This is an optimization exercise on Yosys and OpenROAD, whose aim is small area, a short achievable clock period and few clock cycles per item, not a production implementation. Only simulation tests tie the RTL to the original design; equivalence was not proved. Not every run is shown, and edits may drop behaviour that the tests do not exercise. Power is estimated from default activity; no workload was simulated.

[flow/run.sh]
#!/bin/bash
# synth_recipe.tcl (not shown) runs the flow's synth.tcl, then flattens the netlist and writes it again
# the make line also repeats each setting of config.mk as NAME=value (left out here)
make -C /OpenROAD-flow-scripts/flow DESIGN_CONFIG=/design/flow/config.mk WORK_HOME=/design/flow/orfs CLKGATE_MAP_FILE= SYNTH_SCRIPT=/design/flow/synth_recipe.tcl finish
[flow/constraint.sdc]
create_clock -name core_clock -period 14.0 [get_ports {clk}]
set_input_delay 2.8000 -clock core_clock [delete_from_list [all_inputs] [get_ports {clk}]]
set_output_delay 2.8000 -clock core_clock [all_outputs]
set_load 0.01 [all_outputs]
[flow/config.mk]
export PLATFORM = sky130hd
export DESIGN_NAME = bloom_filter_optimized
export DESIGN_NICKNAME = bloom_filter_optimized
export VERILOG_FILES = /design/flow/design.v
export SDC_FILE = /design/flow/constraint.sdc
export NUM_CORES = 4
export LEC_CHECK = 0
export CAP_MARGIN = 20
export CORE_MARGIN = 2
export CORE_UTILIZATION = 40
export PLACE_DENSITY = 0.6
export SLEW_MARGIN = 20
[flow/design.v]
module bloom_bram #(
  parameter BIT_ARRAY_SIZE = 1024,
  parameter ADDR_WIDTH     = $clog2(BIT_ARRAY_SIZE)
)(
  input  logic                     clk,
  input  logic                     rst_n,
  input  logic                     we,
  input  logic [ADDR_WIDTH-1:0]    addr0,
  input  logic [ADDR_WIDTH-1:0]    addr1,
  output logic                     dout0,
  output logic                     dout1
);
  localparam ROW_BITS = ADDR_WIDTH / 2;
  localparam COL_BITS = ADDR_WIDTH - ROW_BITS;
  localparam ROWS     = 1 << ROW_BITS;
  localparam COLS     = 1 << COL_BITS;
  logic [BIT_ARRAY_SIZE-1:0] mem;
  logic [ROWS-1:0] row0, row1;
  logic [COLS-1:0] col0, col1;
  assign row0 = we ? {{(ROWS-1){1'b0}}, 1'b1} << addr0[ADDR_WIDTH-1:COL_BITS] : '0;
  assign row1 = we ? {{(ROWS-1){1'b0}}, 1'b1} << addr1[ADDR_WIDTH-1:COL_BITS] : '0;
  assign col0 = {{(COLS-1){1'b0}}, 1'b1} << addr0[COL_BITS-1:0];
  assign col1 = {{(COLS-1){1'b0}}, 1'b1} << addr1[COL_BITS-1:0];
  logic [BIT_ARRAY_SIZE-1:0] set;
  for (genvar i = 0; i < BIT_ARRAY_SIZE; i++) begin : g_set
    assign set[i] = (row0[i / COLS] & col0[i % COLS]) | (row1[i / COLS] & col1[i % COLS]);
  end
  always_ff @(posedge clk) begin
    if (!rst_n)
      mem <= '0;
    else
      mem <= mem | set;
  end
  assign dout0 = mem[addr0];
  assign dout1 = mem[addr1];
endmodule
module bloom_filter_optimized #(
  parameter BIT_ARRAY_SIZE = 1024,
  parameter HASH_WIDTH     = $clog2(BIT_ARRAY_SIZE)
)(
  input  logic                clk,
  input  logic                rst_n,        
  input  logic                enable,       
  input  logic [31:0]         src_ip,       
  input  logic [31:0]         dest_ip,      
  input  logic [15:0]         tag,          
  output logic                safe,         
  output logic                output_valid, 
  output logic [63:0]         header,       
  output logic [15:0]         out_tag,      
  output logic                busy          
);
  assign busy = 1'b0;
  function automatic [31:0] jround (input logic [31:0] h, input logic [7:0] b);
    logic [31:0] x;
    begin
      x = h + (h << 10) + {14'd0, b, 2'd0, b};
      jround = x ^ (x >> 6);
    end
  endfunction
  function automatic [HASH_WIDTH-1:0] jfinal (input logic [31:0] f);
    logic [20:0] g;
    begin
      g = f[20:0] + {f[17:0], 3'd0};
      jfinal = g[9:0] ^ g[20:11];
    end
  endfunction
  logic        v1, v2, v3, v4, v5;
  logic [79:0] d1, d2, d3, d4, d5;        
  logic [31:0] s2, t2, s3, t3, s4, t4;    
  logic [HASH_WIDTH-1:0] hs5, hd5;
  logic [BIT_ARRAY_SIZE-1:0] bits_q;
  logic rd_s, rd_d;
  always_ff @(posedge clk) begin
    d1 <= {src_ip, dest_ip, tag};
    d2 <= d1;
    d3 <= d2;
    d4 <= d3;
    d5 <= d4;
    s2 <= jround(jround(32'd0, d1[55:48]), d1[63:56]);
    t2 <= jround(jround(32'd0, d1[23:16]), d1[31:24]);
    s3 <= jround(s2, d2[71:64]);
    t3 <= jround(t2, d2[39:32]);
    s4 <= jround(s3, d3[79:72]);
    t4 <= jround(t3, d3[47:40]);
    hs5 <= jfinal(s4);
    hd5 <= jfinal(t4);
    header  <= d5[79:16];
    out_tag <= d5[15:0];
    safe    <= rd_s & rd_d;
  end
  always_ff @(posedge clk) begin
    if (!rst_n) begin
      v1 <= 1'b0;
      v2 <= 1'b0;
      v3 <= 1'b0;
      v4 <= 1'b0;
      v5 <= 1'b0;
      output_valid <= 1'b0;
    end else begin
      v1 <= enable;
      v2 <= v1;
      v3 <= v2;
      v4 <= v3;
      v5 <= v4;
      output_valid <= v5;
    end
  end
  bloom_bram #(
    .BIT_ARRAY_SIZE(BIT_ARRAY_SIZE),
    .ADDR_WIDTH(HASH_WIDTH)
  ) u_bram (
    .clk(clk),
    .rst_n(rst_n),
    .we(v5),
    .addr0(hs5),
    .addr1(hd5),
    .dout0(rd_s),
    .dout1(rd_d)
  );
endmodule
**Run 1: power grid**

Pins as bars on the die edge.
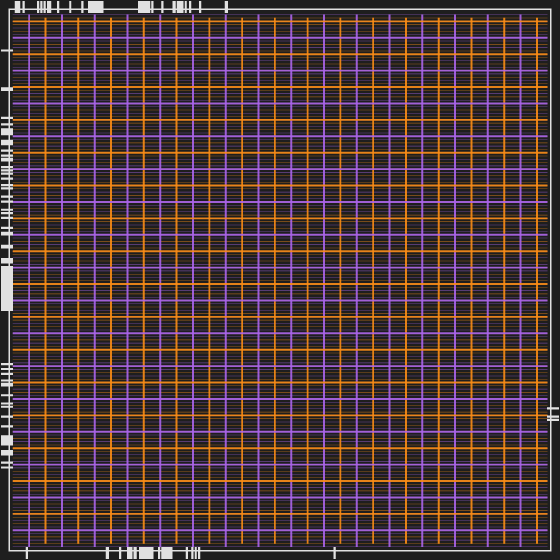
net	color
VDD	orange
VSS	purple
met5 straps	32
met4 straps	32
rows	162
signal pins	166
met1 rails	163
Horiz. Die Dim: 447 um
Peak supply drop: 0.167 mV
Core Box Area: 195,000 sq um

**Run 1: cell classes on the final placement**

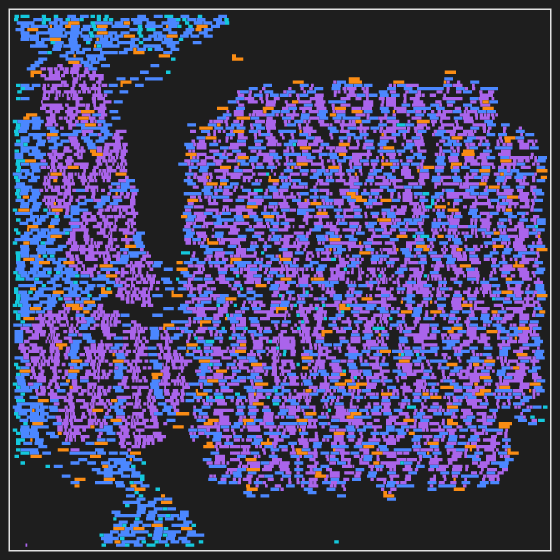
class	color	cells	share of their area
clock drivers and dummy loads	orange	333	7.3%
other buffers and delay cells	cyan	228	2.7%
all other logic	purple	4,464	50%
flip-flops	blue	1,685	40%
Std-Cell Rows: 162
total non-filler cell area in the finished layout: 88,100 sq um
Core Util, Final: 45.1%
fraction of area in registers: 38.3%

**Run 1: clock wires, drivers and flops**

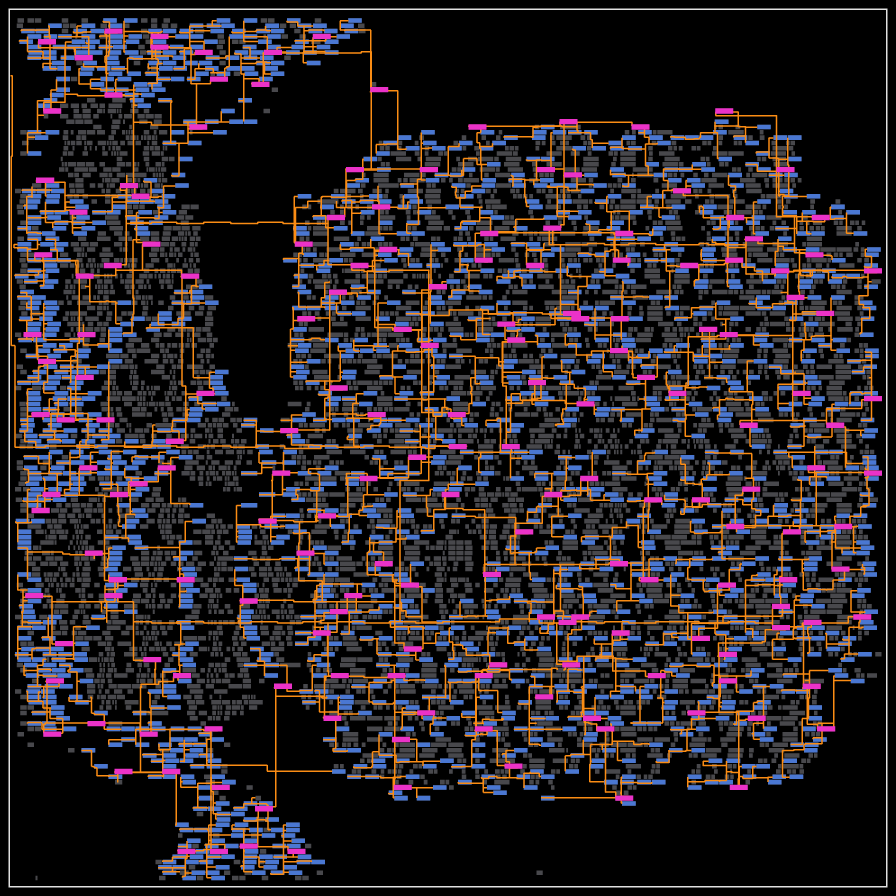
[cells driving clock nets] magenta | count: 181
[flip-flops] blue | count: 1,685
[clock wires] orange | length: 21.2 mm
flops lie	all over the die
routed clock nets	182
share of total power in the clock network: 25.4%
power in the clock group: 4930 uW
clock network latency to the later pin of the worst-skew pair: 850 ps
clock skew: 26.5 ps

**Run 1: metal layers overlaid**

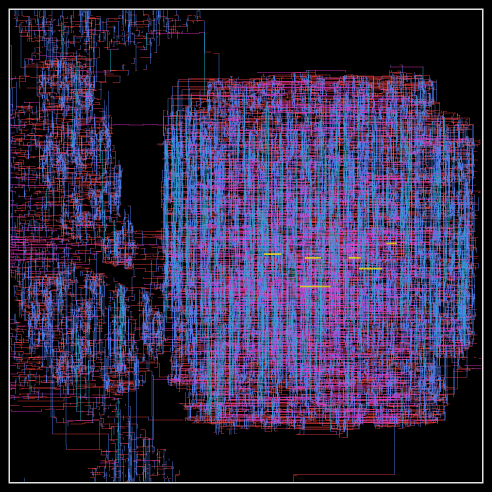
layer	color	wire length
met5	yellow	94.8 um
met4	cyan	21.0 mm
met2	blue	122 mm
met1	red	105 mm
met3	magenta	34.8 mm
WL final: 282,000 um
count of vias placed by the detailed router: 61,334
global router's overall resource usage: 27.4%

[run 1: kinds of logic (layout without fill, tap and decap cells)]
kind of cell               Yosys count  after routing  synth area share [%]
xor gates and xnor gates           354            354                  4.00
muxes                              669            669                  18.5
adders and majority gates          330            330                  5.67
other                                1              6               0.00477
and+or+nand+nor                    572            572                  3.38
DFF                               1685           1685                  42.9
buffers and inverters              740            614                  3.94
AOI/OAI and AO/OA                 2485           2485                  21.6
[run 1: registers in the layout (all words and copies together), names as in the netlist, 29 cells and up]
register / cells
s2: 29
u_bram.mem: 1024
d1: 80
t2: 29
d5: 80
d2: 80
header: 64
d4: 80
d3: 80
[run 1: power by group]
part           internal, uW  switching (uW)  total [uW]
Clock                  2860            2070        4930
Combinational          3440            5270        8710
Sequential             5270             518        5790
[run 1: metrics by stage]
step	total power, uW	instance area, sq um	hold slack, ps
after floorplan	12000	78600	310
after detailed placement	14500	81700	312
final	19400	88100	306
after CTS	19400	87900	308
after global placement	14400	81700	310
after global routing	20300	88100	317
[run 1: final timing paths]
kind,endpoint,slack [ps]
max,safe,8510
min reg2reg,header[44],310
min,header[44],310
max reg2reg,safe,8510
==> reports/results.md, run 1 <==
| Step | Item | This run |
| --- | --- | --- |
| drt | Wire per inst | 30.2 um |
| hold path | Worst hold path stage count | 0 |
| floorplan | Number of ports placed on the die boundary | 166 |
| setup path | Largest delay contributor family on the critical path | buffers and inverters |
| synth | Synthesized instance count | 6,836 |
| finish | Clock network area share | 7.01% |
| placed design | Global placement routability congestion | 0.929 |
| finish | Most area-hungry cell class in the final design | multi-input gates |
| finish | Non-clk bufs | 228 |
| synth | Leading cell types by count after synthesis | 1,685 x dfxtp_1, 1,035 x o21a_1, 1,031 x o22ai_1 |
| finish | Clock Buffer Count | 262 |
| drt | DRT antenna net count | 0 |
| clock tree | Root Buffer | clkbuf_16 |
| clock tree | Buffer depth of the longest clock path | 3 |
| run | Max-cap violations | 0 |
| clock tree | Number of clock buffers inserted by TritonCTS | 181 |
| setup path | Worst Reg-to-Reg Cells | 9 |
| hold path | Worst hold path class | reg -> reg |
| sta | RSZ-0062 raised after global routing | false |
| sta | Final sum of negative setup slack | 0 ps |
| grt | Most crowded layer after global routing | met2 |
| setup path | Worst setup path start | hd5[0] |
| synth | Cell types occupying the most area after synthesis | dfxtp_1 43%, mux4_2 18%, o21a_1 9.9% |
| clock tree | # Post-CTS Setup Buffers | 0 |
| synth | Syn_nets | 7,249 |
| clock tree | Clock-pin slew on the worst setup and hold paths | 70 ps |
| finish | Share of cell area taken by multi-input logic gates | 48.2% |
| placed design | Cell count after placement | 8,998 |
| setup path | Worst Path Arrival | 6220 ps |
| clock tree | CTS tree | done |
| grt | Met3 track utilization from global routing | 8.64% |
| finish | Share of cells above drive strength 1 | 17.2% |
| run status | Result of the run | finished clean |
| setup path | Data required time of the worst path | 14,720 ps |
| setup path | Max Fanout on Critical Path | 46 |
| finish | Final sequential cell count | 1,685 |
| synth | Most used DFF post-synth | dfxtp_1 |
Testbench counts for the RTL of run 1, summed over its fixed seeds: cycles 12,048, items 12,000.
==> run 2, diff against run 1 <==
--- a/flow/design.v
+++ b/flow/design.v
@@ -5,3 +5,3 @@
   input  logic                     clk,
-  input  logic                     rst_n,
+  input  logic                     clr,
   input  logic                     we,
@@ -28,3 +28,3 @@
   always_ff @(posedge clk) begin
-    if (!rst_n)
+    if (clr)
       mem <= '0;
@@ -33,4 +33,13 @@
   end
-  assign dout0 = mem[addr0];
-  assign dout1 = mem[addr1];
+  logic [COLS-1:0] hit0, hit1;
+  for (genvar c = 0; c < COLS; c++) begin : g_rd
+    logic [ROWS-1:0] colbits;
+    for (genvar r = 0; r < ROWS; r++) begin : g_r
+      assign colbits[r] = mem[r * COLS + c];
+    end
+    assign hit0[c] = col0[c] & |(row0 & colbits);
+    assign hit1[c] = col1[c] & |(row1 & colbits);
+  end
+  assign dout0 = |hit0;
+  assign dout1 = |hit1;
 endmodule
@@ -71,3 +80,3 @@
   logic [HASH_WIDTH-1:0] hs5, hd5;
-  logic [BIT_ARRAY_SIZE-1:0] bits_q;
+  logic clr;
   logic rd_s, rd_d;
@@ -91,2 +100,4 @@
   end
+  always_ff @(posedge clk)
+    clr <= !rst_n;
   always_ff @(posedge clk) begin
@@ -113,3 +124,3 @@
     .clk(clk),
-    .rst_n(rst_n),
+    .clr(clr),
     .we(v5),
==> flow/flow/run.sh (new file) <==
#!/bin/bash
# Standard ORFS layout (standard.sh), with the timing repair steps
# aiming for more setup slack than the design's clock period needs, and a
# clock tree without dummy loads.  Each tool's output goes to its own log.
set -euo pipefail
bash standard.sh \
  SETUP_SLACK_MARGIN=9.6 \
  "CTS_ARGS=-sink_clustering_enable -repair_clock_nets -dont_use_dummy_load" \
  finish > standard_flow.log 2>&1
==> flow/standard.sh (new file) <==
#!/bin/bash
# synth_recipe.tcl (not shown) runs the flow's synth.tcl, then flattens the netlist and writes it again
# the make line also repeats each setting of config.mk as NAME=value (left out here)
make -C /OpenROAD-flow-scripts/flow DESIGN_CONFIG=/design/flow/config.mk WORK_HOME=/design/flow/orfs CLKGATE_MAP_FILE= SYNTH_SCRIPT=/design/flow/synth_recipe.tcl "${@:-finish}"
--- a/flow/config.mk
+++ b/flow/config.mk
@@ -9,4 +9,4 @@
 export CORE_MARGIN = 2
-export CORE_UTILIZATION = 40
-export PLACE_DENSITY = 0.6
+export CORE_UTILIZATION = 50
+export PLACE_DENSITY = 0.65
 export SLEW_MARGIN = 20
removed: flow/run.sh
**Run 2: power grid**

Pins as bars on the die edge.
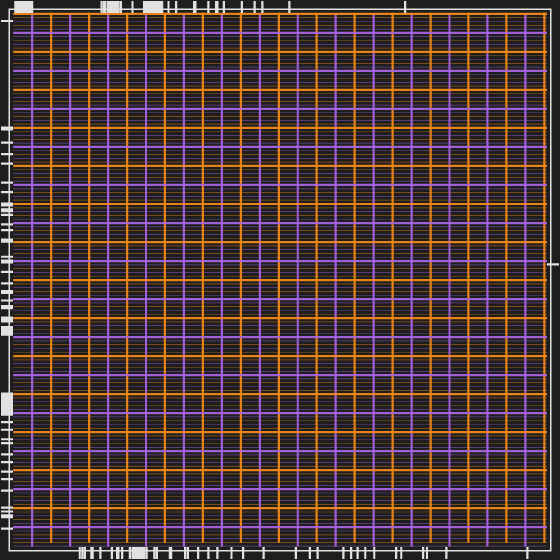
net	color
VSS	purple
VDD	orange
met1 rails	141
met5 straps	28
met4 straps	28
rows	140
Core Box Area: 145,000 sq um
die height: 386 um
Horiz. Die Dim: 386 um
Peak supply drop: 0.166 mV

**Run 2: cell classes on the final placement**

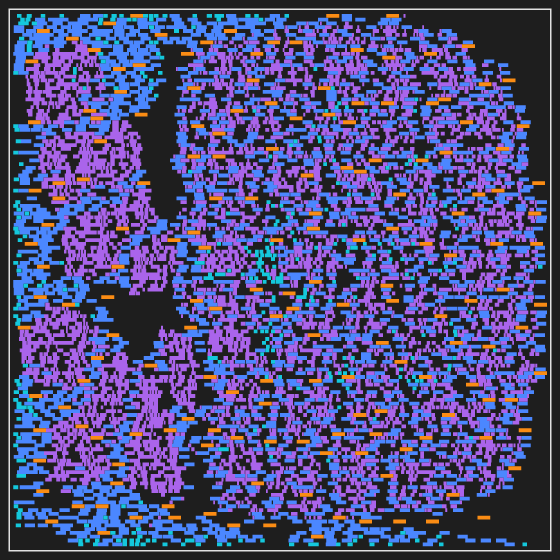
class	color	cells	share of their area
other buffers and delay cells	cyan	348	3.9%
all other logic	purple	5,028	47%
cells driving clock nets	orange	174	5.6%
flip-flops	blue	1,686	43%
Std-Cell Rows: 140
Core Util, Final: 55.2%
total non-filler cell area in the finished layout: 80,200 sq um
fraction of area in registers: 42.1%

==> run 2 against run 1 <==
Against the previous run:
- clock-buffer cell count down 88
- via count is 9.5% higher
- synthesized cell count rose by 9.6%
- flip-flop and latch count up 1
- clock power down about 20%
- final area shrank 9.0%
- routed wire length shrank 2.0%
- critical path depth increased by 1
- area after synthesis is 7.0% lower
- first-iteration DRC count increased by 38%
- largest power group unchanged
==> reports/results.md, run 2 <==
| Step | Item | This run | Delta |
| --- | --- | --- | --- |
| run status | Result of the run | finished clean |  |
| drt | Count of vias placed by the detailed router | 67,159 | +9.5% |
| synth | Syn_nets | 7,908 | +9.1% |
| clock tree | Buffer depth of the longest clock path | 3 | unchanged |
| finish | Max FFs per register | 1,024 | unchanged |
| clock tree | Root Buffer | clkbuf_16 |  |
| clock tree | # Post-CTS Setup Buffers | 0 | unchanged |
| sta | Final sum of negative setup slack | 0 ps | unchanged |
| finish | Share of cells above drive strength 1 | 7.55% | -9.6 points |
| synth | Compound-cell area share of the yosys netlist | 27.1% | +5.5 points |
| hold path | Worst hold path class | reg -> reg |  |
| clock tree | CTS tree | done |  |
| clock tree | Number of clock buffers inserted by TritonCTS | 174 | -3.9% |
| drt | WL final | 276,000 um | -2.0% |
| sta | Final number of max-transition violations | 0 |  |
| drt | DRT antenna net count | 0 | unchanged |
| run | Max-cap violations | 0 | unchanged |
| synth | Simple-Gate Fraction of Synth Area | 11.5% | +8.1 points |
| sta | Worst-case hold slack | 300 ps | -6.22 ps |
| setup path | Data required time of the worst path | 14,750 ps | +30 ps |
| synth | Combinational family with the most area after synthesis | compound AO/OA/AOI/OAI gates |  |
| synth | Fraction of the mapped netlist area in adder cells | 6.10% | +0.43 points |
| grt | Via count of the first global-routing pass | 62,694 |  |
| drt | Wire per inst | 30.2 um | about the same |
| synth | Sequential share of the synthesized area | 46.2% |  |
| sta | RSZ-0062 raised after global routing | true |  |
| finish | Top register by number of flip-flops | u_bram.mem |  |
| synth | Multiplexer area fraction after synthesis | 0.190% | -18 points |
| setup path | Cell at the slowest stage of the critical path | and2_4 |  |
| synth | Leading cell types by count after synthesis | 1,686 x dfxtp_1, 1,171 x a221oi_1, 1,171 x nor2_1 |  |
| setup path | Max Fanout on Critical Path | 36 | -22% |
| synth | Post-synthesis register bit count | 1,686 |  |
| setup path | Worst Path Arrival | 5200 ps | -1020 ps |
| drt | Iteration count of the initial detailed-routing pass | 8 |  |
| grt | Maximum number of pins on one net before global-route repair | 219 |  |
| synth | Synthesized instance count | 7,495 | +9.6% |
| synth | Cell types occupying the most area after synthesis | dfxtp_1 46%, a221oi_1 14%, a22oi_1 7.4% |  |
| synth | Xor and xnor fraction of the mapped netlist area | 4.39% | +0.39 points |
| setup path | Largest delay contributor family on the critical path | simple AND/OR/NAND/NOR gates |  |
| placed design | Global placement routability congestion | 0.975 | +5.0% |
Testbench counts for the RTL of run 2, summed over its fixed seeds: cycles 12,048, items 12,000.
**Run 2: clock wires, drivers and flops**

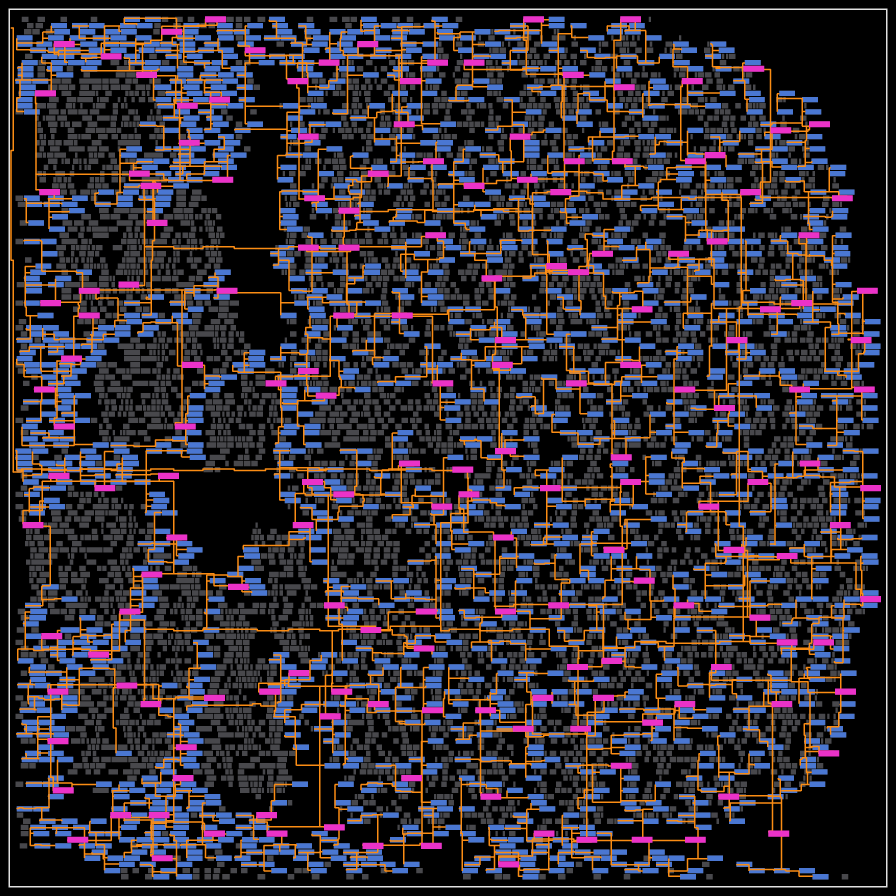
[flip-flops] blue | count: 1,686
[clock wires] orange | length: 19,600 um
[cells driving clock nets] magenta | count: 174
flops lie	all over the die
routed clock nets	175
clock skew: 70.3 ps
clock network latency to the later pin of the worst-skew pair: 830 ps
power in the clock group: 3940 uW
share of total power in the clock network: 24.9%

**Run 2: supply voltage drop heat map**

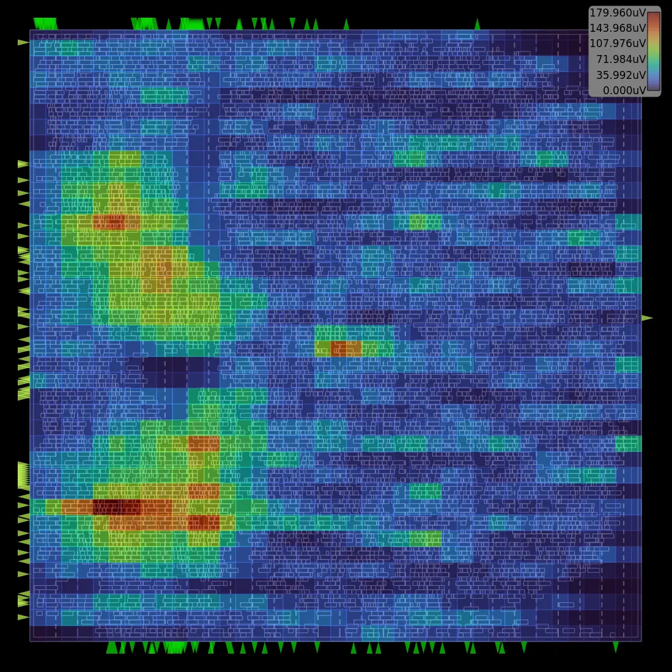
total power consumption of the routed design: 15,900 uW
ratio of total power to cell area: 198 nW/um^2
P_sw: 5730 uW
cell internal pwr: 10,100 uW

[run 2: through the flow]
step                utilization (%)  cells  instance area, sq um  power [uW]
floorplan                         -   7495                 73100       10400
finish                         55.2   9154                 80200       15900
CTS                            55.1   9147                 80100       15900
global placement               52.1   8973                 75800       11900
detailed placement             52.1   8973                 75800       12000
global route                   55.2   9153                 80200       16800
[run 2: path summary, 6_finish.rpt]
check	start	end	slack, ps	depth (start not counted)
setup reg to reg	v5	safe	9550	10
hold reg to reg	d2[40]	d3[40]	300	0
setup / recovery	v5	safe	9550	10
hold / removal	d2[40]	d3[40]	300	0
[run 2: cell type report]
cell class              instances  share of cell area [%]
clock buffers                 174                    5.43
multi-input cells            4985                    45.5
inverters                      43                   0.201
flip-flops and latches       1686                    42.1
diodes                          1                 0.00312
well taps                    1917                    2.99
repair buffers                348                    3.73
[run 2: where the power goes]
part,leakage [uW],switching [uW],total [uW],internal (uW)
Sequential,0.0138,332,5600,5270
Clock,0.00214,1780,3940,2170
Combinational,0.0135,3620,6320,2700
Total,0.0294,5730,15900,10100
[run 2: metal layers]
layer	track usage, %	vias up
li1	-	28226
met1	46.0	32126
met2	52.9	5415
met3	9.97	1382
met4	21.0	10
met5	0	-
--- run 3 (changed files replaced; the others as in run 2) ---
==> flow/design.v <==
module bloom_bram #(
  parameter BIT_ARRAY_SIZE = 1024,
  parameter ADDR_WIDTH     = $clog2(BIT_ARRAY_SIZE)
)(
  input  logic                     clk,
  input  logic                     clr,
  input  logic                     we,
  input  logic [7:0]               row0_hi,
  input  logic [3:0]               row0_lo,
  input  logic [4:0]               col0,
  input  logic [7:0]               row1_hi,
  input  logic [3:0]               row1_lo,
  input  logic [4:0]               col1,
  output logic                     dout0,
  output logic                     dout1
);
  localparam ROWS = 32;
  localparam COLS = 32;
  logic [BIT_ARRAY_SIZE-1:0] mem;
  logic [ROWS-1:0] row0, row1;
  logic [COLS-1:0] colw0, colw1;
  for (genvar r = 0; r < ROWS; r++) begin : g_row
    assign row0[r] = row0_hi[r / 4] & row0_lo[r % 4];
    assign row1[r] = row1_hi[r / 4] & row1_lo[r % 4];
  end
  assign colw0 = we ? {{(COLS-1){1'b0}}, 1'b1} << col0 : '0;
  assign colw1 = we ? {{(COLS-1){1'b0}}, 1'b1} << col1 : '0;
  logic [BIT_ARRAY_SIZE-1:0] set;
  for (genvar i = 0; i < BIT_ARRAY_SIZE; i++) begin : g_set
    assign set[i] = (row0[i / COLS] & colw0[i % COLS]) | (row1[i / COLS] & colw1[i % COLS]);
  end
  always_ff @(posedge clk) begin
    if (clr)
      mem <= '0;
    else
      mem <= mem | set;
  end
  logic [COLS-1:0] hit0, hit1;
  for (genvar c = 0; c < COLS; c++) begin : g_rd
    logic [ROWS-1:0] colbits;
    for (genvar r = 0; r < ROWS; r++) begin : g_r
      assign colbits[r] = mem[r * COLS + c];
    end
    assign hit0[c] = colw0[c] & |(row0 & colbits);
    assign hit1[c] = colw1[c] & |(row1 & colbits);
  end
  assign dout0 = |hit0;
  assign dout1 = |hit1;
endmodule
module bloom_filter_optimized #(
  parameter BIT_ARRAY_SIZE = 1024,
  parameter HASH_WIDTH     = $clog2(BIT_ARRAY_SIZE)
)(
  input  logic                clk,
  input  logic                rst_n,        
  input  logic                enable,       
  input  logic [31:0]         src_ip,       
  input  logic [31:0]         dest_ip,      
  input  logic [15:0]         tag,          
  output logic                safe,         
  output logic                output_valid, 
  output logic [63:0]         header,       
  output logic [15:0]         out_tag,      
  output logic                busy          
);
  assign busy = 1'b0;
  function automatic [31:0] jsum (input logic [31:0] h, input logic [7:0] b);
    jsum = h + (h << 10) + {14'd0, b, 2'd0, b};
  endfunction
  function automatic [31:0] jmix (input logic [31:0] x);
    jmix = x ^ (x >> 6);
  endfunction
  function automatic [HASH_WIDTH-1:0] jfinal (input logic [31:0] f);
    logic [20:0] g;
    begin
      g = f[20:0] + {f[17:0], 3'd0};
      jfinal = g[9:0] ^ g[20:11];
    end
  endfunction
  logic        v1, v2, v3, v4, v5;
  logic [79:0] d1, d2, d3, d4, d5;        
  logic [31:0] s2, t2, s3, t3, s4, t4;    
  logic [HASH_WIDTH-1:0] hs, hd;
  logic [7:0] rs_hi5, rd_hi5;
  logic [3:0] rs_lo5, rd_lo5;
  logic [4:0] cs5, cd5;
  logic rd_s, rd_d;
  assign hs = jfinal(jmix(s4));
  assign hd = jfinal(jmix(t4));
  always_ff @(posedge clk) begin
    d1 <= {src_ip, dest_ip, tag};
    d2 <= d1;
    d3 <= d2;
    d4 <= d3;
    d5 <= d4;
    s2 <= jsum(jmix({14'd0, d1[55:48], 2'd0, d1[55:48]}), d1[63:56]);
    t2 <= jsum(jmix({14'd0, d1[23:16], 2'd0, d1[23:16]}), d1[31:24]);
    s3 <= jsum(jmix(s2), d2[71:64]);
    t3 <= jsum(jmix(t2), d2[39:32]);
    s4 <= jsum(jmix(s3), d3[79:72]);
    t4 <= jsum(jmix(t3), d3[47:40]);
    rs_hi5 <= 8'd1 << hs[9:7];
    rs_lo5 <= 4'd1 << hs[6:5];
    cs5    <= hs[4:0];
    rd_hi5 <= 8'd1 << hd[9:7];
    rd_lo5 <= 4'd1 << hd[6:5];
    cd5    <= hd[4:0];
    header  <= d5[79:16];
    out_tag <= d5[15:0];
    safe    <= rd_s & rd_d;
  end
  logic clr;
  always_ff @(posedge clk)
    clr <= !rst_n;
  always_ff @(posedge clk) begin
    if (!rst_n) begin
      v1 <= 1'b0;
      v2 <= 1'b0;
      v3 <= 1'b0;
      v4 <= 1'b0;
      v5 <= 1'b0;
      output_valid <= 1'b0;
    end else begin
      v1 <= enable;
      v2 <= v1;
      v3 <= v2;
      v4 <= v3;
      v5 <= v4;
      output_valid <= v5;
    end
  end
  bloom_bram #(
    .BIT_ARRAY_SIZE(BIT_ARRAY_SIZE),
    .ADDR_WIDTH(HASH_WIDTH)
  ) u_bram (
    .clk(clk),
    .clr(clr),
    .we(v5),
    .row0_hi(rs_hi5),
    .row0_lo(rs_lo5),
    .col0(cs5),
    .row1_hi(rd_hi5),
    .row1_lo(rd_lo5),
    .col1(cd5),
    .dout0(rd_s),
    .dout1(rd_d)
  );
endmodule
==> flow/flow/run.sh <==
#!/bin/bash
# Standard ORFS layout (standard.sh), with the timing repair steps
# aiming for more setup slack than the design's clock period needs, plain
# buffers on the ports and a clock tree without dummy loads.  The flow's
# output goes to its own log.
set -euo pipefail
bash standard.sh \
  SETUP_SLACK_MARGIN=10.0 \
  "BUFFER_PORTS_ARGS=-buffer_cell sky130_fd_sc_hd__buf_1" \
  "CTS_ARGS=-sink_clustering_enable -repair_clock_nets -dont_use_dummy_load" \
  finish > standard_flow.log 2>&1
**Run 3: supply voltage drop heat map**

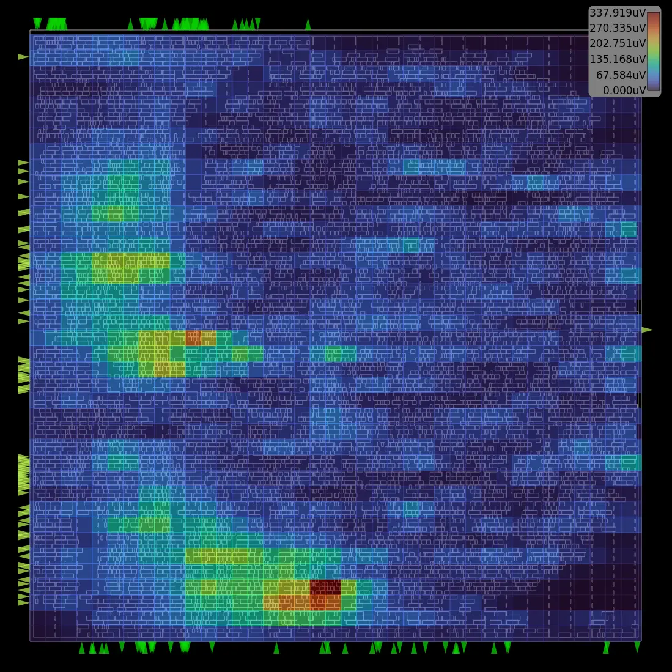
total power consumption of the routed design: 20,100 uW
cell internal pwr: 11,300 uW
ratio of total power to cell area: 243 nW/um^2
P_sw: 8740 uW

**Run 3: power grid**

Pins as bars on the die edge.
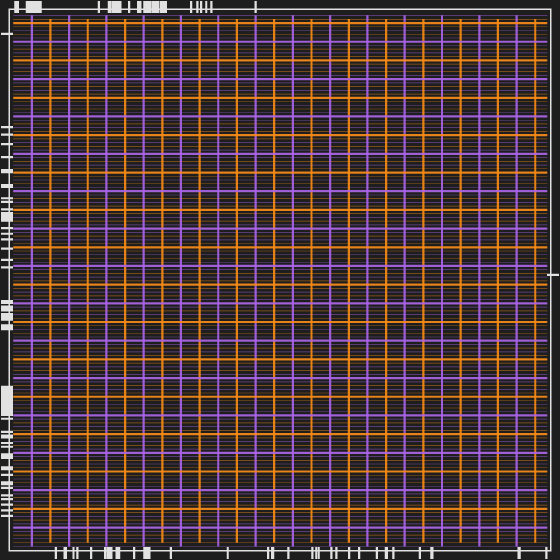
net	color
VSS	purple
VDD	orange
met1 rails	143
rows	142
signal pins	166
Horiz. Die Dim: 393 um
die height: 393 um

==> run 3 against run 2 <==
Against the previous run:
- global-route usage is 5.4 points higher
- clock skew fell by 6.3 ps
- core utilization hardly changed
- flip-flop and latch count up 36
- via count rose by 9.1%
- register-to-register slack better by 40 ps
- first-iteration DRC count is 23% higher
- routed wire length is 19% higher
- clock-buffer cell count up 6
- critical path type unchanged
- largest cell class unchanged
- largest power group unchanged
==> reports/results.md, run 3 <==
| Step | Item | This run | Delta |
| --- | --- | --- | --- |
| drt | Wire per inst | 34.0 um | +13% |
| finish | Number of multi-input combinational cells | 5,211 | +4.5% |
| synth | Combinational family with the most area after synthesis | compound AO/OA/AOI/OAI gates |  |
| floorplan | # Taps | 2,016 | +5.2% |
| synth | Multiplexer area fraction after synthesis | 0.116% | -0.074 points |
| pwr | Fraction of power consumed by combinational cells | 50.1% | +10 points |
| finish | Number of cells in the finished layout apart from fillers | 9,683 | +5.8% |
| drt | Iteration count of the initial detailed-routing pass | 13 | +5 |
| drt | WL final | 329,000 um | +19% |
| setup path | Critical register-to-register path startpoint | rs_lo5[1] |  |
| clock tree | Root Buffer | clkbuf_16 |  |
| finish | Clock Buffer Count | 180 | +3.4% |
| synth | Simple-Gate Fraction of Synth Area | 10.5% | -0.94 points |
| pwr | Relative contribution of sequential cells to total power | 29.6% | -5.7 points |
| drt | Count of vias placed by the detailed router | 73,287 | +9.1% |
| placed design | Global placement routability congestion | 1.02 | +4.3% |
| hold path | Worst hold path startpoint | d5[0] |  |
| synth | Synthesized instance count | 7,952 | +6.1% |
| setup path | Worst Path Arrival | 5080 ps | -120 ps |
| setup path | Max Fanout on Critical Path | 40 | +11% |
| clock tree | CTS tree | done |  |
| clock tree | Clock network latency to the later pin of the worst-skew pair | 840 ps | about the same |
| sta | RSZ-0062 raised after global routing | true |  |
| setup path | Cell at the slowest stage of the critical path | o41ai_4 |  |
| finish | Non-clock buffer share | 3.18% | -0.56 points |
| finish | Most area-hungry cell class in the final design | multi-input gates |  |
| run status | Result of the run | finished clean |  |
| synth | Compound-cell area share of the yosys netlist | 28.6% | +1.4 points |
| synth | Syn_nets | 8,365 | +5.8% |
| finish | Antenna fix cells | 9 | +8 |
| finish | Non-Clock Inverter Count | 178 | +310% |
| synth | Sequential share of the synthesized area | 45.6% | -0.63 points |
| synth | Post-synthesis register bit count | 1,722 | +2.1% |
| synth | Xor and xnor fraction of the mapped netlist area | 4.13% | -0.26 points |
| synth | Leading cell types by count after synthesis | 1,722 x dfxtp_1, 1,225 x nor2_1, 1,119 x a221oi_1 |  |
| drt | DRT antenna net count | 0 | unchanged |
| hold path | Worst hold path class | reg -> reg |  |
| synth | Cell types occupying the most area after synthesis | dfxtp_1 46%, a221oi_1 13%, nor2_1 6.1% |  |
Testbench counts for the RTL of run 3, summed over its fixed seeds: cycles 12,048, items 12,000.
**Run 3: cell classes on the final placement**

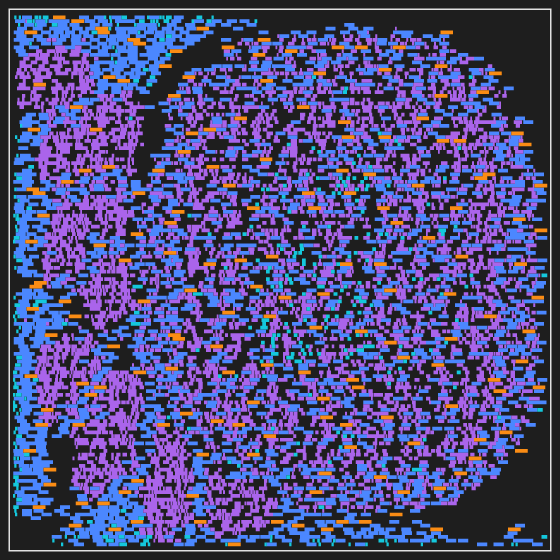
class	color	cells	share of their area
all other logic	purple	5,389	48%
other buffers and delay cells	cyan	367	3.3%
cells driving clock nets	orange	180	5.6%
flip-flops	blue	1,722	43%
Core Box Area: 150,000 sq um
fraction of area in registers: 41.8%
Std-Cell Rows: 142
Core Util, Final: 55.1%
total non-filler cell area in the finished layout: 82,800 sq um

**Run 3: clock wires, drivers and flops**

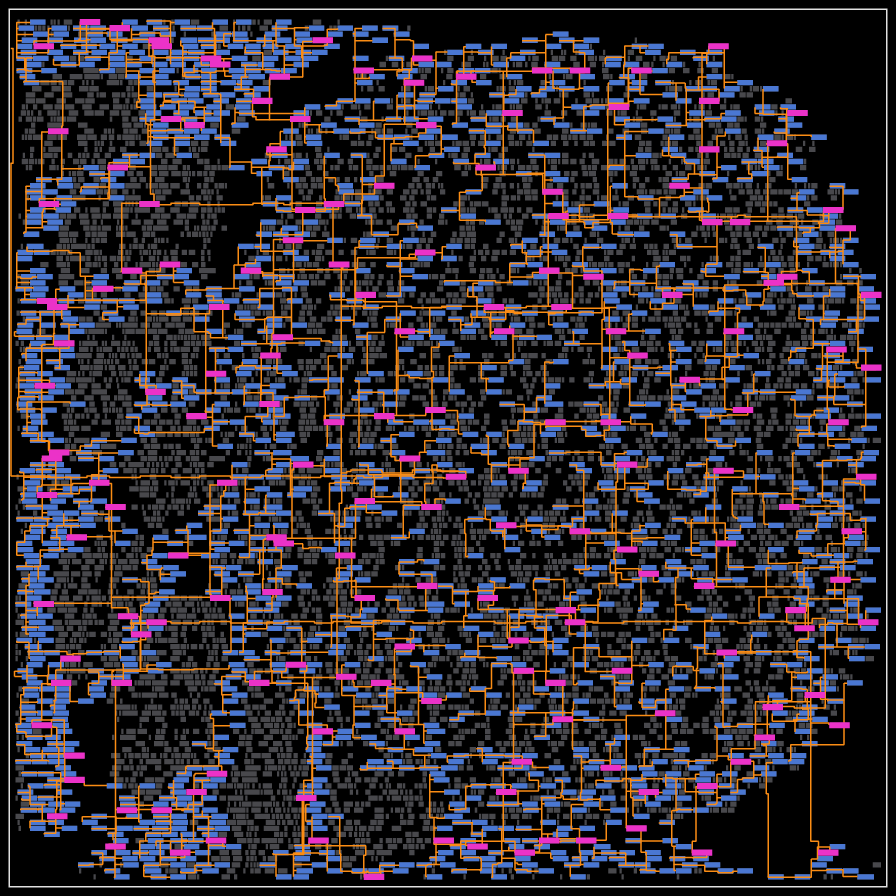
[clock wires] orange | length: 20.3 mm
[cells driving clock nets] magenta | count: 180
[flip-flops] blue | count: 1,722
routed clock nets	181
flops lie	all over the die
clock skew: 64.0 ps
power in the clock group: 4090 uW
share of total power in the clock network: 20.4%

## run 3: worst paths after layout
check	endpoint	slack [ps]	cells after the start
max	safe	9580	10
min	out_tag[0]	280	0
max reg2reg	safe	9580	10
min reg2reg	out_tag[0]	280	0
## run 3: per-layer routing
metal | GRT usage [%] | up-vias | share of wire [%]
li1 | - | 29659 | -
met1 | 50.6 | 34763 | 35
met2 | 57.5 | 6756 | 40
met3 | 17.0 | 2092 | 16
met4 | 28.5 | 17 | 9.1
met5 | 0.0319 | - | 0.060
## run 3: power groups by stage
stage / clock [uW] / sequential [uW] / combinational (uW)
after global routing: 4300 / 5940 / 10800
after CTS: 4110 / 5900 / 9700
after floorplan: 0 / 5710 / 7050
after detailed placement: 0 / 6000 / 9630
after global placement: 0 / 5990 / 9530
final: 4090 / 5940 / 10100
## run 3: what timing repair did
item                                   CTS  global route
pin swaps                                0             4
hold buffers                             0             0
endpoints found under the hold margin    0             0
cloned                                   0             1
setup endpoints to repair               88           265
buffers inserted                         0             1
gates resized for setup                164            65
==> run 4, diff against run 3 <==
--- a/flow/design.v
+++ b/flow/design.v
@@ -6,8 +6,5 @@
   input  logic                     clr,
-  input  logic                     we,
-  input  logic [7:0]               row0_hi,
-  input  logic [3:0]               row0_lo,
+  input  logic [31:0]              row0,
   input  logic [4:0]               col0,
-  input  logic [7:0]               row1_hi,
-  input  logic [3:0]               row1_lo,
+  input  logic [31:0]              row1,
   input  logic [4:0]               col1,
@@ -19,13 +16,8 @@
   logic [BIT_ARRAY_SIZE-1:0] mem;
-  logic [ROWS-1:0] row0, row1;
-  logic [COLS-1:0] colw0, colw1;
-  for (genvar r = 0; r < ROWS; r++) begin : g_row
-    assign row0[r] = row0_hi[r / 4] & row0_lo[r % 4];
-    assign row1[r] = row1_hi[r / 4] & row1_lo[r % 4];
-  end
-  assign colw0 = we ? {{(COLS-1){1'b0}}, 1'b1} << col0 : '0;
-  assign colw1 = we ? {{(COLS-1){1'b0}}, 1'b1} << col1 : '0;
+  logic [COLS-1:0] col0d, col1d;
+  assign col0d = {{(COLS-1){1'b0}}, 1'b1} << col0;
+  assign col1d = {{(COLS-1){1'b0}}, 1'b1} << col1;
   logic [BIT_ARRAY_SIZE-1:0] set;
   for (genvar i = 0; i < BIT_ARRAY_SIZE; i++) begin : g_set
-    assign set[i] = (row0[i / COLS] & colw0[i % COLS]) | (row1[i / COLS] & colw1[i % COLS]);
+    assign set[i] = (row0[i / COLS] & col0d[i % COLS]) | (row1[i / COLS] & col1d[i % COLS]);
   end
@@ -43,4 +35,4 @@
     end
-    assign hit0[c] = colw0[c] & |(row0 & colbits);
-    assign hit1[c] = colw1[c] & |(row1 & colbits);
+    assign hit0[c] = col0d[c] & |(row0 & colbits);
+    assign hit1[c] = col1d[c] & |(row1 & colbits);
   end
@@ -83,5 +75,4 @@
   logic [HASH_WIDTH-1:0] hs, hd;
-  logic [7:0] rs_hi5, rd_hi5;
-  logic [3:0] rs_lo5, rd_lo5;
-  logic [4:0] cs5, cd5;
+  logic [31:0] rs5, rd5;
+  logic [4:0]  cs5, cd5;
   logic rd_s, rd_d;
@@ -101,8 +92,6 @@
     t4 <= jsum(jmix(t3), d3[47:40]);
-    rs_hi5 <= 8'd1 << hs[9:7];
-    rs_lo5 <= 4'd1 << hs[6:5];
-    cs5    <= hs[4:0];
-    rd_hi5 <= 8'd1 << hd[9:7];
-    rd_lo5 <= 4'd1 << hd[6:5];
-    cd5    <= hd[4:0];
+    rs5 <= v4 ? 32'd1 << hs[9:5] : 32'd0;
+    cs5 <= hs[4:0];
+    rd5 <= v4 ? 32'd1 << hd[9:5] : 32'd0;
+    cd5 <= hd[4:0];
     header  <= d5[79:16];
@@ -137,8 +126,5 @@
     .clr(clr),
-    .we(v5),
-    .row0_hi(rs_hi5),
-    .row0_lo(rs_lo5),
+    .row0(rs5),
     .col0(cs5),
-    .row1_hi(rd_hi5),
-    .row1_lo(rd_lo5),
+    .row1(rd5),
     .col1(cd5),
==> flow/flow/run.sh (replaced) <==
#!/bin/bash
# Standard ORFS layout (standard.sh), with the timing repair steps
# aiming for more setup slack than the design's clock period needs, plain
# buffers on the ports and a clock tree without dummy loads and with larger
# sink clusters.  The flow's output goes to its own log.
set -euo pipefail
bash standard.sh \
  SETUP_SLACK_MARGIN=10.1 \
  "BUFFER_PORTS_ARGS=-buffer_cell sky130_fd_sc_hd__buf_1" \
  "CTS_ARGS=-sink_clustering_enable -repair_clock_nets -dont_use_dummy_load -sink_clustering_size 28 -sink_clustering_max_diameter 60" \
  finish > standard_flow.log 2>&1
--- a/flow/config.mk
+++ b/flow/config.mk
@@ -9,4 +9,4 @@
 export CORE_MARGIN = 2
-export CORE_UTILIZATION = 50
-export PLACE_DENSITY = 0.65
+export CORE_UTILIZATION = 45
+export PLACE_DENSITY = 0.6
 export SLEW_MARGIN = 20
**Run 4: supply voltage drop heat map**

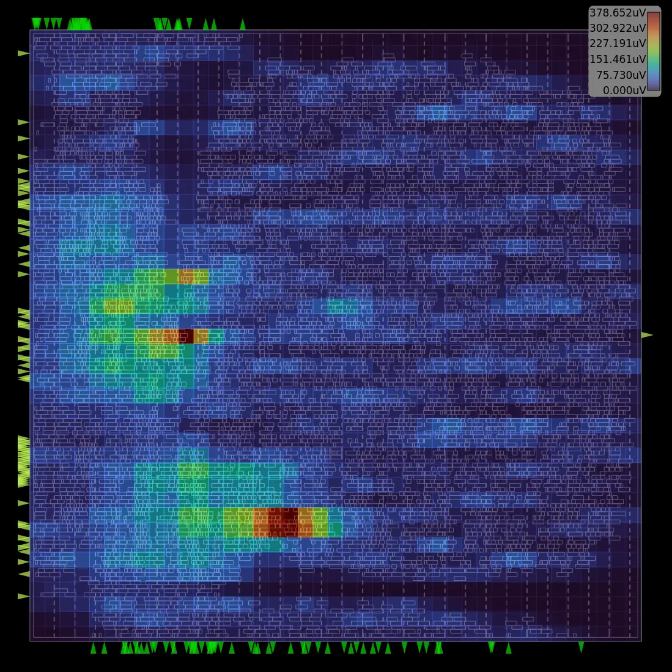
P_sw: 8510 uW
ratio of total power to cell area: 241 nW/um^2
cell internal pwr: 11,000 uW
total power consumption of the routed design: 19,500 uW

**Run 4: cell classes on the final placement**

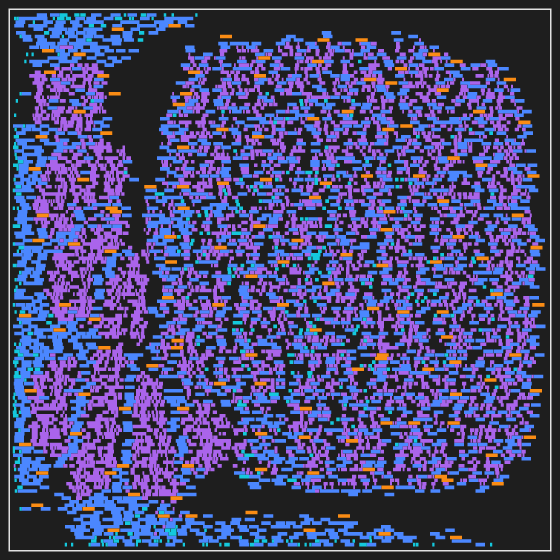
class	color	cells	share of their area
flip-flops	blue	1,762	45%
other buffers and delay cells	cyan	362	3.4%
all other logic	purple	5,053	47%
cells driving clock nets	orange	141	4.5%
total non-filler cell area in the finished layout: 81,000 sq um
Std-Cell Rows: 149
fraction of area in registers: 43.9%
Core Box Area: 164,000 sq um
Core Util, Final: 49.3%

==> run 4 against run 3 <==
Against the previous run:
- critical endpoint is now safe
- area after synthesis decreased by 1.8%
- critical path type is now reg -> out
- worst setup slack better by 290 ps
- sequential share of layout area is 2.1 points higher
- clock power fell by 14%
- combinational power about the same
- routed wire length shrank 14%
- maximum frequency increased by 7.0%
==> reports/results.md, run 4 <==
| Step | Item | This run | Delta |
| --- | --- | --- | --- |
| run status | Result of the run | finished clean |  |
| placed design | Global placement routability congestion | 0.948 | -6.8% |
| grt | Most crowded layer after global routing | met2 |  |
| synth | Multiplexer area fraction after synthesis | 0.104% | -0.011 points |
| grt | GR Util met2 | 48.2% | -9.4 points |
| grt | Met1 Use GR | 41.3% | -9.2 points |
| hold path | Worst hold path class | reg -> reg |  |
| synth | Synthesized instance count | 7,600 | -4.4% |
| setup path | Max Fanout on Critical Path | 1 | -98% |
| setup path | Critical register-to-register path startpoint | rs5[27] |  |
| clock tree | CTS tree | done |  |
| synth | Leading cell types by count after synthesis | 1,762 x dfxtp_1, 1,281 x a221oi_1, 1,188 x nor2_1 |  |
| finish | Non-clock buffer share | 3.26% | +0.088 points |
| finish | Non-Clock Inverter Count | 138 | -22% |
| synth | Combinational family with the most area after synthesis | compound AO/OA/AOI/OAI gates |  |
| sta | Clock skew | 65.2 ps | +1.20 ps |
| drt | Iteration count of the initial detailed-routing pass | 14 | +1 |
| drt | Count of vias placed by the detailed router | 66,911 | -8.7% |
| finish | Number of multi-input combinational cells | 4,915 | -5.7% |
| clock tree | Clock network latency to the later pin of the worst-skew pair | 830 ps | about the same |
| finish | Most area-hungry cell class in the final design | multi-input gates |  |
| setup path | Destination of the worst register-to-register timing path | safe |  |
| setup path | Flop2flop setup slack | 10,200 ps | +620 ps |
| pwr | Fraction of power consumed by combinational cells | 51.4% | +1.3 points |
| pwr | Power consumed by combinational cells | 10,000 uW | about the same |
| grt | Met3 track utilization from global routing | 7.98% | -9.0 points |
| synth | Cell types occupying the most area after synthesis | dfxtp_1 47%, a221oi_1 15%, nor2_1 6.0% |  |
| synth | Post-synthesis register bit count | 1,762 | +2.3% |
| setup path | Worst Reg-to-Reg Cells | 9 | -1 |
| synth | Sequential share of the synthesized area | 47.5% | +1.9 points |
| setup path | Worst Path Arrival | 1330 ps | -3750 ps |
| drt | WL final | 282,000 um | -14% |
| finish | Clock Buffer Count | 141 | -22% |
| hold path | Worst hold path startpoint | d3[58] |  |
| synth | Compound-cell area share of the yosys netlist | 27.2% | -1.4 points |
| setup path | Cell at the slowest stage of the critical path | dfxtp_4 |  |
| finish | Number of cells in the finished layout apart from fillers | 9,509 | -1.8% |
| pwr | Relative contribution of sequential cells to total power | 30.5% | +0.9 points |
Testbench counts for the RTL of run 4, summed over its fixed seeds: cycles 12,048, items 12,000.
**Run 4: power grid**

Pins as bars on the die edge.
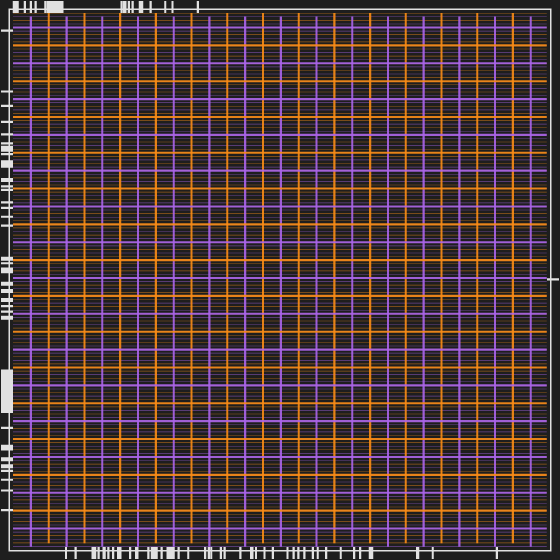
net	color
VSS	purple
VDD	orange
rows	149
met5 straps	29
met1 rails	150
signal pins	166
met4 straps	29
die height: 410 um
Horiz. Die Dim: 410 um
Peak supply drop: 0.448 mV

**Run 4: clock wires, drivers and flops**

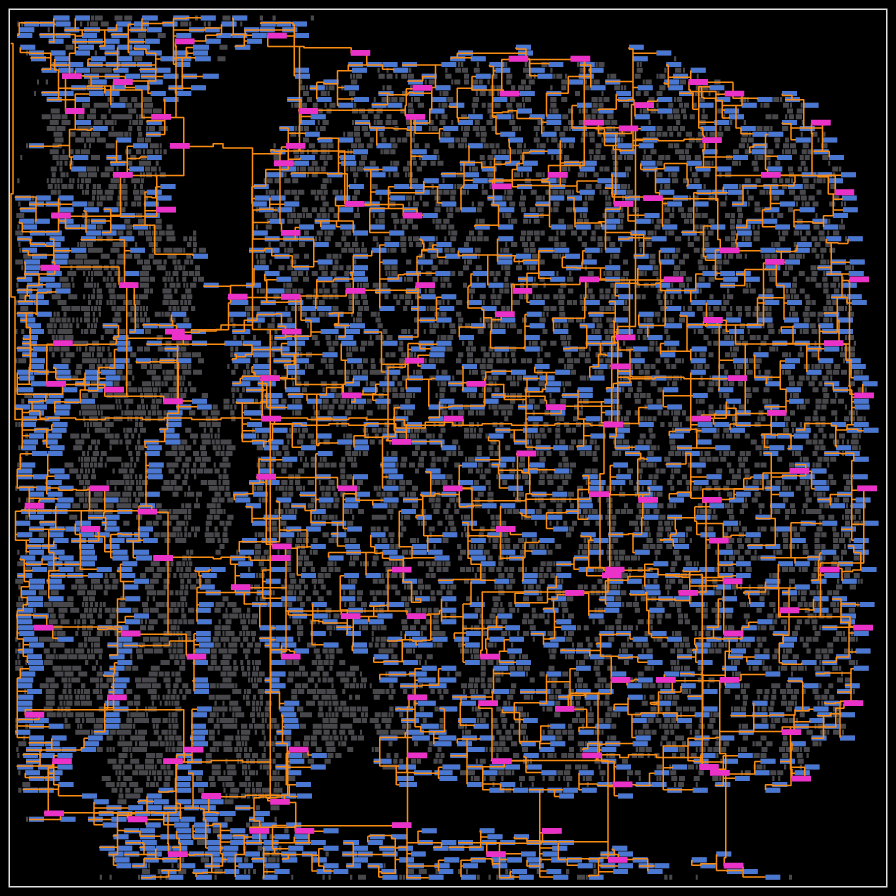
[flip-flops] blue | count: 1,762
[cells driving clock nets] magenta | count: 141
[clock wires] orange | length: 20.1 mm
routed clock nets	142
power in the clock group: 3530 uW
share of total power in the clock network: 18.1%

==> run 4: worst max path at each step <==
stage / slack [ps] / start / end / cells after the start
3_5_place_dp: 9820 / d1[54] / s2[26] / 15
3_3_place_gp: 9660 / d1[54] / s2[26] / 15
4_1_cts: 9840 / safe / safe / 1
6_report: 9870 / safe / safe / 1
2_1_floorplan: 10450 / d1[54] / s2[26] / 16
5_1_grt: 9850 / safe / safe / 1
==> run 4: metal layers <==
layer,part of all wire (%),vias up
li1,-,28453
met1,38,32438
met2,43,4897
met3,13,1119
met4,6.8,4
met5,0.012,-
==> run 4: through the flow <==
step	hold slack, ps	total power, uW	instance area [sq um]	util [%]
final	256	19500	81000	49.3
after global routing	245	20800	81000	49.3
after CTS	255	19400	80600	49.0
after detailed placement	312	15800	76800	46.7
after global placement	310	15700	76700	46.6
after floorplan	310	13500	74300	-
==> run 4: what timing repair did <==
item                                    4_1_cts  5_1_grt
cloned                                        0        0
hold buffers                                  0        0
endpoints found under the setup margin      175      347
buffers inserted                              1        1
pin swaps                                     1        4
resized for setup                           152       78
==> run 5, diff against run 4 <==
--- a/flow/config.mk
+++ b/flow/config.mk
@@ -9,4 +9,4 @@
 export CORE_MARGIN = 2
-export CORE_UTILIZATION = 45
-export PLACE_DENSITY = 0.6
+export CORE_UTILIZATION = 50
+export PLACE_DENSITY = 0.65
 export SLEW_MARGIN = 20
**Run 5: cell classes on the final placement**

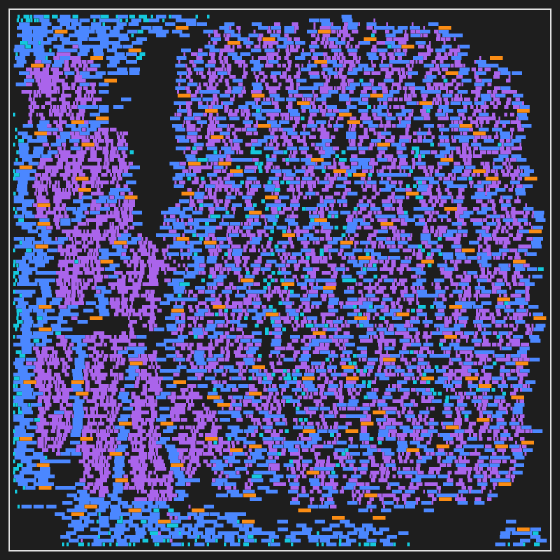
class	color	cells	share of their area
flip-flops	blue	1,762	46%
other buffers and delay cells	cyan	359	3.3%
cells driving clock nets	orange	139	4.5%
all other logic	purple	5,053	47%
total non-filler cell area in the finished layout: 80,500 sq um
fraction of area in registers: 44.2%
Std-Cell Rows: 141
Core Util, Final: 54.5%
Core Box Area: 148,000 sq um

**Run 5: supply voltage drop heat map**

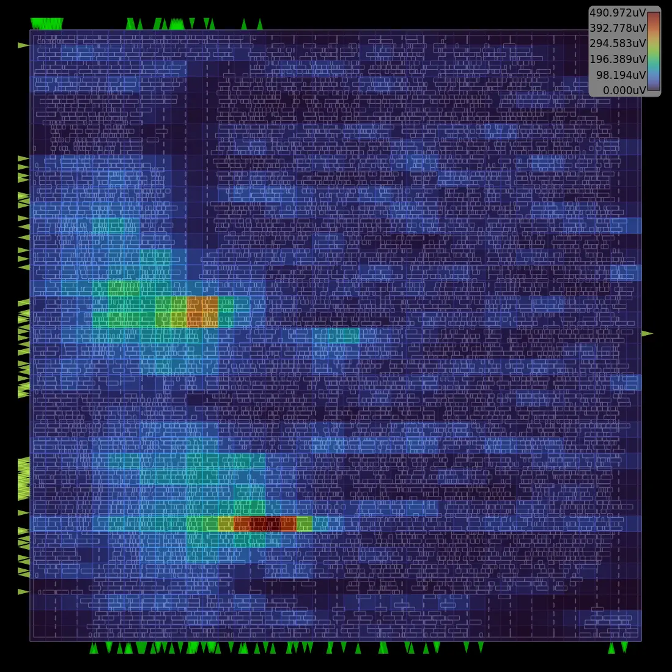
cell internal pwr: 11,000 uW
P_sw: 8390 uW

==> run 5 against run 4 <==
Against the previous run:
- still clean
- critical path depth unchanged
- critical path type unchanged
- non-clock buffer count is 3 lower
- die area shrank 9.9%
- sequential share of layout area rose by 0.26 points
- highest routed layer unchanged
==> reports/results.md, run 5 <==
| Step | Item | This run | Delta |
| --- | --- | --- | --- |
| run status | Result of the run | finished clean |  |
| finish | Max FFs per register | 1,024 |  |
| synth | Mapped Avg Cell Area | 9.78 sq um |  |
| synth | Sequential share of the synthesized area | 47.5% | unchanged |
| setup path | Worst setup path start | safe |  |
| synth | Synthesized instance count | 7,600 | unchanged |
| setup path | Destination of the worst register-to-register timing path | safe |  |
| drt | WL final | 274,000 um | -2.9% |
| synth | Combinational family with the most area after synthesis | compound AO/OA/AOI/OAI gates |  |
| setup path | Flop2flop setup slack | 10,190 ps | about the same |
| synth | Multiplexer area fraction after synthesis | 0.104% | unchanged |
| grt | Met1 Use GR | 44.8% | +3.5 points |
| drt | Met2 WL | 117,000 um | -3.0% |
| drt | Iteration count of the initial detailed-routing pass | 9 | -5 |
| setup path | Endpoint of the most critical setup path | safe |  |
| drt | Count of vias placed by the detailed router | 66,754 | -0.23% |
| setup path | Logic depth of the worst setup path including buffers | 1 | unchanged |
| synth | Leading cell types by count after synthesis | 1,762 x dfxtp_1, 1,281 x a221oi_1, 1,188 x nor2_1 |  |
| clock tree | # Post-CTS Setup Buffers | 0 | -1 |
| setup path | Critical register-to-register path startpoint | rd5[10] |  |
| clock tree | CTS tree | done |  |
| clock tree | Hold-fix buffer count after cts | 0 | unchanged |
| setup path | Max Fanout on Critical Path | 1 | unchanged |
| grt | Global-route wire length before repair | 402,000 um |  |
| sta | RSZ-0062 raised after global routing | true |  |
| drt | Highest signal layer in the routed design | met5 |  |
| setup path | Cell at the slowest stage of the critical path | dfxtp_2 |  |
| clock tree | Number of gates given a new drive strength after cts | 142 | -6.6% |
| clock tree | Clock network latency to the later pin of the worst-skew pair | 790 ps | -40 ps |
| pwr | Fraction of power consumed by combinational cells | 51.2% | -0.2 points |
| placed design | Global placement routability congestion | 0.994 | +4.9% |
| sta | Clock skew | 59.6 ps | -5.62 ps |
| setup path | Worst Path Arrival | 1270 ps | -60 ps |
| synth | Cell types occupying the most area after synthesis | dfxtp_1 47%, a221oi_1 15%, nor2_1 6.0% |  |
| pwr | Ratio of total power to cell area | 241 nW/um^2 | about the same |
| sta | Total count of hold-check failures in the final report | 0 |  |
| run | Max-cap violations | 0 |  |
| grt | Met3 track utilization from global routing | 8.93% | +0.95 points |
| finish | Number of cells in the finished layout apart from fillers | 9,244 | -2.8% |
| grt | Most crowded layer after global routing | met2 |  |
| pwr | Relative contribution of sequential cells to total power | 30.9% | +0.4 points |
| setup path | Sort of element at the end of the critical path | output pin |  |
| drt | Metal1 wirelength | 102,000 um | -4.9% |
| drt | Met3 Wirelength | 36,400 um | +2.1% |
| setup path | Worst Reg-to-Reg Cells | 8 | -1 |
| sta | Worst-case hold slack | 277 ps | +21.7 ps |
| hold path | Worst hold path class | reg -> reg |  |
| synth | Compound-cell area share of the yosys netlist | 27.2% | unchanged |
**Run 5: clock wires, drivers and flops**

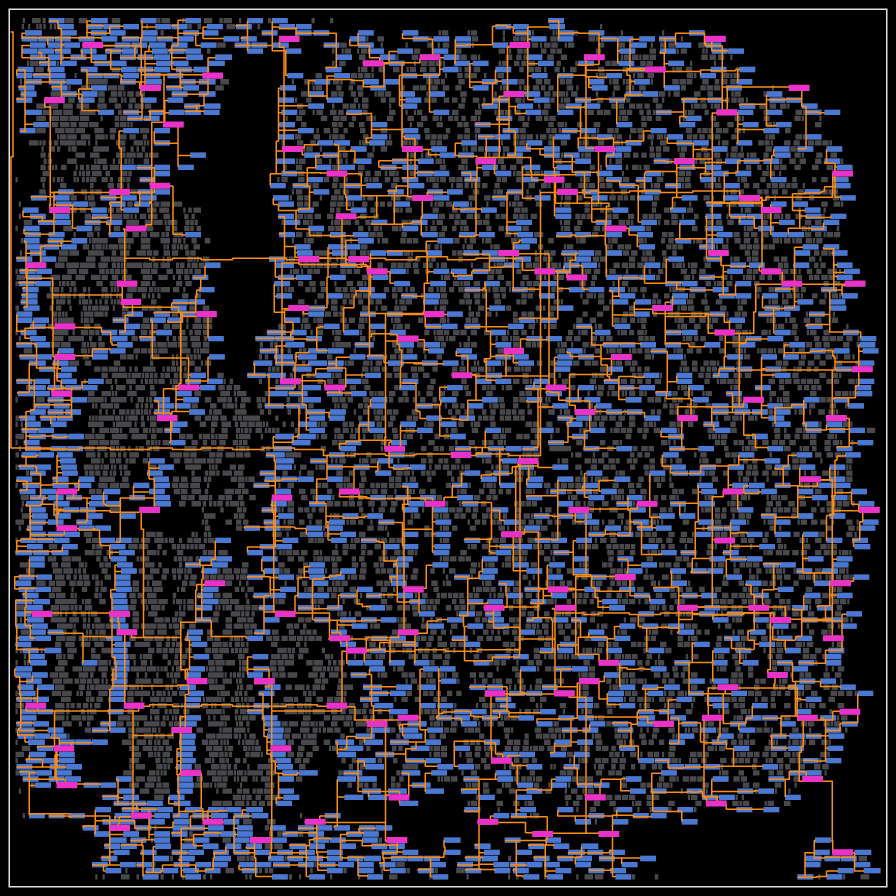
[clock wires] orange | length: 19,100 um
[cells driving clock nets] magenta | count: 139
[flip-flops] blue | count: 1,762
flops lie	all over the die
routed clock nets	140
power in the clock group: 3470 uW
share of total power in the clock network: 17.9%

**Run 5: power grid**

Pins as bars on the die edge.
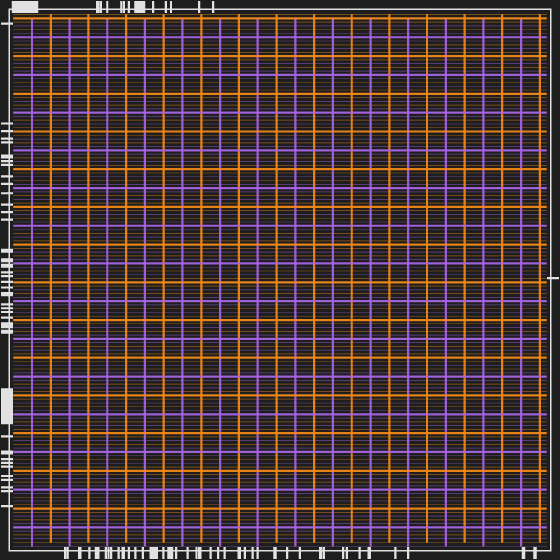
net	color
VSS	purple
VDD	orange
met5 straps	28
met1 rails	142
signal pins	166
rows	141
met4 straps	28
die height: 390 um
Horiz. Die Dim: 390 um
Peak supply drop: 0.711 mV

## run 5: how the worst min path moves through the flow
stage / endpoint / from / cells past startpoint / slack [ps]
after global placement: d4[9] / d3[9] / 0 / 310
after CTS: d4[56] / d3[56] / 0 / 270
after global routing: d4[56] / d3[56] / 0 / 280
after detailed placement: d3[63] / d2[63] / 0 / 310
final: d4[56] / d3[56] / 0 / 280
after floorplan: d2[0] / d1[0] / 0 / 310
## run 5: power groups by stage
| stage | clock (uW) | combinational, uW | sequential [uW] |
|---|---|---|---|
| 2_1_floorplan | 0 | 7670 | 5790 |
| 3_3_place_gp | 0 | 9430 | 6060 |
| 3_5_place_dp | 0 | 9590 | 6070 |
| 4_1_cts | 3520 | 9650 | 5960 |
| 5_1_grt | 3700 | 10900 | 6000 |
| 6_report | 3470 | 9930 | 5990 |
## run 5: layout make-up
class / instances / area [sq um] / share of cell area, %
repair buffers: 359 / 2570 / 3.19
multi-input cells: 4915 / 35900 / 44.6
flip-flops and latches: 1762 / 35600 / 44.2
clock buffers: 139 / 3480 / 4.32
well taps: 1930 / 2410 / 3.00
inverters: 138 / 518 / 0.643
diodes: 1 / 2.50 / 0.00311
==> run 6, diff against run 5 <==
--- a/flow/flow/run.sh
+++ b/flow/flow/run.sh
@@ -9,3 +9,3 @@
   "BUFFER_PORTS_ARGS=-buffer_cell sky130_fd_sc_hd__buf_1" \
-  "CTS_ARGS=-sink_clustering_enable -repair_clock_nets -dont_use_dummy_load -sink_clustering_size 28 -sink_clustering_max_diameter 60" \
+  "CTS_ARGS=-sink_clustering_enable -repair_clock_nets -dont_use_dummy_load -sink_clustering_size 35 -sink_clustering_max_diameter 70" \
   finish > standard_flow.log 2>&1
**Run 6: clock wires, drivers and flops**

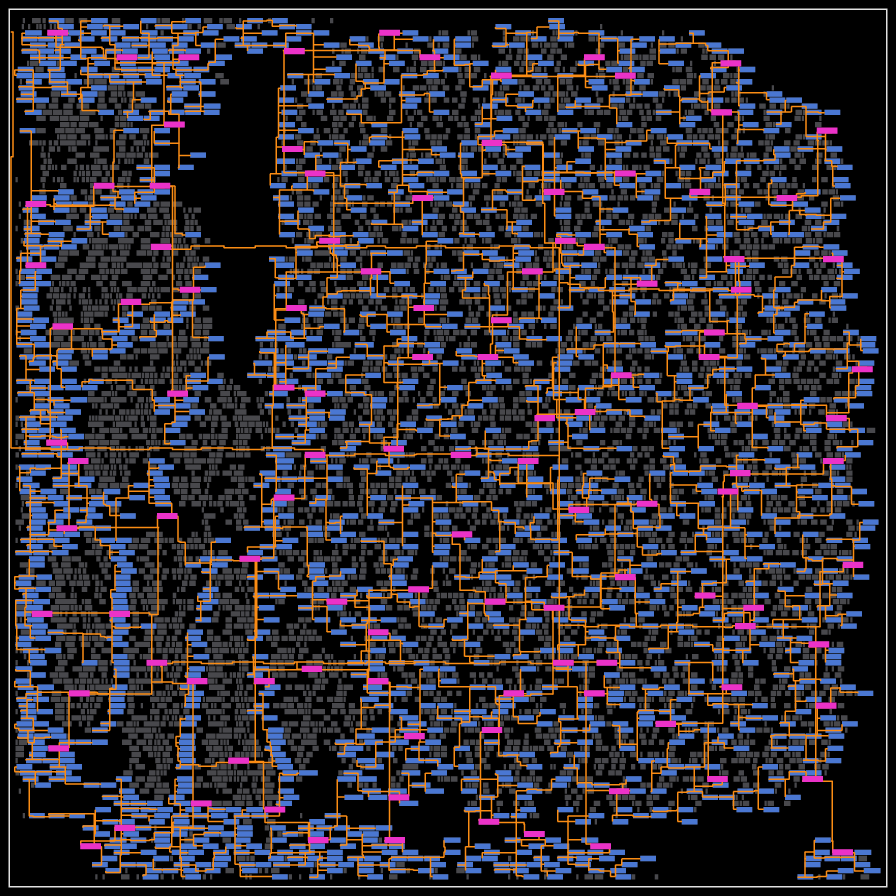
[cells driving clock nets] magenta | count: 114
[flip-flops] blue | count: 1,762
[clock wires] orange | length: 18,900 um
flops lie	all over the die
power in the clock group: 3090 uW
share of total power in the clock network: 16.3%

**Run 6: metal layers overlaid**

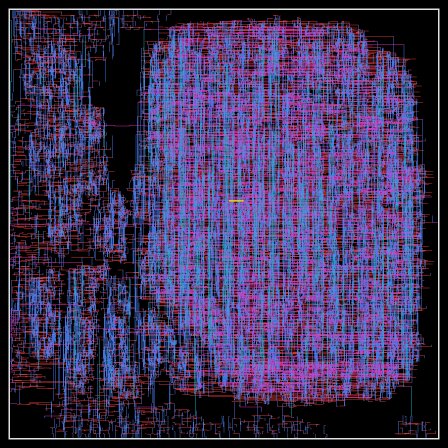
layer	color	wire length
met4	cyan	19,300 um
met5	yellow	12.0 um
met3	magenta	35.3 mm
met1	red	102 mm
met2	blue	117 mm
WL final: 274,000 um
count of vias placed by the detailed router: 66,482
wire per inst: 29.7 um
global router's overall resource usage: 34.4%

==> run 6 against run 5 <==
Against the previous run:
- die area is the same
- sequential power about the same
- synthesized cell count stayed put
- via count shrank 0.41%
- area after synthesis unchanged
==> reports/results.md, run 6 <==
| Step | Item | This run | Delta |
| --- | --- | --- | --- |
| synth | Cell types occupying the most area after synthesis | dfxtp_1 47%, a221oi_1 15%, nor2_1 6.0% |  |
| sta | RSZ-0062 raised after global routing | true |  |
| grt | Met3 track utilization from global routing | 8.69% | -0.24 points |
| synth | Synthesized instance count | 7,600 | unchanged |
| finish | Non-clk bufs | 359 | unchanged |
| sta | Total count of hold-check failures in the final report | 0 | unchanged |
| synth | Leading cell types by count after synthesis | 1,762 x dfxtp_1, 1,281 x a221oi_1, 1,188 x nor2_1 |  |
| placed design | Global placement routability congestion | 0.994 | unchanged |
| drt | Met2 WL | 117,000 um | +0.12% |
| synth | Combinational family with the most area after synthesis | compound AO/OA/AOI/OAI gates |  |
| hold path | Worst hold path stage count | 0 | unchanged |
| clock tree | Clock network latency to the later pin of the worst-skew pair | 760 ps | -30 ps |
| finish | Share of cell area taken by multi-input logic gates | 45.0% | +0.34 points |
| setup path | Max Fanout on Critical Path | 1 | unchanged |
| hold path | Worst hold path startpoint | d1[32] |  |
| floorplan | Std-Cell Rows | 141 | unchanged |
| finish | Area occupied by multi-input gates | 35,900 sq um | about the same |
| finish | Non-clock buffer share | 3.21% | +0.025 points |
| drt | Iteration count of the initial detailed-routing pass | 12 | +3 |
| drt | Met3 Wirelength | 35,300 um | -3.0% |
| setup path | Sort of element at the end of the critical path | output pin |  |
| setup path | Worst Reg-to-Reg Cells | 8 | unchanged |
| drt | Highest signal layer in the routed design | met5 |  |
| floorplan | Core Box Area | 148,000 sq um | unchanged |
| grt | Most crowded layer after global routing | met2 |  |
| floorplan | Die height | 390 um | unchanged |
| finish | Most area-hungry cell class in the final design | multi-input gates |  |
| synth | Compound-cell area share of the yosys netlist | 27.2% | unchanged |
| synth | Sequential share of the synthesized area | 47.5% | unchanged |
| pwr | Peak supply drop | 0.578 mV | -19% |
| floorplan | Horiz. Die Dim | 390 um | unchanged |
| run status | Result of the run | finished clean |  |
| run | Max-cap violations | 0 | unchanged |
| sta | Clock skew | 81.2 ps | +21.6 ps |
**Run 6: cell classes on the final placement**

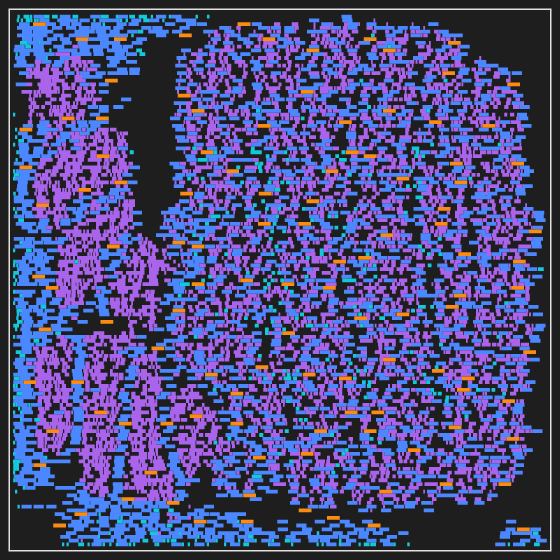
class	color	cells	share of their area
all other logic	purple	5,053	47%
cells driving clock nets	orange	114	3.7%
flip-flops	blue	1,762	46%
other buffers and delay cells	cyan	359	3.3%
Core Util, Final: 54.1%
fraction of area in registers: 44.6%
total non-filler cell area in the finished layout: 79,900 sq um

**Run 6: supply voltage drop heat map**

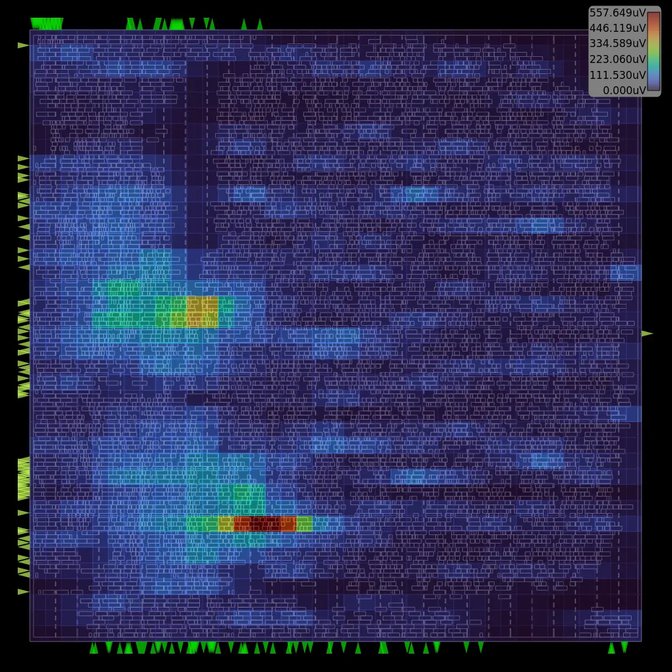
total power consumption of the routed design: 19,000 uW
P_sw: 8330 uW
cell internal pwr: 10,700 uW
ratio of total power to cell area: 238 nW/um^2

-- run 6: cell counts after synthesis --
Identical to the previous run, type by type.
-- run 6: logic make-up after synthesis --
family	Yosys count
adders and majority gates	330
and+or+nand+nor	1738
AOI/OAI and AO/OA	2479
xor gates and xnor gates	360
muxes	7
DFF	1762
buffers and inverters	923
other	1
-- run 6: repair_timing --
action | CTS | global route
pin swaps | 0 | 4
resized for setup | 144 | 80
endpoints found under the setup margin | 90 | 374
buffers inserted | 0 | 2
hold buffers | 0 | 0
-- run 6: per-stage QoR --
step	worst slack [ps]	hold WS [ps]	cells
6_report	9950	244	9218
5_1_grt	9880	239	9218
4_1_cts	9910	244	9216
3_5_place_dp	9980	312	9102
3_3_place_gp	9880	310	9102
2_1_floorplan	10450	310	7600
-- run 6: worst max-delay path by stage --
stage	cells after the start	from	slack [ps]	endpoint
floorplan	16	d1[54]	10450	s2[26]
global placement	15	d1[54]	9880	s2[26]
detailed placement	15	d1[54]	9980	s2[26]
CTS	1	header[37]	9910	header[37]
global route	1	header[37]	9880	header[37]
finish	1	header[37]	9950	header[37]
-- run 6: report_power, final --
group	internal (uW)	switching (uW)
registers	5490	493
logic	3750	6170
clock network	1430	1670
total	10700	8330
==> run 7, diff against run 6 <==
--- a/flow/config.mk
+++ b/flow/config.mk
@@ -9,4 +9,4 @@
 export CORE_MARGIN = 2
-export CORE_UTILIZATION = 50
-export PLACE_DENSITY = 0.65
+export CORE_UTILIZATION = 45
+export PLACE_DENSITY = 0.6
 export SLEW_MARGIN = 20
**Run 7: metal layers overlaid**

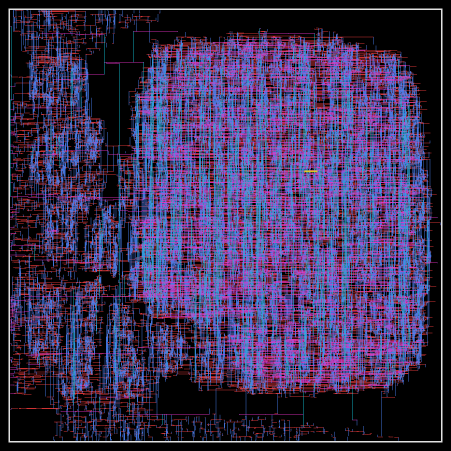
layer	color	wire length
met1	red	108 mm
met5	yellow	11.0 um
met4	cyan	18,900 um
met3	magenta	35.1 mm
met2	blue	120 mm
count of vias placed by the detailed router: 66,737
global router's overall resource usage: 31.9%
wire per inst: 29.7 um

**Run 7: cell classes on the final placement**

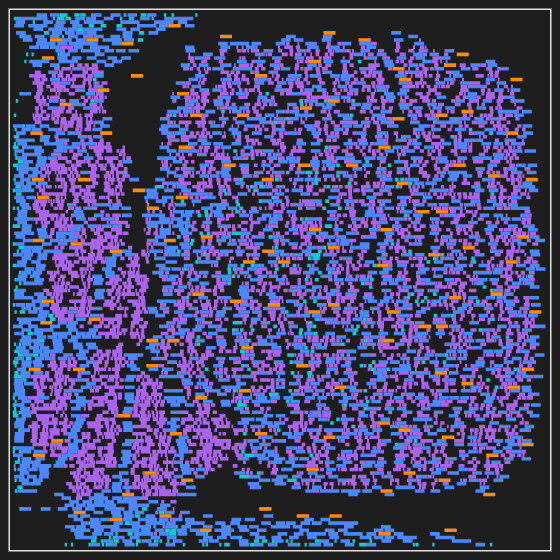
class	color	cells	share of their area
cells driving clock nets	orange	120	3.9%
other buffers and delay cells	cyan	363	3.4%
all other logic	purple	5,053	47%
flip-flops	blue	1,762	46%
Std-Cell Rows: 149
total non-filler cell area in the finished layout: 80,500 sq um
Core Box Area: 164,000 sq um
Core Util, Final: 49.0%

==> run 7 against run 6 <==
Against the previous run:
- via count is 0.38% higher
- critical endpoint is now safe
- still clean
- largest power group unchanged
- critical path depth unchanged
- clock skew grew 5.5 ps
- first-iteration DRC count shrank 6.6%
==> reports/results.md, run 7 <==
| Step | Item | This run | Delta |
| --- | --- | --- | --- |
| finish | Number of cells in the finished layout apart from fillers | 9,494 | +3.0% |
| finish | Share of cell area taken by multi-input logic gates | 44.7% | -0.28 points |
| finish | Non-clock buffer share | 3.29% | +0.080 points |
| drt | Met3 Wirelength | 35,100 um | -0.44% |
| placed design | Post-place setup slack | 9820 ps | -159 ps |
| synth | Sequential share of the synthesized area | 47.5% | unchanged |
| grt | GR Util met2 | 48.2% |  |
| clock tree | CTS tree | done |  |
| synth | Cell types occupying the most area after synthesis | dfxtp_1 47%, a221oi_1 15%, nor2_1 6.0% |  |
| finish | Share of cells above drive strength 1 | 9.13% |  |
| placed design | Cell count after placement | 9,364 | +2.9% |
| synth | Leading cell types by count after synthesis | 1,762 x dfxtp_1, 1,281 x a221oi_1, 1,188 x nor2_1 |  |
| run | Max-cap violations | 0 | unchanged |
| grt | Met3 track utilization from global routing | 7.67% | -1.0 points |
| synth | Mapped Avg Cell Area | 9.78 sq um |  |
| clock tree | # Post-CTS Setup Buffers | 2 | +2 |
| synth | Largest area contributor in the netlist | dfxtp_1 |  |
| drt | Met2 WL | 120,000 um | +2.7% |
| clock tree | Hold-fix buffer count after cts | 0 | unchanged |
| floorplan | Die height | 410 um | +5.4% |
| setup path | Data required time of the worst path | 11,200 ps |  |
| finish | Number of fill cells | 15,309 |  |
| sta | Smallest setup slack after layout | 9900 ps | -56.0 ps |
| sta | Achievable Freq | 244 MHz |  |
| synth | Synthesized instance count | 7,600 | unchanged |
| drt | Initial drt markers | 10,739 |  |
| sta | Total count of hold-check failures in the final report | 0 | unchanged |
| setup path | Max Fanout on Critical Path | 1 | unchanged |
| drt | Iteration count of the initial detailed-routing pass | 8 | -4 |
| placed design | Port Buffers | 164 |  |
| run status | Result of the run | finished clean |  |
| pwr | Peak supply drop | 0.444 mV | -23% |
| finish | Clock Buffer Count | 120 |  |
| grt | Most crowded layer after global routing | met2 |  |
| finish | Non-clk bufs | 363 | +1.1% |
| drt | Highest signal layer in the routed design | met5 |  |
| hold path | Worst hold path class | reg -> reg |  |
| placed design | Global placement routability congestion | 0.948 | -4.7% |
| finish | Most area-hungry cell class in the final design | multi-input gates |  |
| synth | Fraction of synthesis flops using an asynchronous set or reset pin | 0% |  |
| finish | Area occupied by multi-input gates | 36,000 sq um | +0.17% |
| floorplan | Horiz. Die Dim | 410 um | +5.4% |
| finish | Fraction of area in registers | 44.2% | -0.35 points |
| synth | Count of unique library cells instantiated by Yosys | 82 |  |
| drt | Vias per inst | 7.03 |  |
| sta | Worst-case hold slack | 276 ps | +32.2 ps |
| clock tree | Number of gates given a new drive strength after cts | 152 | +5.6% |
| grt | Met1 Use GR | 41.4% |  |
| setup path | Worst Path Arrival | 1300 ps |  |
**Run 7: clock wires, drivers and flops**

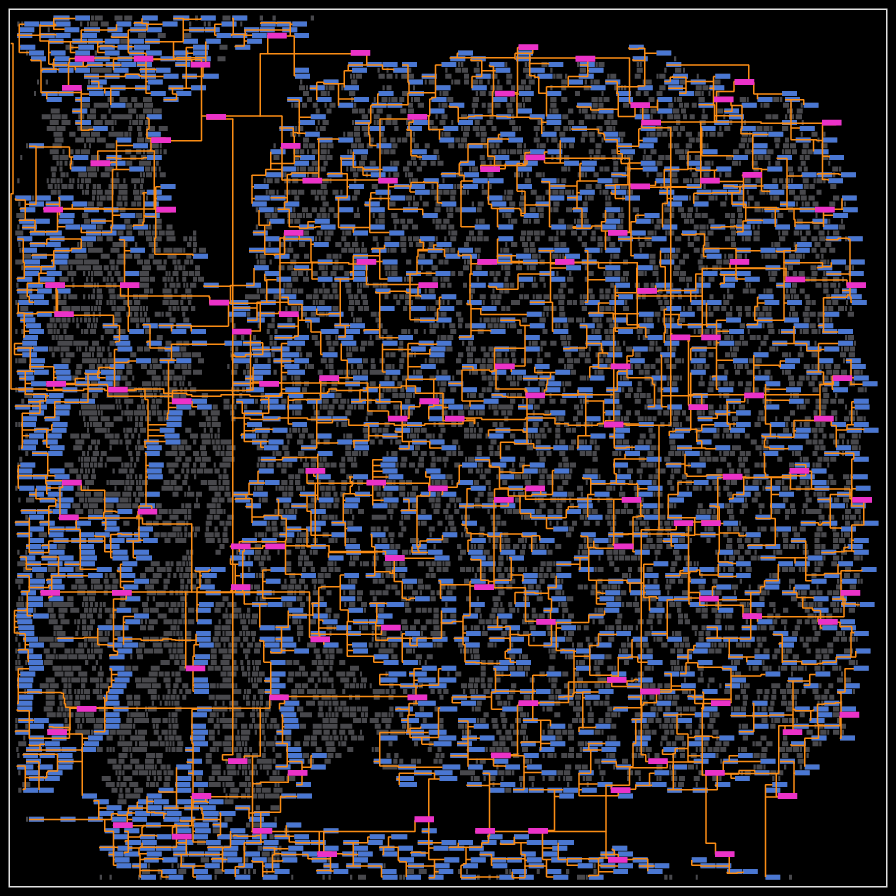
[cells driving clock nets] magenta | count: 120
[flip-flops] blue | count: 1,762
[clock wires] orange | length: 19,900 um
flops lie	all over the die
clock network latency to the later pin of the worst-skew pair: 790 ps
clock skew: 86.6 ps
share of total power in the clock network: 16.7%

**Run 7: supply voltage drop heat map**

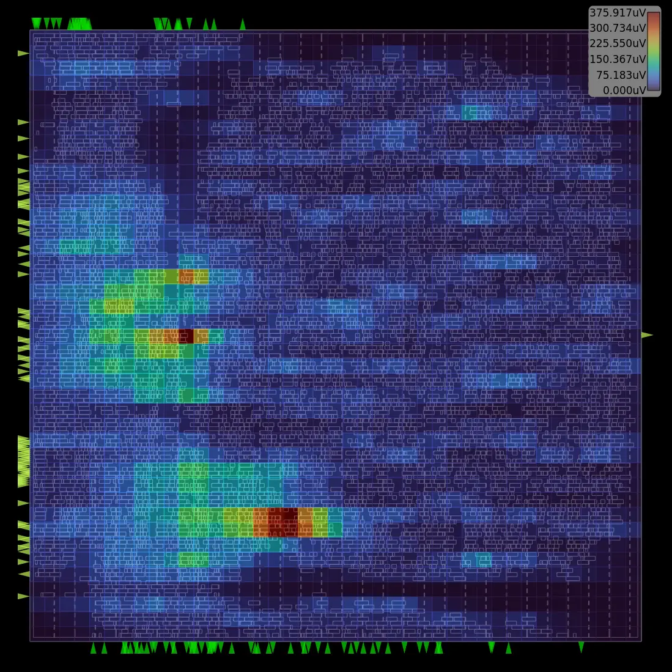
ratio of total power to cell area: 238 nW/um^2
total power consumption of the routed design: 19,200 uW
P_sw: 8450 uW
cell internal pwr: 10,700 uW

-- run 7: cell counts after synthesis --
Identical to the previous run, type by type.
-- run 7: final timing paths --
| kind | start | to | slack [ps] | cells after the start |
|---|---|---|---|---|
| worst max-delay path | safe | safe | 9900 | 1 |
| worst min-delay path | d4[62] | d5[62] | 280 | 0 |
| worst max register to register | rs5[27] | safe | 10170 | 9 |
| worst min register to register | d4[62] | d5[62] | 280 | 0 |
-- run 7: cell families (layout without fill, tap and decap cells) --
kind of cell / Yosys count / after routing / synth area share, %
and+or+nand+nor: 1738 / 1738 / 10.3
buffers and inverters: 923 / 621 / 4.70
other: 1 / 8 / 0.00504
xor gates and xnor gates: 360 / 360 / 4.27
DFF: 1762 / 1762 / 47.5
adders and majority gates: 330 / 330 / 5.99
AOI/OAI and AO/OA: 2479 / 2479 / 27.2
muxes: 7 / 7 / 0.104
-- run 7: where the power goes --
| group | leakage [uW] | internal, uW | switching [uW] |
|---|---|---|---|
| combinational | 0.0136 | 3750 | 6290 |
| clock | 0.00148 | 1500 | 1710 |
| sequential | 0.0145 | 5490 | 456 |
==> run 8, diff against run 7 <==
--- a/flow/config.mk
+++ b/flow/config.mk
@@ -9,4 +9,4 @@
 export CORE_MARGIN = 2
-export CORE_UTILIZATION = 45
-export PLACE_DENSITY = 0.6
+export CORE_UTILIZATION = 55
+export PLACE_DENSITY = 0.7
 export SLEW_MARGIN = 20
**Run 8: power grid**

Pins as bars on the die edge.
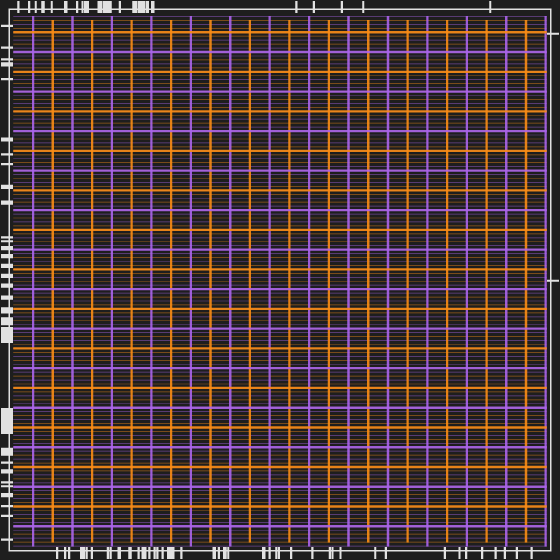
net	color
VDD	orange
VSS	purple
met4 straps	27
met1 rails	135
signal pins	166
rows	134
met5 straps	26
Core Box Area: 134,000 sq um
Horiz. Die Dim: 372 um

**Run 8: cell classes on the final placement**

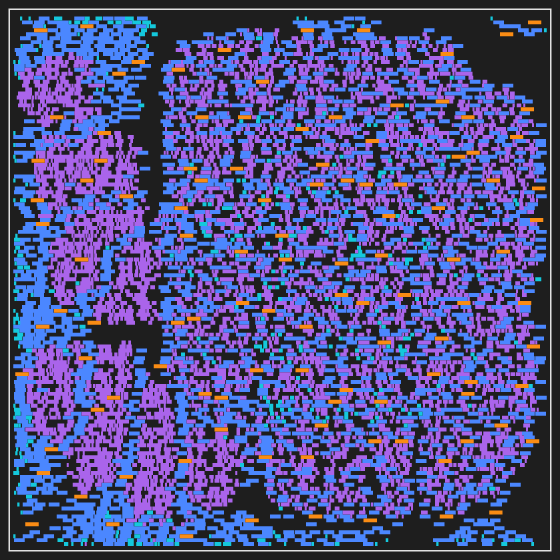
class	color	cells	share of their area
other buffers and delay cells	cyan	363	3.3%
all other logic	purple	5,053	47%
cells driving clock nets	orange	111	3.6%
flip-flops	blue	1,762	46%
Std-Cell Rows: 134
Core Util, Final: 59.5%
total non-filler cell area in the finished layout: 79,600 sq um
fraction of area in registers: 44.7%

==> run 8 against run 7 <==
Against the previous run:
- via count grew 0.19%
- register-to-register slack gained 50 ps
- routed wire length shrank 5.2%
- synthesized cell count is the same
- clock skew shrank 7.3 ps
- critical endpoint unchanged
==> reports/results.md, run 8 <==
| Step | Item | This run | Delta |
| --- | --- | --- | --- |
| finish | Area occupied by multi-input gates | 35,900 sq um | -0.23% |
| grt | Met1 Use GR | 47.8% | +6.4 points |
| synth | Cell types occupying the most area after synthesis | dfxtp_1 47%, a221oi_1 15%, nor2_1 6.0% |  |
| drt | Count of vias placed by the detailed router | 66,861 | +0.19% |
| placed design | Global placement routability congestion | 1.01 | +6.1% |
| pwr | Switching share of power | 43.9% | -0.12 points |
| sta | Achievable Freq | 246 MHz | +1.0% |
| drt | Wire per inst | 29.5 um | -0.62% |
| placed design | Post-place setup slack | 9900 ps | +83.9 ps |
| setup path | Flop2flop setup slack | 10,220 ps | +50 ps |
| synth | Largest area contributor in the netlist | dfxtp_1 |  |
| placed design | Port Buffers | 164 | unchanged |
| drt | Vias per inst | 7.38 | +5.0% |
| setup path | Worst Path Arrival | 1260 ps | -40 ps |
| synth | Compound-cell area share of the yosys netlist | 27.2% | unchanged |
| pwr | Power consumed by combinational cells | 9930 uW | about the same |
| run status | Result of the run | finished clean |  |
| clock tree | CTS tree | done |  |
| synth | Sequential share of the synthesized area | 47.5% | unchanged |
| placed design | Cell count after placement | 8,944 | -4.5% |
| setup path | Destination of the worst register-to-register timing path | safe |  |
| grt | Most crowded layer after global routing | met2 |  |
| clock tree | Hold-fix buffer count after cts | 0 | unchanged |
| hold path | Worst hold path class | reg -> reg |  |
| synth | Fraction of synthesis flops using an asynchronous set or reset pin | 0% | unchanged |
| pwr | Fraction of power consumed by combinational cells | 52.5% | +0.2 points |
| setup path | Logic depth of the worst setup path including buffers | 1 | unchanged |
| finish | Number of fill cells | 11,479 | -25% |
| pwr | Peak supply drop | 0.460 mV | +3.7% |
| run | Max-cap violations | 0 | unchanged |
| pwr | Ratio of total power to cell area | 238 nW/um^2 | -0.14% |
| hold path | Worst hold path stage count | 0 | unchanged |
**Run 8: supply voltage drop heat map**

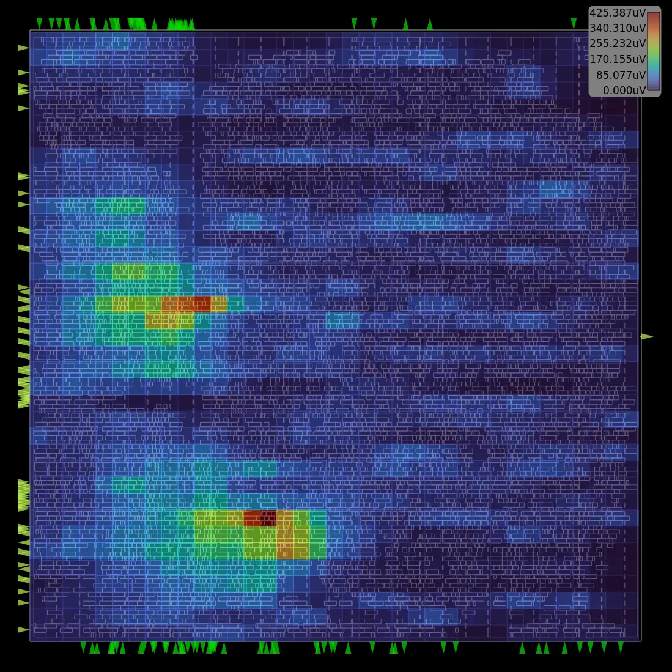
total power consumption of the routed design: 18,900 uW
cell internal pwr: 10,600 uW
P_sw: 8320 uW

**Run 8: clock wires, drivers and flops**

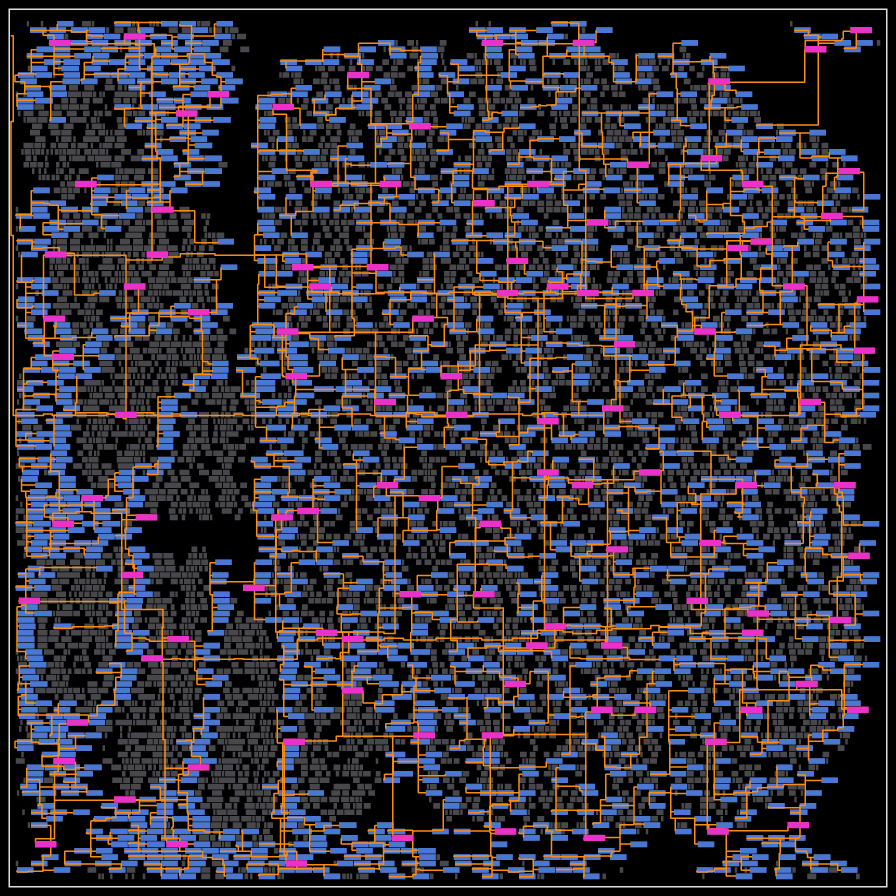
[flip-flops] blue | count: 1,762
[clock wires] orange | length: 18,400 um
[cells driving clock nets] magenta | count: 111
routed clock nets	112
clock network latency to the later pin of the worst-skew pair: 810 ps
clock skew: 79.4 ps
power in the clock group: 3040 uW
share of total power in the clock network: 16.1%

## run 8: cell counts after synthesis
Identical to the previous run, type by type.
## run 8: per-layer routing
| metal | routed length (um) | part of all wire [%] |
|---|---|---|
| met3 | 36900 | 14 |
| met5 | 57 | 0.021 |
| met4 | 20300 | 7.6 |
| met2 | 112000 | 42 |
| met1 | 97600 | 37 |
## run 8: worst min-delay path by stage
| stage | startpoint | endpoint | slack (ps) |
|---|---|---|---|
| after CTS | d1[32] | d2[32] | 250 |
| after detailed placement | d5[74] | header[58] | 310 |
| final | d1[32] | d2[32] | 250 |
| after floorplan | d1[0] | d2[0] | 310 |
| after global placement | d4[2] | d5[2] | 310 |
| after global routing | d1[32] | d2[32] | 250 |
## run 8: what timing repair did
action / 4_1_cts / 5_1_grt
pin swaps: 0 / 5
gates resized for setup: 157 / 64
setup endpoints to repair: 89 / 200
buffers inserted: 0 / 2
hold endpoints to repair: 0 / 0
## run 8: final cells by class
cell class,instances,share of cell area [%]
Tap cell,1768,2.78
Multi-Input combinational cell,4915,45.1
Clock buffer,111,3.49
Antenna cell,1,0.00315
Inverter,138,0.651
Timing Repair Buffer,363,3.21
Sequential cell,1762,44.7
==> run 9, diff against run 8 <==
--- a/flow/config.mk
+++ b/flow/config.mk
@@ -9,4 +9,4 @@
 export CORE_MARGIN = 2
-export CORE_UTILIZATION = 55
-export PLACE_DENSITY = 0.7
+export CORE_UTILIZATION = 50
+export PLACE_DENSITY = 0.72
 export SLEW_MARGIN = 20
**Run 9: supply voltage drop heat map**

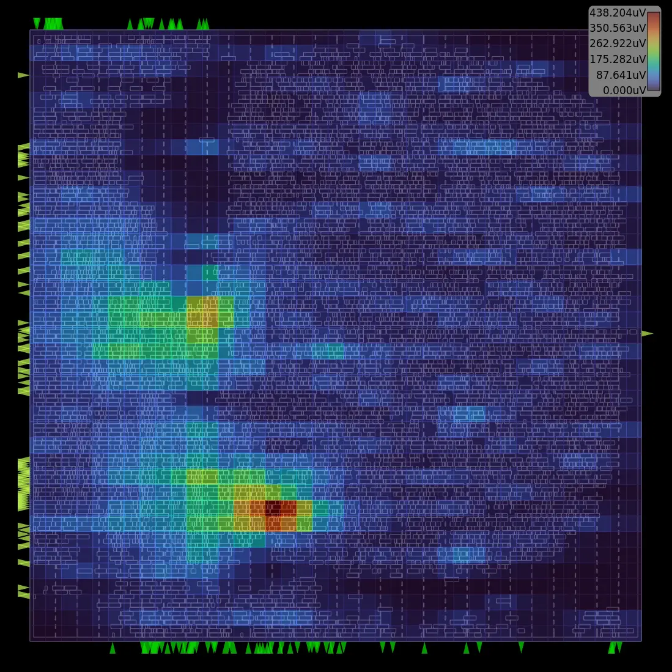
P_sw: 8370 uW
ratio of total power to cell area: 237 nW/um^2
cell internal pwr: 10,600 uW
total power consumption of the routed design: 18,900 uW

**Run 9: clock wires, drivers and flops**

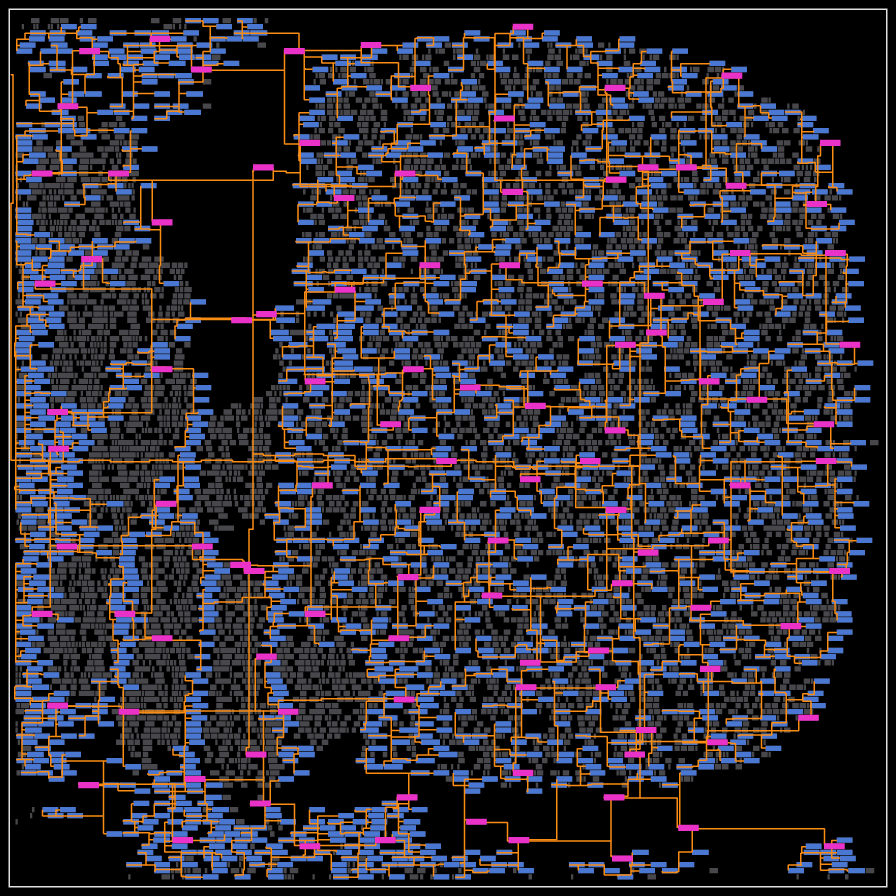
[cells driving clock nets] magenta | count: 108
[flip-flops] blue | count: 1,762
[clock wires] orange | length: 18,600 um
routed clock nets	109
clock skew: 124 ps
share of total power in the clock network: 15.9%

==> run 9 against run 8 <==
Against the previous run:
- global-route usage down 3.0 points
- routed wire length is 1.5% higher
- synthesized cell count is the same
- largest power group unchanged
- sequential share of layout area decreased by 0.095 points
- largest cell class unchanged
- maximum frequency is 0.65% lower
- die area is 9.9% higher
- still clean
- highest routed layer unchanged
- core utilization fell by 5.5 points
==> reports/results.md, run 9 <==
| Step | Item | This run | Delta |
| --- | --- | --- | --- |
| run status | Result of the run | finished clean |  |
| hold path | Worst hold path class | reg -> reg |  |
| clock tree | Clock network latency to the later pin of the worst-skew pair | 810 ps | about the same |
| drt | Highest signal layer in the routed design | met5 |  |
| hold path | Worst Hold End | d4[34] |  |
| setup path | Largest delay contributor family on the critical path | flip-flops |  |
| clock tree | Buffer depth of the longest clock path | 3 |  |
| setup path | Worst Path Arrival | 1290 ps | +30 ps |
| setup path | Destination of the worst register-to-register timing path | s2[26] |  |
| drt | Met3 Wirelength | 39,800 um | +7.9% |
| floorplan | Std-Cell Rows | 141 | +5.2% |
| pwr | Switching share of power | 44.2% | +0.30 points |
| synth | Mapped Avg Cell Area | 9.78 sq um |  |
| grt | Met1 Use GR | 41.9% | -5.9 points |
| clock tree | # Post-CTS Setup Buffers | 0 | unchanged |
| sta | Achievable Freq | 245 MHz | -0.65% |
| drt | Vias per inst | 7.36 | -0.24% |
| run | Max-cap violations | 0 | unchanged |
| clock tree | CTS tree | done |  |
| finish | Register Area | 35,600 sq um |  |
| finish | Core Util, Final | 54.0% | -5.5 points |
| drt | Iteration count of the initial detailed-routing pass | 11 |  |
| sta | # setup viols final | 0 |  |
| floorplan | Core Box Area | 148,000 sq um | +10% |
| clock tree | Hold-fix buffer count after cts | 0 | unchanged |
| drt | WL final | 271,000 um |  |
| drt | Met2 WL | 113,000 um | +0.86% |
| floorplan | Starting density of the core | 50.3% |  |
| pwr | Fraction of power consumed by combinational cells | 52.5% | about the same |
| synth | Sequential share of the synthesized area | 47.5% | unchanged |
| setup path | Data required time of the worst path | 11,200 ps |  |
| placed design | Global placement routability congestion | 1.00 | -0.14% |
| synth | Fraction of synthesis flops using an asynchronous set or reset pin | 0% | unchanged |
| setup path | Logic depth of the worst setup path including buffers | 1 | unchanged |
| placed design | Cell count after placement | 9,098 | +1.7% |
| drt | Wire per inst | 29.4 um | -0.16% |
| hold path | Worst hold path startpoint | d3[34] |  |
| sta | Final sum of negative setup slack | 0 ps |  |
| grt | Most crowded layer after global routing | met2 |  |
| finish | Number of fill cells | 13,022 | +13% |
| drt | Count of vias placed by the detailed router | 67,829 | +1.4% |
| setup path | Crit-path cells | buf_6 |  |
| placed design | Post-place setup slack | 9730 ps | -172 ps |
| finish | Area occupied by multi-input gates | 35,900 sq um | about the same |
| setup path | CP startpoint kind | flip-flop |  |
| placed design | Port Buffers | 164 | unchanged |
| synth | Cell types occupying the most area after synthesis | dfxtp_1 47%, a221oi_1 15%, nor2_1 6.0% |  |
| drt | Metal1 wirelength | 95,500 um | -2.2% |
| clock tree | Number of clock sinks | 1,762 |  |
| grt | GR Util met2 | 50.5% |  |
| hold path | Worst hold path stage count | 0 | unchanged |
| setup path | Flop2flop setup slack | 10,180 ps | -40 ps |
**Run 9: power grid**

Pins as bars on the die edge.
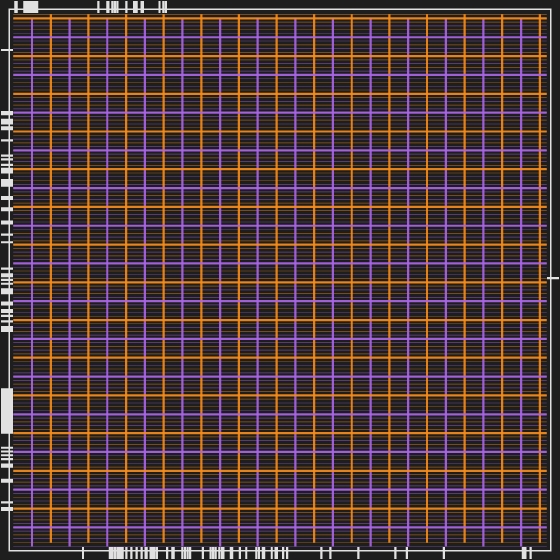
net	color
VDD	orange
VSS	purple
signal pins	166
rows	141
met4 straps	28
met5 straps	28
met1 rails	142
Horiz. Die Dim: 390 um
Peak supply drop: 0.544 mV

**Run 9: cell classes on the final placement**

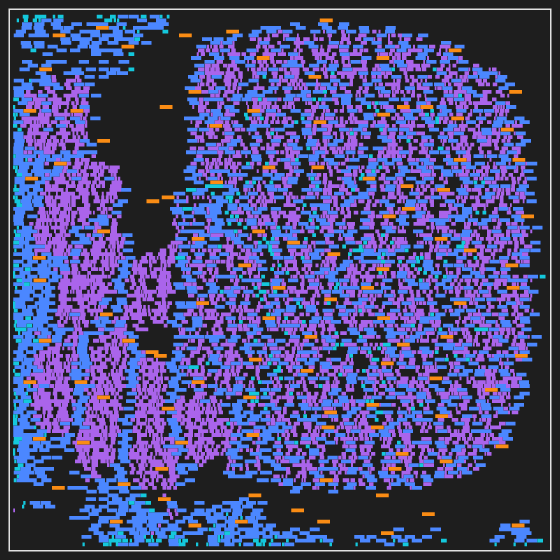
class	color	cells	share of their area
flip-flops	blue	1,762	46%
cells driving clock nets	orange	108	3.5%
all other logic	purple	5,053	47%
other buffers and delay cells	cyan	354	3.4%
fraction of area in registers: 44.6%
total non-filler cell area in the finished layout: 79,800 sq um

==> run 9: cell counts after synthesis <==
Identical to the previous run, type by type.
==> run 9: kinds of logic (layout without fill, tap and decap cells) <==
logic type | after synthesis | after routing | share of synthesized area, %
fa+ha+maj | 330 | 330 | 5.99
flops | 1762 | 1762 | 47.5
mux | 7 | 7 | 0.104
other cells | 1 | 5 | 0.00504
simple gates | 1738 | 1738 | 10.3
xor+xnor | 360 | 360 | 4.27
compound gates | 2479 | 2479 | 27.2
buf+inv | 923 | 600 | 4.70
==> run 9: power groups by stage <==
stage,logic [uW],registers [uW],clock network [uW]
4_1_cts,9690,5950,3040
3_3_place_gp,9380,6050,0
3_5_place_dp,9630,6060,0
5_1_grt,10900,6000,3210
2_1_floorplan,7670,5790,0
6_report,9950,5980,3010
==> run 9: cell type report <==
cell class                      instances  area share [%]
Tap cell                             1930            3.03
Multi-Input combinational cell       4915            45.0
Timing Repair Buffer                  354            3.27
Inverter                              138           0.650
Sequential cell                      1762            44.6
Clock buffer                          108            3.39
Antenna cell                            4          0.0126
==> run 9: repair_timing <==
item	in CTS	in global routing
pin swaps	0	2
setup endpoints to repair	87	135
gates resized for setup	154	77
==> run 10, diff against run 9 <==
--- a/flow/config.mk
+++ b/flow/config.mk
@@ -7,6 +7,6 @@
 export LEC_CHECK = 0
-export CAP_MARGIN = 20
+export CAP_MARGIN = 10
 export CORE_MARGIN = 2
 export CORE_UTILIZATION = 50
-export PLACE_DENSITY = 0.72
-export SLEW_MARGIN = 20
+export PLACE_DENSITY = 0.65
+export SLEW_MARGIN = 10
**Run 10: cell classes on the final placement**

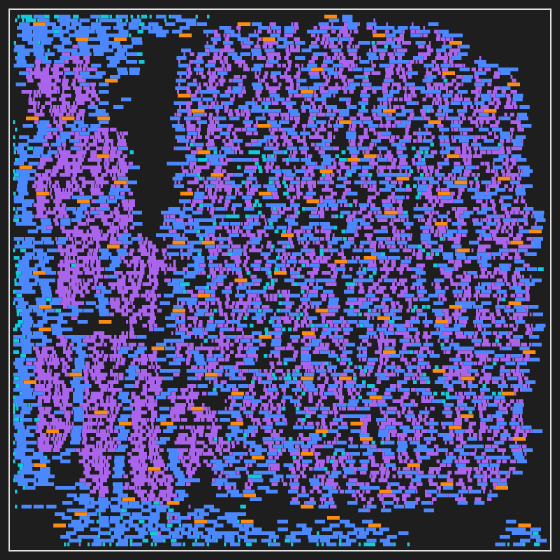
class	color	cells	share of their area
all other logic	purple	5,053	47%
cells driving clock nets	orange	112	3.6%
other buffers and delay cells	cyan	359	3.3%
flip-flops	blue	1,762	46%
Core Box Area: 148,000 sq um
Core Util, Final: 54.0%
Std-Cell Rows: 141

**Run 10: clock wires, drivers and flops**

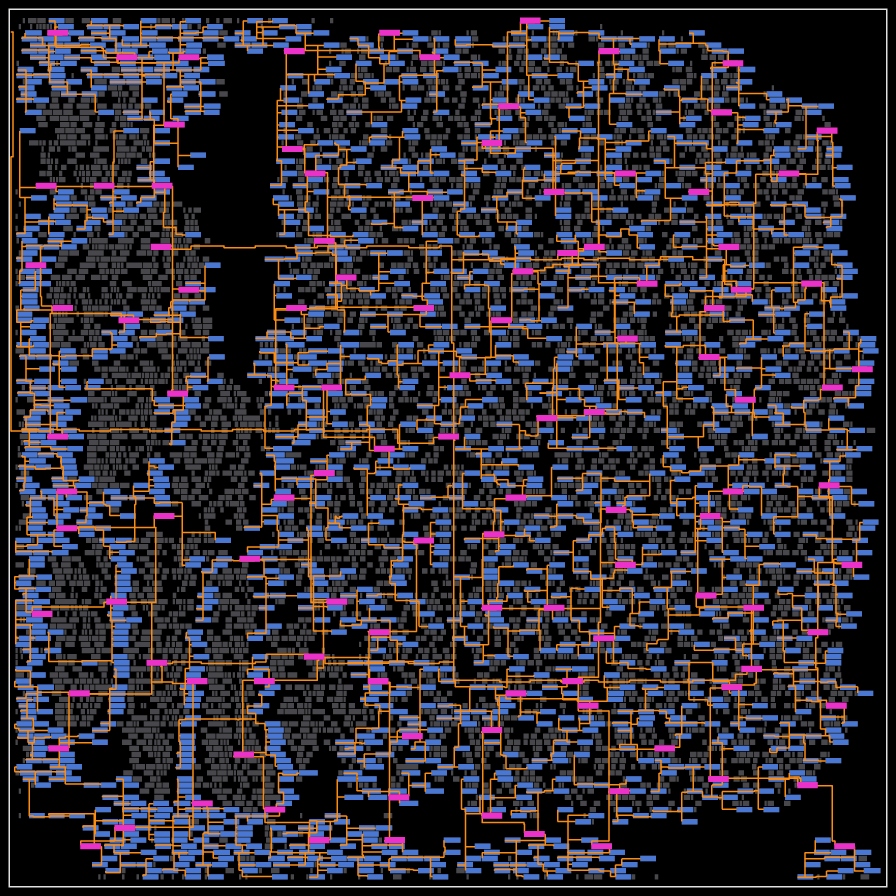
[cells driving clock nets] magenta | count: 112
[clock wires] orange | length: 18,800 um
[flip-flops] blue | count: 1,762
flops lie	all over the die
clock network latency to the later pin of the worst-skew pair: 760 ps
clock skew: 86.7 ps
share of total power in the clock network: 16.2%
power in the clock group: 3060 uW

==> run 10 against run 9 <==
Against the previous run:
- flip-flop and latch count unchanged
- via count fell by 2.2%
- combinational power is 0.5% lower
- still clean
- routed wire length up 0.76%
- global-route usage is 0.34 points higher
- sequential share of layout area hardly changed
- non-clock buffer count is 5 higher
- clock-buffer cell count increased by 4
- cell count hardly changed
- synthesized cell count stayed put
- sequential power about the same
==> reports/results.md, run 10 <==
| Step | Item | This run | Delta |
| --- | --- | --- | --- |
| setup path | Data required time of the worst path | 11,200 ps | about the same |
| finish | Fraction of area in registers | 44.6% | -0.049 points |
| synth | Sequential share of the synthesized area | 47.5% | unchanged |
| floorplan | Horiz. Die Dim | 390 um | unchanged |
| synth | Mapped Avg Cell Area | 9.78 sq um | unchanged |
| pwr | Peak supply drop | 0.533 mV | -2.1% |
| finish | Area occupied by multi-input gates | 35,900 sq um | about the same |
| finish | Final sequential cell count | 1,762 | unchanged |
| placed design | Port Buffers | 164 | unchanged |
| hold path | Worst hold path stage count | 0 | unchanged |
| finish | Antenna fix cells | 1 | -3 |
| synth | Combinational family with the most area after synthesis | compound AO/OA/AOI/OAI gates |  |
| floorplan | # Taps | 1,930 | unchanged |
| finish | Non-Clock Inverter Count | 138 | unchanged |
| floorplan | Starting density of the core | 50.3% | unchanged |
| drt | Met3 Wirelength | 35,700 um | -10% |
| synth | Cell types occupying the most area after synthesis | dfxtp_1 47%, a221oi_1 15%, nor2_1 6.0% |  |
| clock tree | Number of clock sinks | 1,762 | unchanged |
| clock tree | Number of gates given a new drive strength after cts | 138 | -10% |
| finish | Share of cell area taken by multi-input logic gates | 45.0% | about the same |
| synth | Fraction of synthesis flops using an asynchronous set or reset pin | 0% | unchanged |
| sta | Final sum of negative setup slack | 0 ps | unchanged |
| run status | Result of the run | finished clean |  |
| finish | Most area-hungry cell class in the final design | multi-input gates |  |
| finish | Non-clock buffer share | 3.20% | -0.068 points |
| finish | Number of multi-input combinational cells | 4,915 | unchanged |
| drt | Iteration count of the initial detailed-routing pass | 7 | -4 |
| synth | Fraction of the mapped netlist area in adder cells | 5.99% | unchanged |
| hold path | Worst Hold End | d2[32] |  |
| pwr | Switching share of power | 43.8% | -0.39 points |
| pwr | Largest Pwr Group | combinational logic |  |
| synth | Xor and xnor fraction of the mapped netlist area | 4.27% | unchanged |
| hold path | Worst hold path class | reg -> reg |  |
| synth | Compound-cell area share of the yosys netlist | 27.2% | unchanged |
| clock tree | Hold-fix buffer count after cts | 0 | unchanged |
| drt | Wire per inst | 29.6 um | +0.69% |
| setup path | CP startpoint kind | flip-flop |  |
| clock tree | Buffer depth of the longest clock path | 3 | unchanged |
| pwr | Flop+latch power | 5980 uW | about the same |
| pwr | Ratio of total power to cell area | 237 nW/um^2 | about the same |
| drt | Highest signal layer in the routed design | met4 |  |
| finish | Number of fill cells | 13,085 | +0.48% |
| pwr | Fraction of power consumed by combinational cells | 52.3% | -0.2 points |
| clock tree | CTS tree | done |  |
| synth | Simple-Gate Fraction of Synth Area | 10.3% | unchanged |
| finish | Clock network area share | 3.51% | +0.12 points |
| setup path | Crit-path cells | buf_6 |  |
**Run 10: metal layers overlaid**

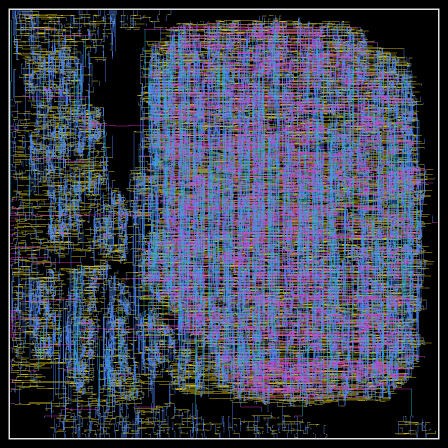
layer	color	wire length
met4	cyan	19,700 um
met1	yellow	102 mm
met2	blue	116 mm
met3	magenta	35.7 mm
WL final: 273,000 um
global router's overall resource usage: 34.3%

**Run 10: supply voltage drop heat map**

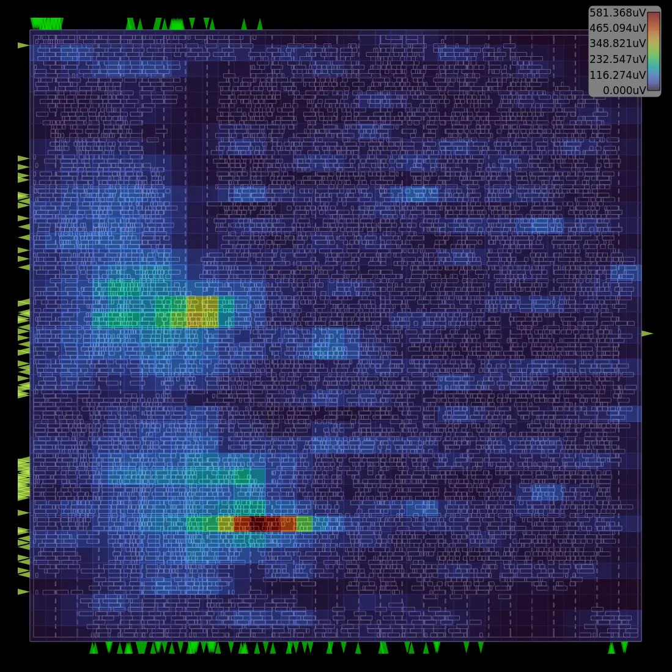
cell internal pwr: 10,600 uW
P_sw: 8300 uW
total power consumption of the routed design: 18,900 uW

run 10: cell counts after synthesis:
Identical to the previous run, type by type.
run 10: worst max-delay path by stage:
stage	start	endpoint	slack (ps)	depth (start not counted)
2_1_floorplan	d1[54]	s2[26]	10450	16
3_3_place_gp	d1[54]	s2[26]	9880	15
3_5_place_dp	d1[54]	s2[26]	9950	15
4_1_cts	header[37]	header[37]	9920	1
5_1_grt	header[37]	header[37]	9910	1
6_report	header[37]	header[37]	9960	1
run 10: through the flow:
| step | hold slack [ps] | cells | setup WS (ps) | cell area [sq um] | power (uW) |
|---|---|---|---|---|---|
| floorplan | 310 | 7600 | 10450 | 74300 | 13500 |
| detailed placement | 312 | 9102 | 9950 | 76300 | 15700 |
| global placement | 310 | 9102 | 9880 | 76300 | 15500 |
| CTS | 244 | 9214 | 9920 | 79400 | 18700 |
| finish | 244 | 9217 | 9960 | 79800 | 18900 |
| global route | 238 | 9216 | 9910 | 79800 | 20200 |
run 10: per-layer routing:
metal	vias to the layer above	global-route usage [%]
met4	0	20.5
met1	31781	44.7
met3	1147	8.71
li1	28394	-
met5	-	0
met2	5044	51.3

==> notes/layouts.md <==
Pictures saved along the way, in no particular order.

Metal layers overlaid.
panel A
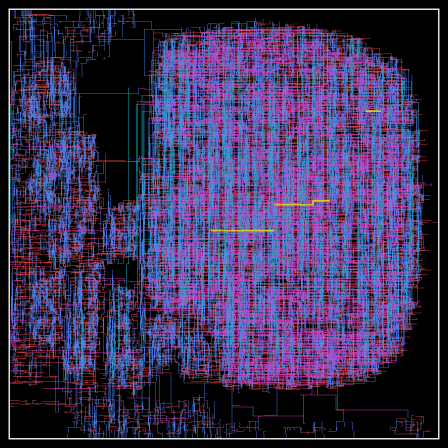
panel B
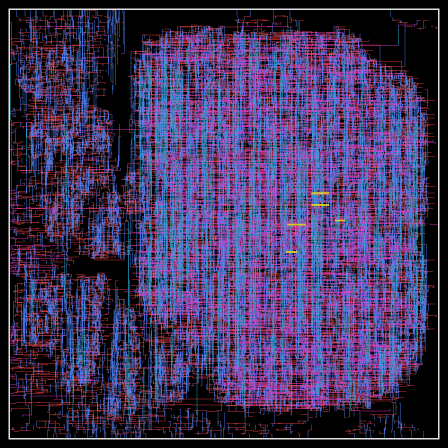
panel C
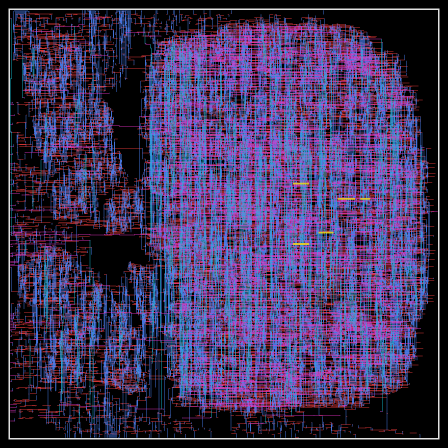
panel C: run 2
panel B: run 8
panel A: run 9

Key to panel C:
layer	color	wire length
met2	blue	116 mm
met5	yellow	58.9 um
met1	red	103 mm
met3	magenta	37.4 mm
met4	cyan	19,900 um


==> layout pictures side by side <==
Metal layers overlaid.
Plate I
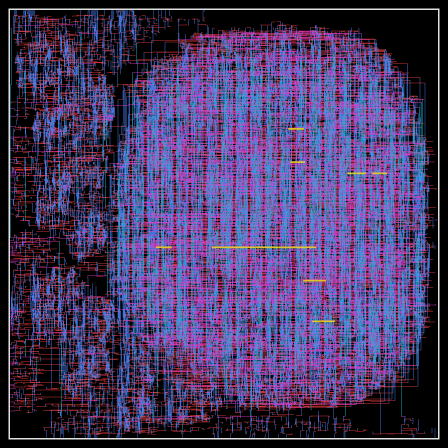
Plate II
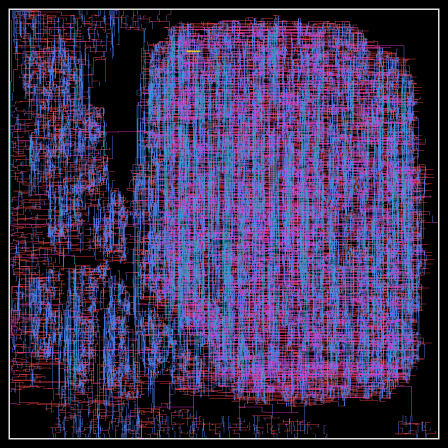
- most wire: Plate I
Plate I: run 3
Plate II: run 5

## static timing again, ports no longer ideal
The flow's constraints put no driver on any port. The routed layouts listed below were extracted and timed again, unchanged, in two steps.
Step 1 assumes that a clkbuf_16 drives the clock port and a buf_2 every other input.
Step 2 adds t to the input delays and takes it off the output delays; t is the mean of the earliest and latest rising clock arrival at the registers after step 1. Input paths then give back, and output paths get back, about the clock's delay inside the block.
Slacks: ideal ports / drivers / drivers and shift; pairs: ideal ports / drivers.
run | t (ns) | setup WS [ns] | latest minus earliest clock arrival (ns) | worst register clock-pin slew, ns | worst slew at a driven data input, ns
run 1 | 0.917 | 8.506 / 8.506 / 8.078 | 0.033 / 0.033 | 0.07 / 0.07 | 0.05
run 2 | 0.881 | 9.550 / 9.550 / 9.550 | 0.077 / 0.077 | 0.06 / 0.06 | 0.06
run 3 | 0.894 | 9.585 / 9.585 / 9.585 | 0.068 / 0.068 | 0.07 / 0.07 | 0.05
run 4 | 0.869 | 9.873 / 9.793 / 10.203 | 0.090 / 0.090 | 0.10 / 0.10 | 0.05
run 5 | 0.843 | 9.935 / 9.856 / 10.195 | 0.065 / 0.065 | 0.10 / 0.10 | 0.05
run 6 | 0.815 | 9.953 / 9.874 / 10.202 | 0.120 / 0.121 | 0.12 / 0.12 | 0.05
run 7 | 0.844 | 9.897 / 9.812 / 10.169 | 0.110 / 0.110 | 0.11 / 0.11 | 0.05
run 8 | 0.820 | 9.940 / 9.865 / 10.219 | 0.124 / 0.124 | 0.12 / 0.12 | 0.06
run 9 | 0.823 | 9.913 / 9.834 / 10.176 | 0.125 / 0.124 | 0.12 / 0.12 | 0.06
run 10 | 0.817 | 9.957 / 9.880 / 10.216 | 0.128 / 0.128 | 0.12 / 0.12 | 0.05
After both steps every run listed still meets setup and hold. For run 1, which loses most, drivers alone change the setup slack by 0.000 ns; drivers and shift together by -0.428 ns.
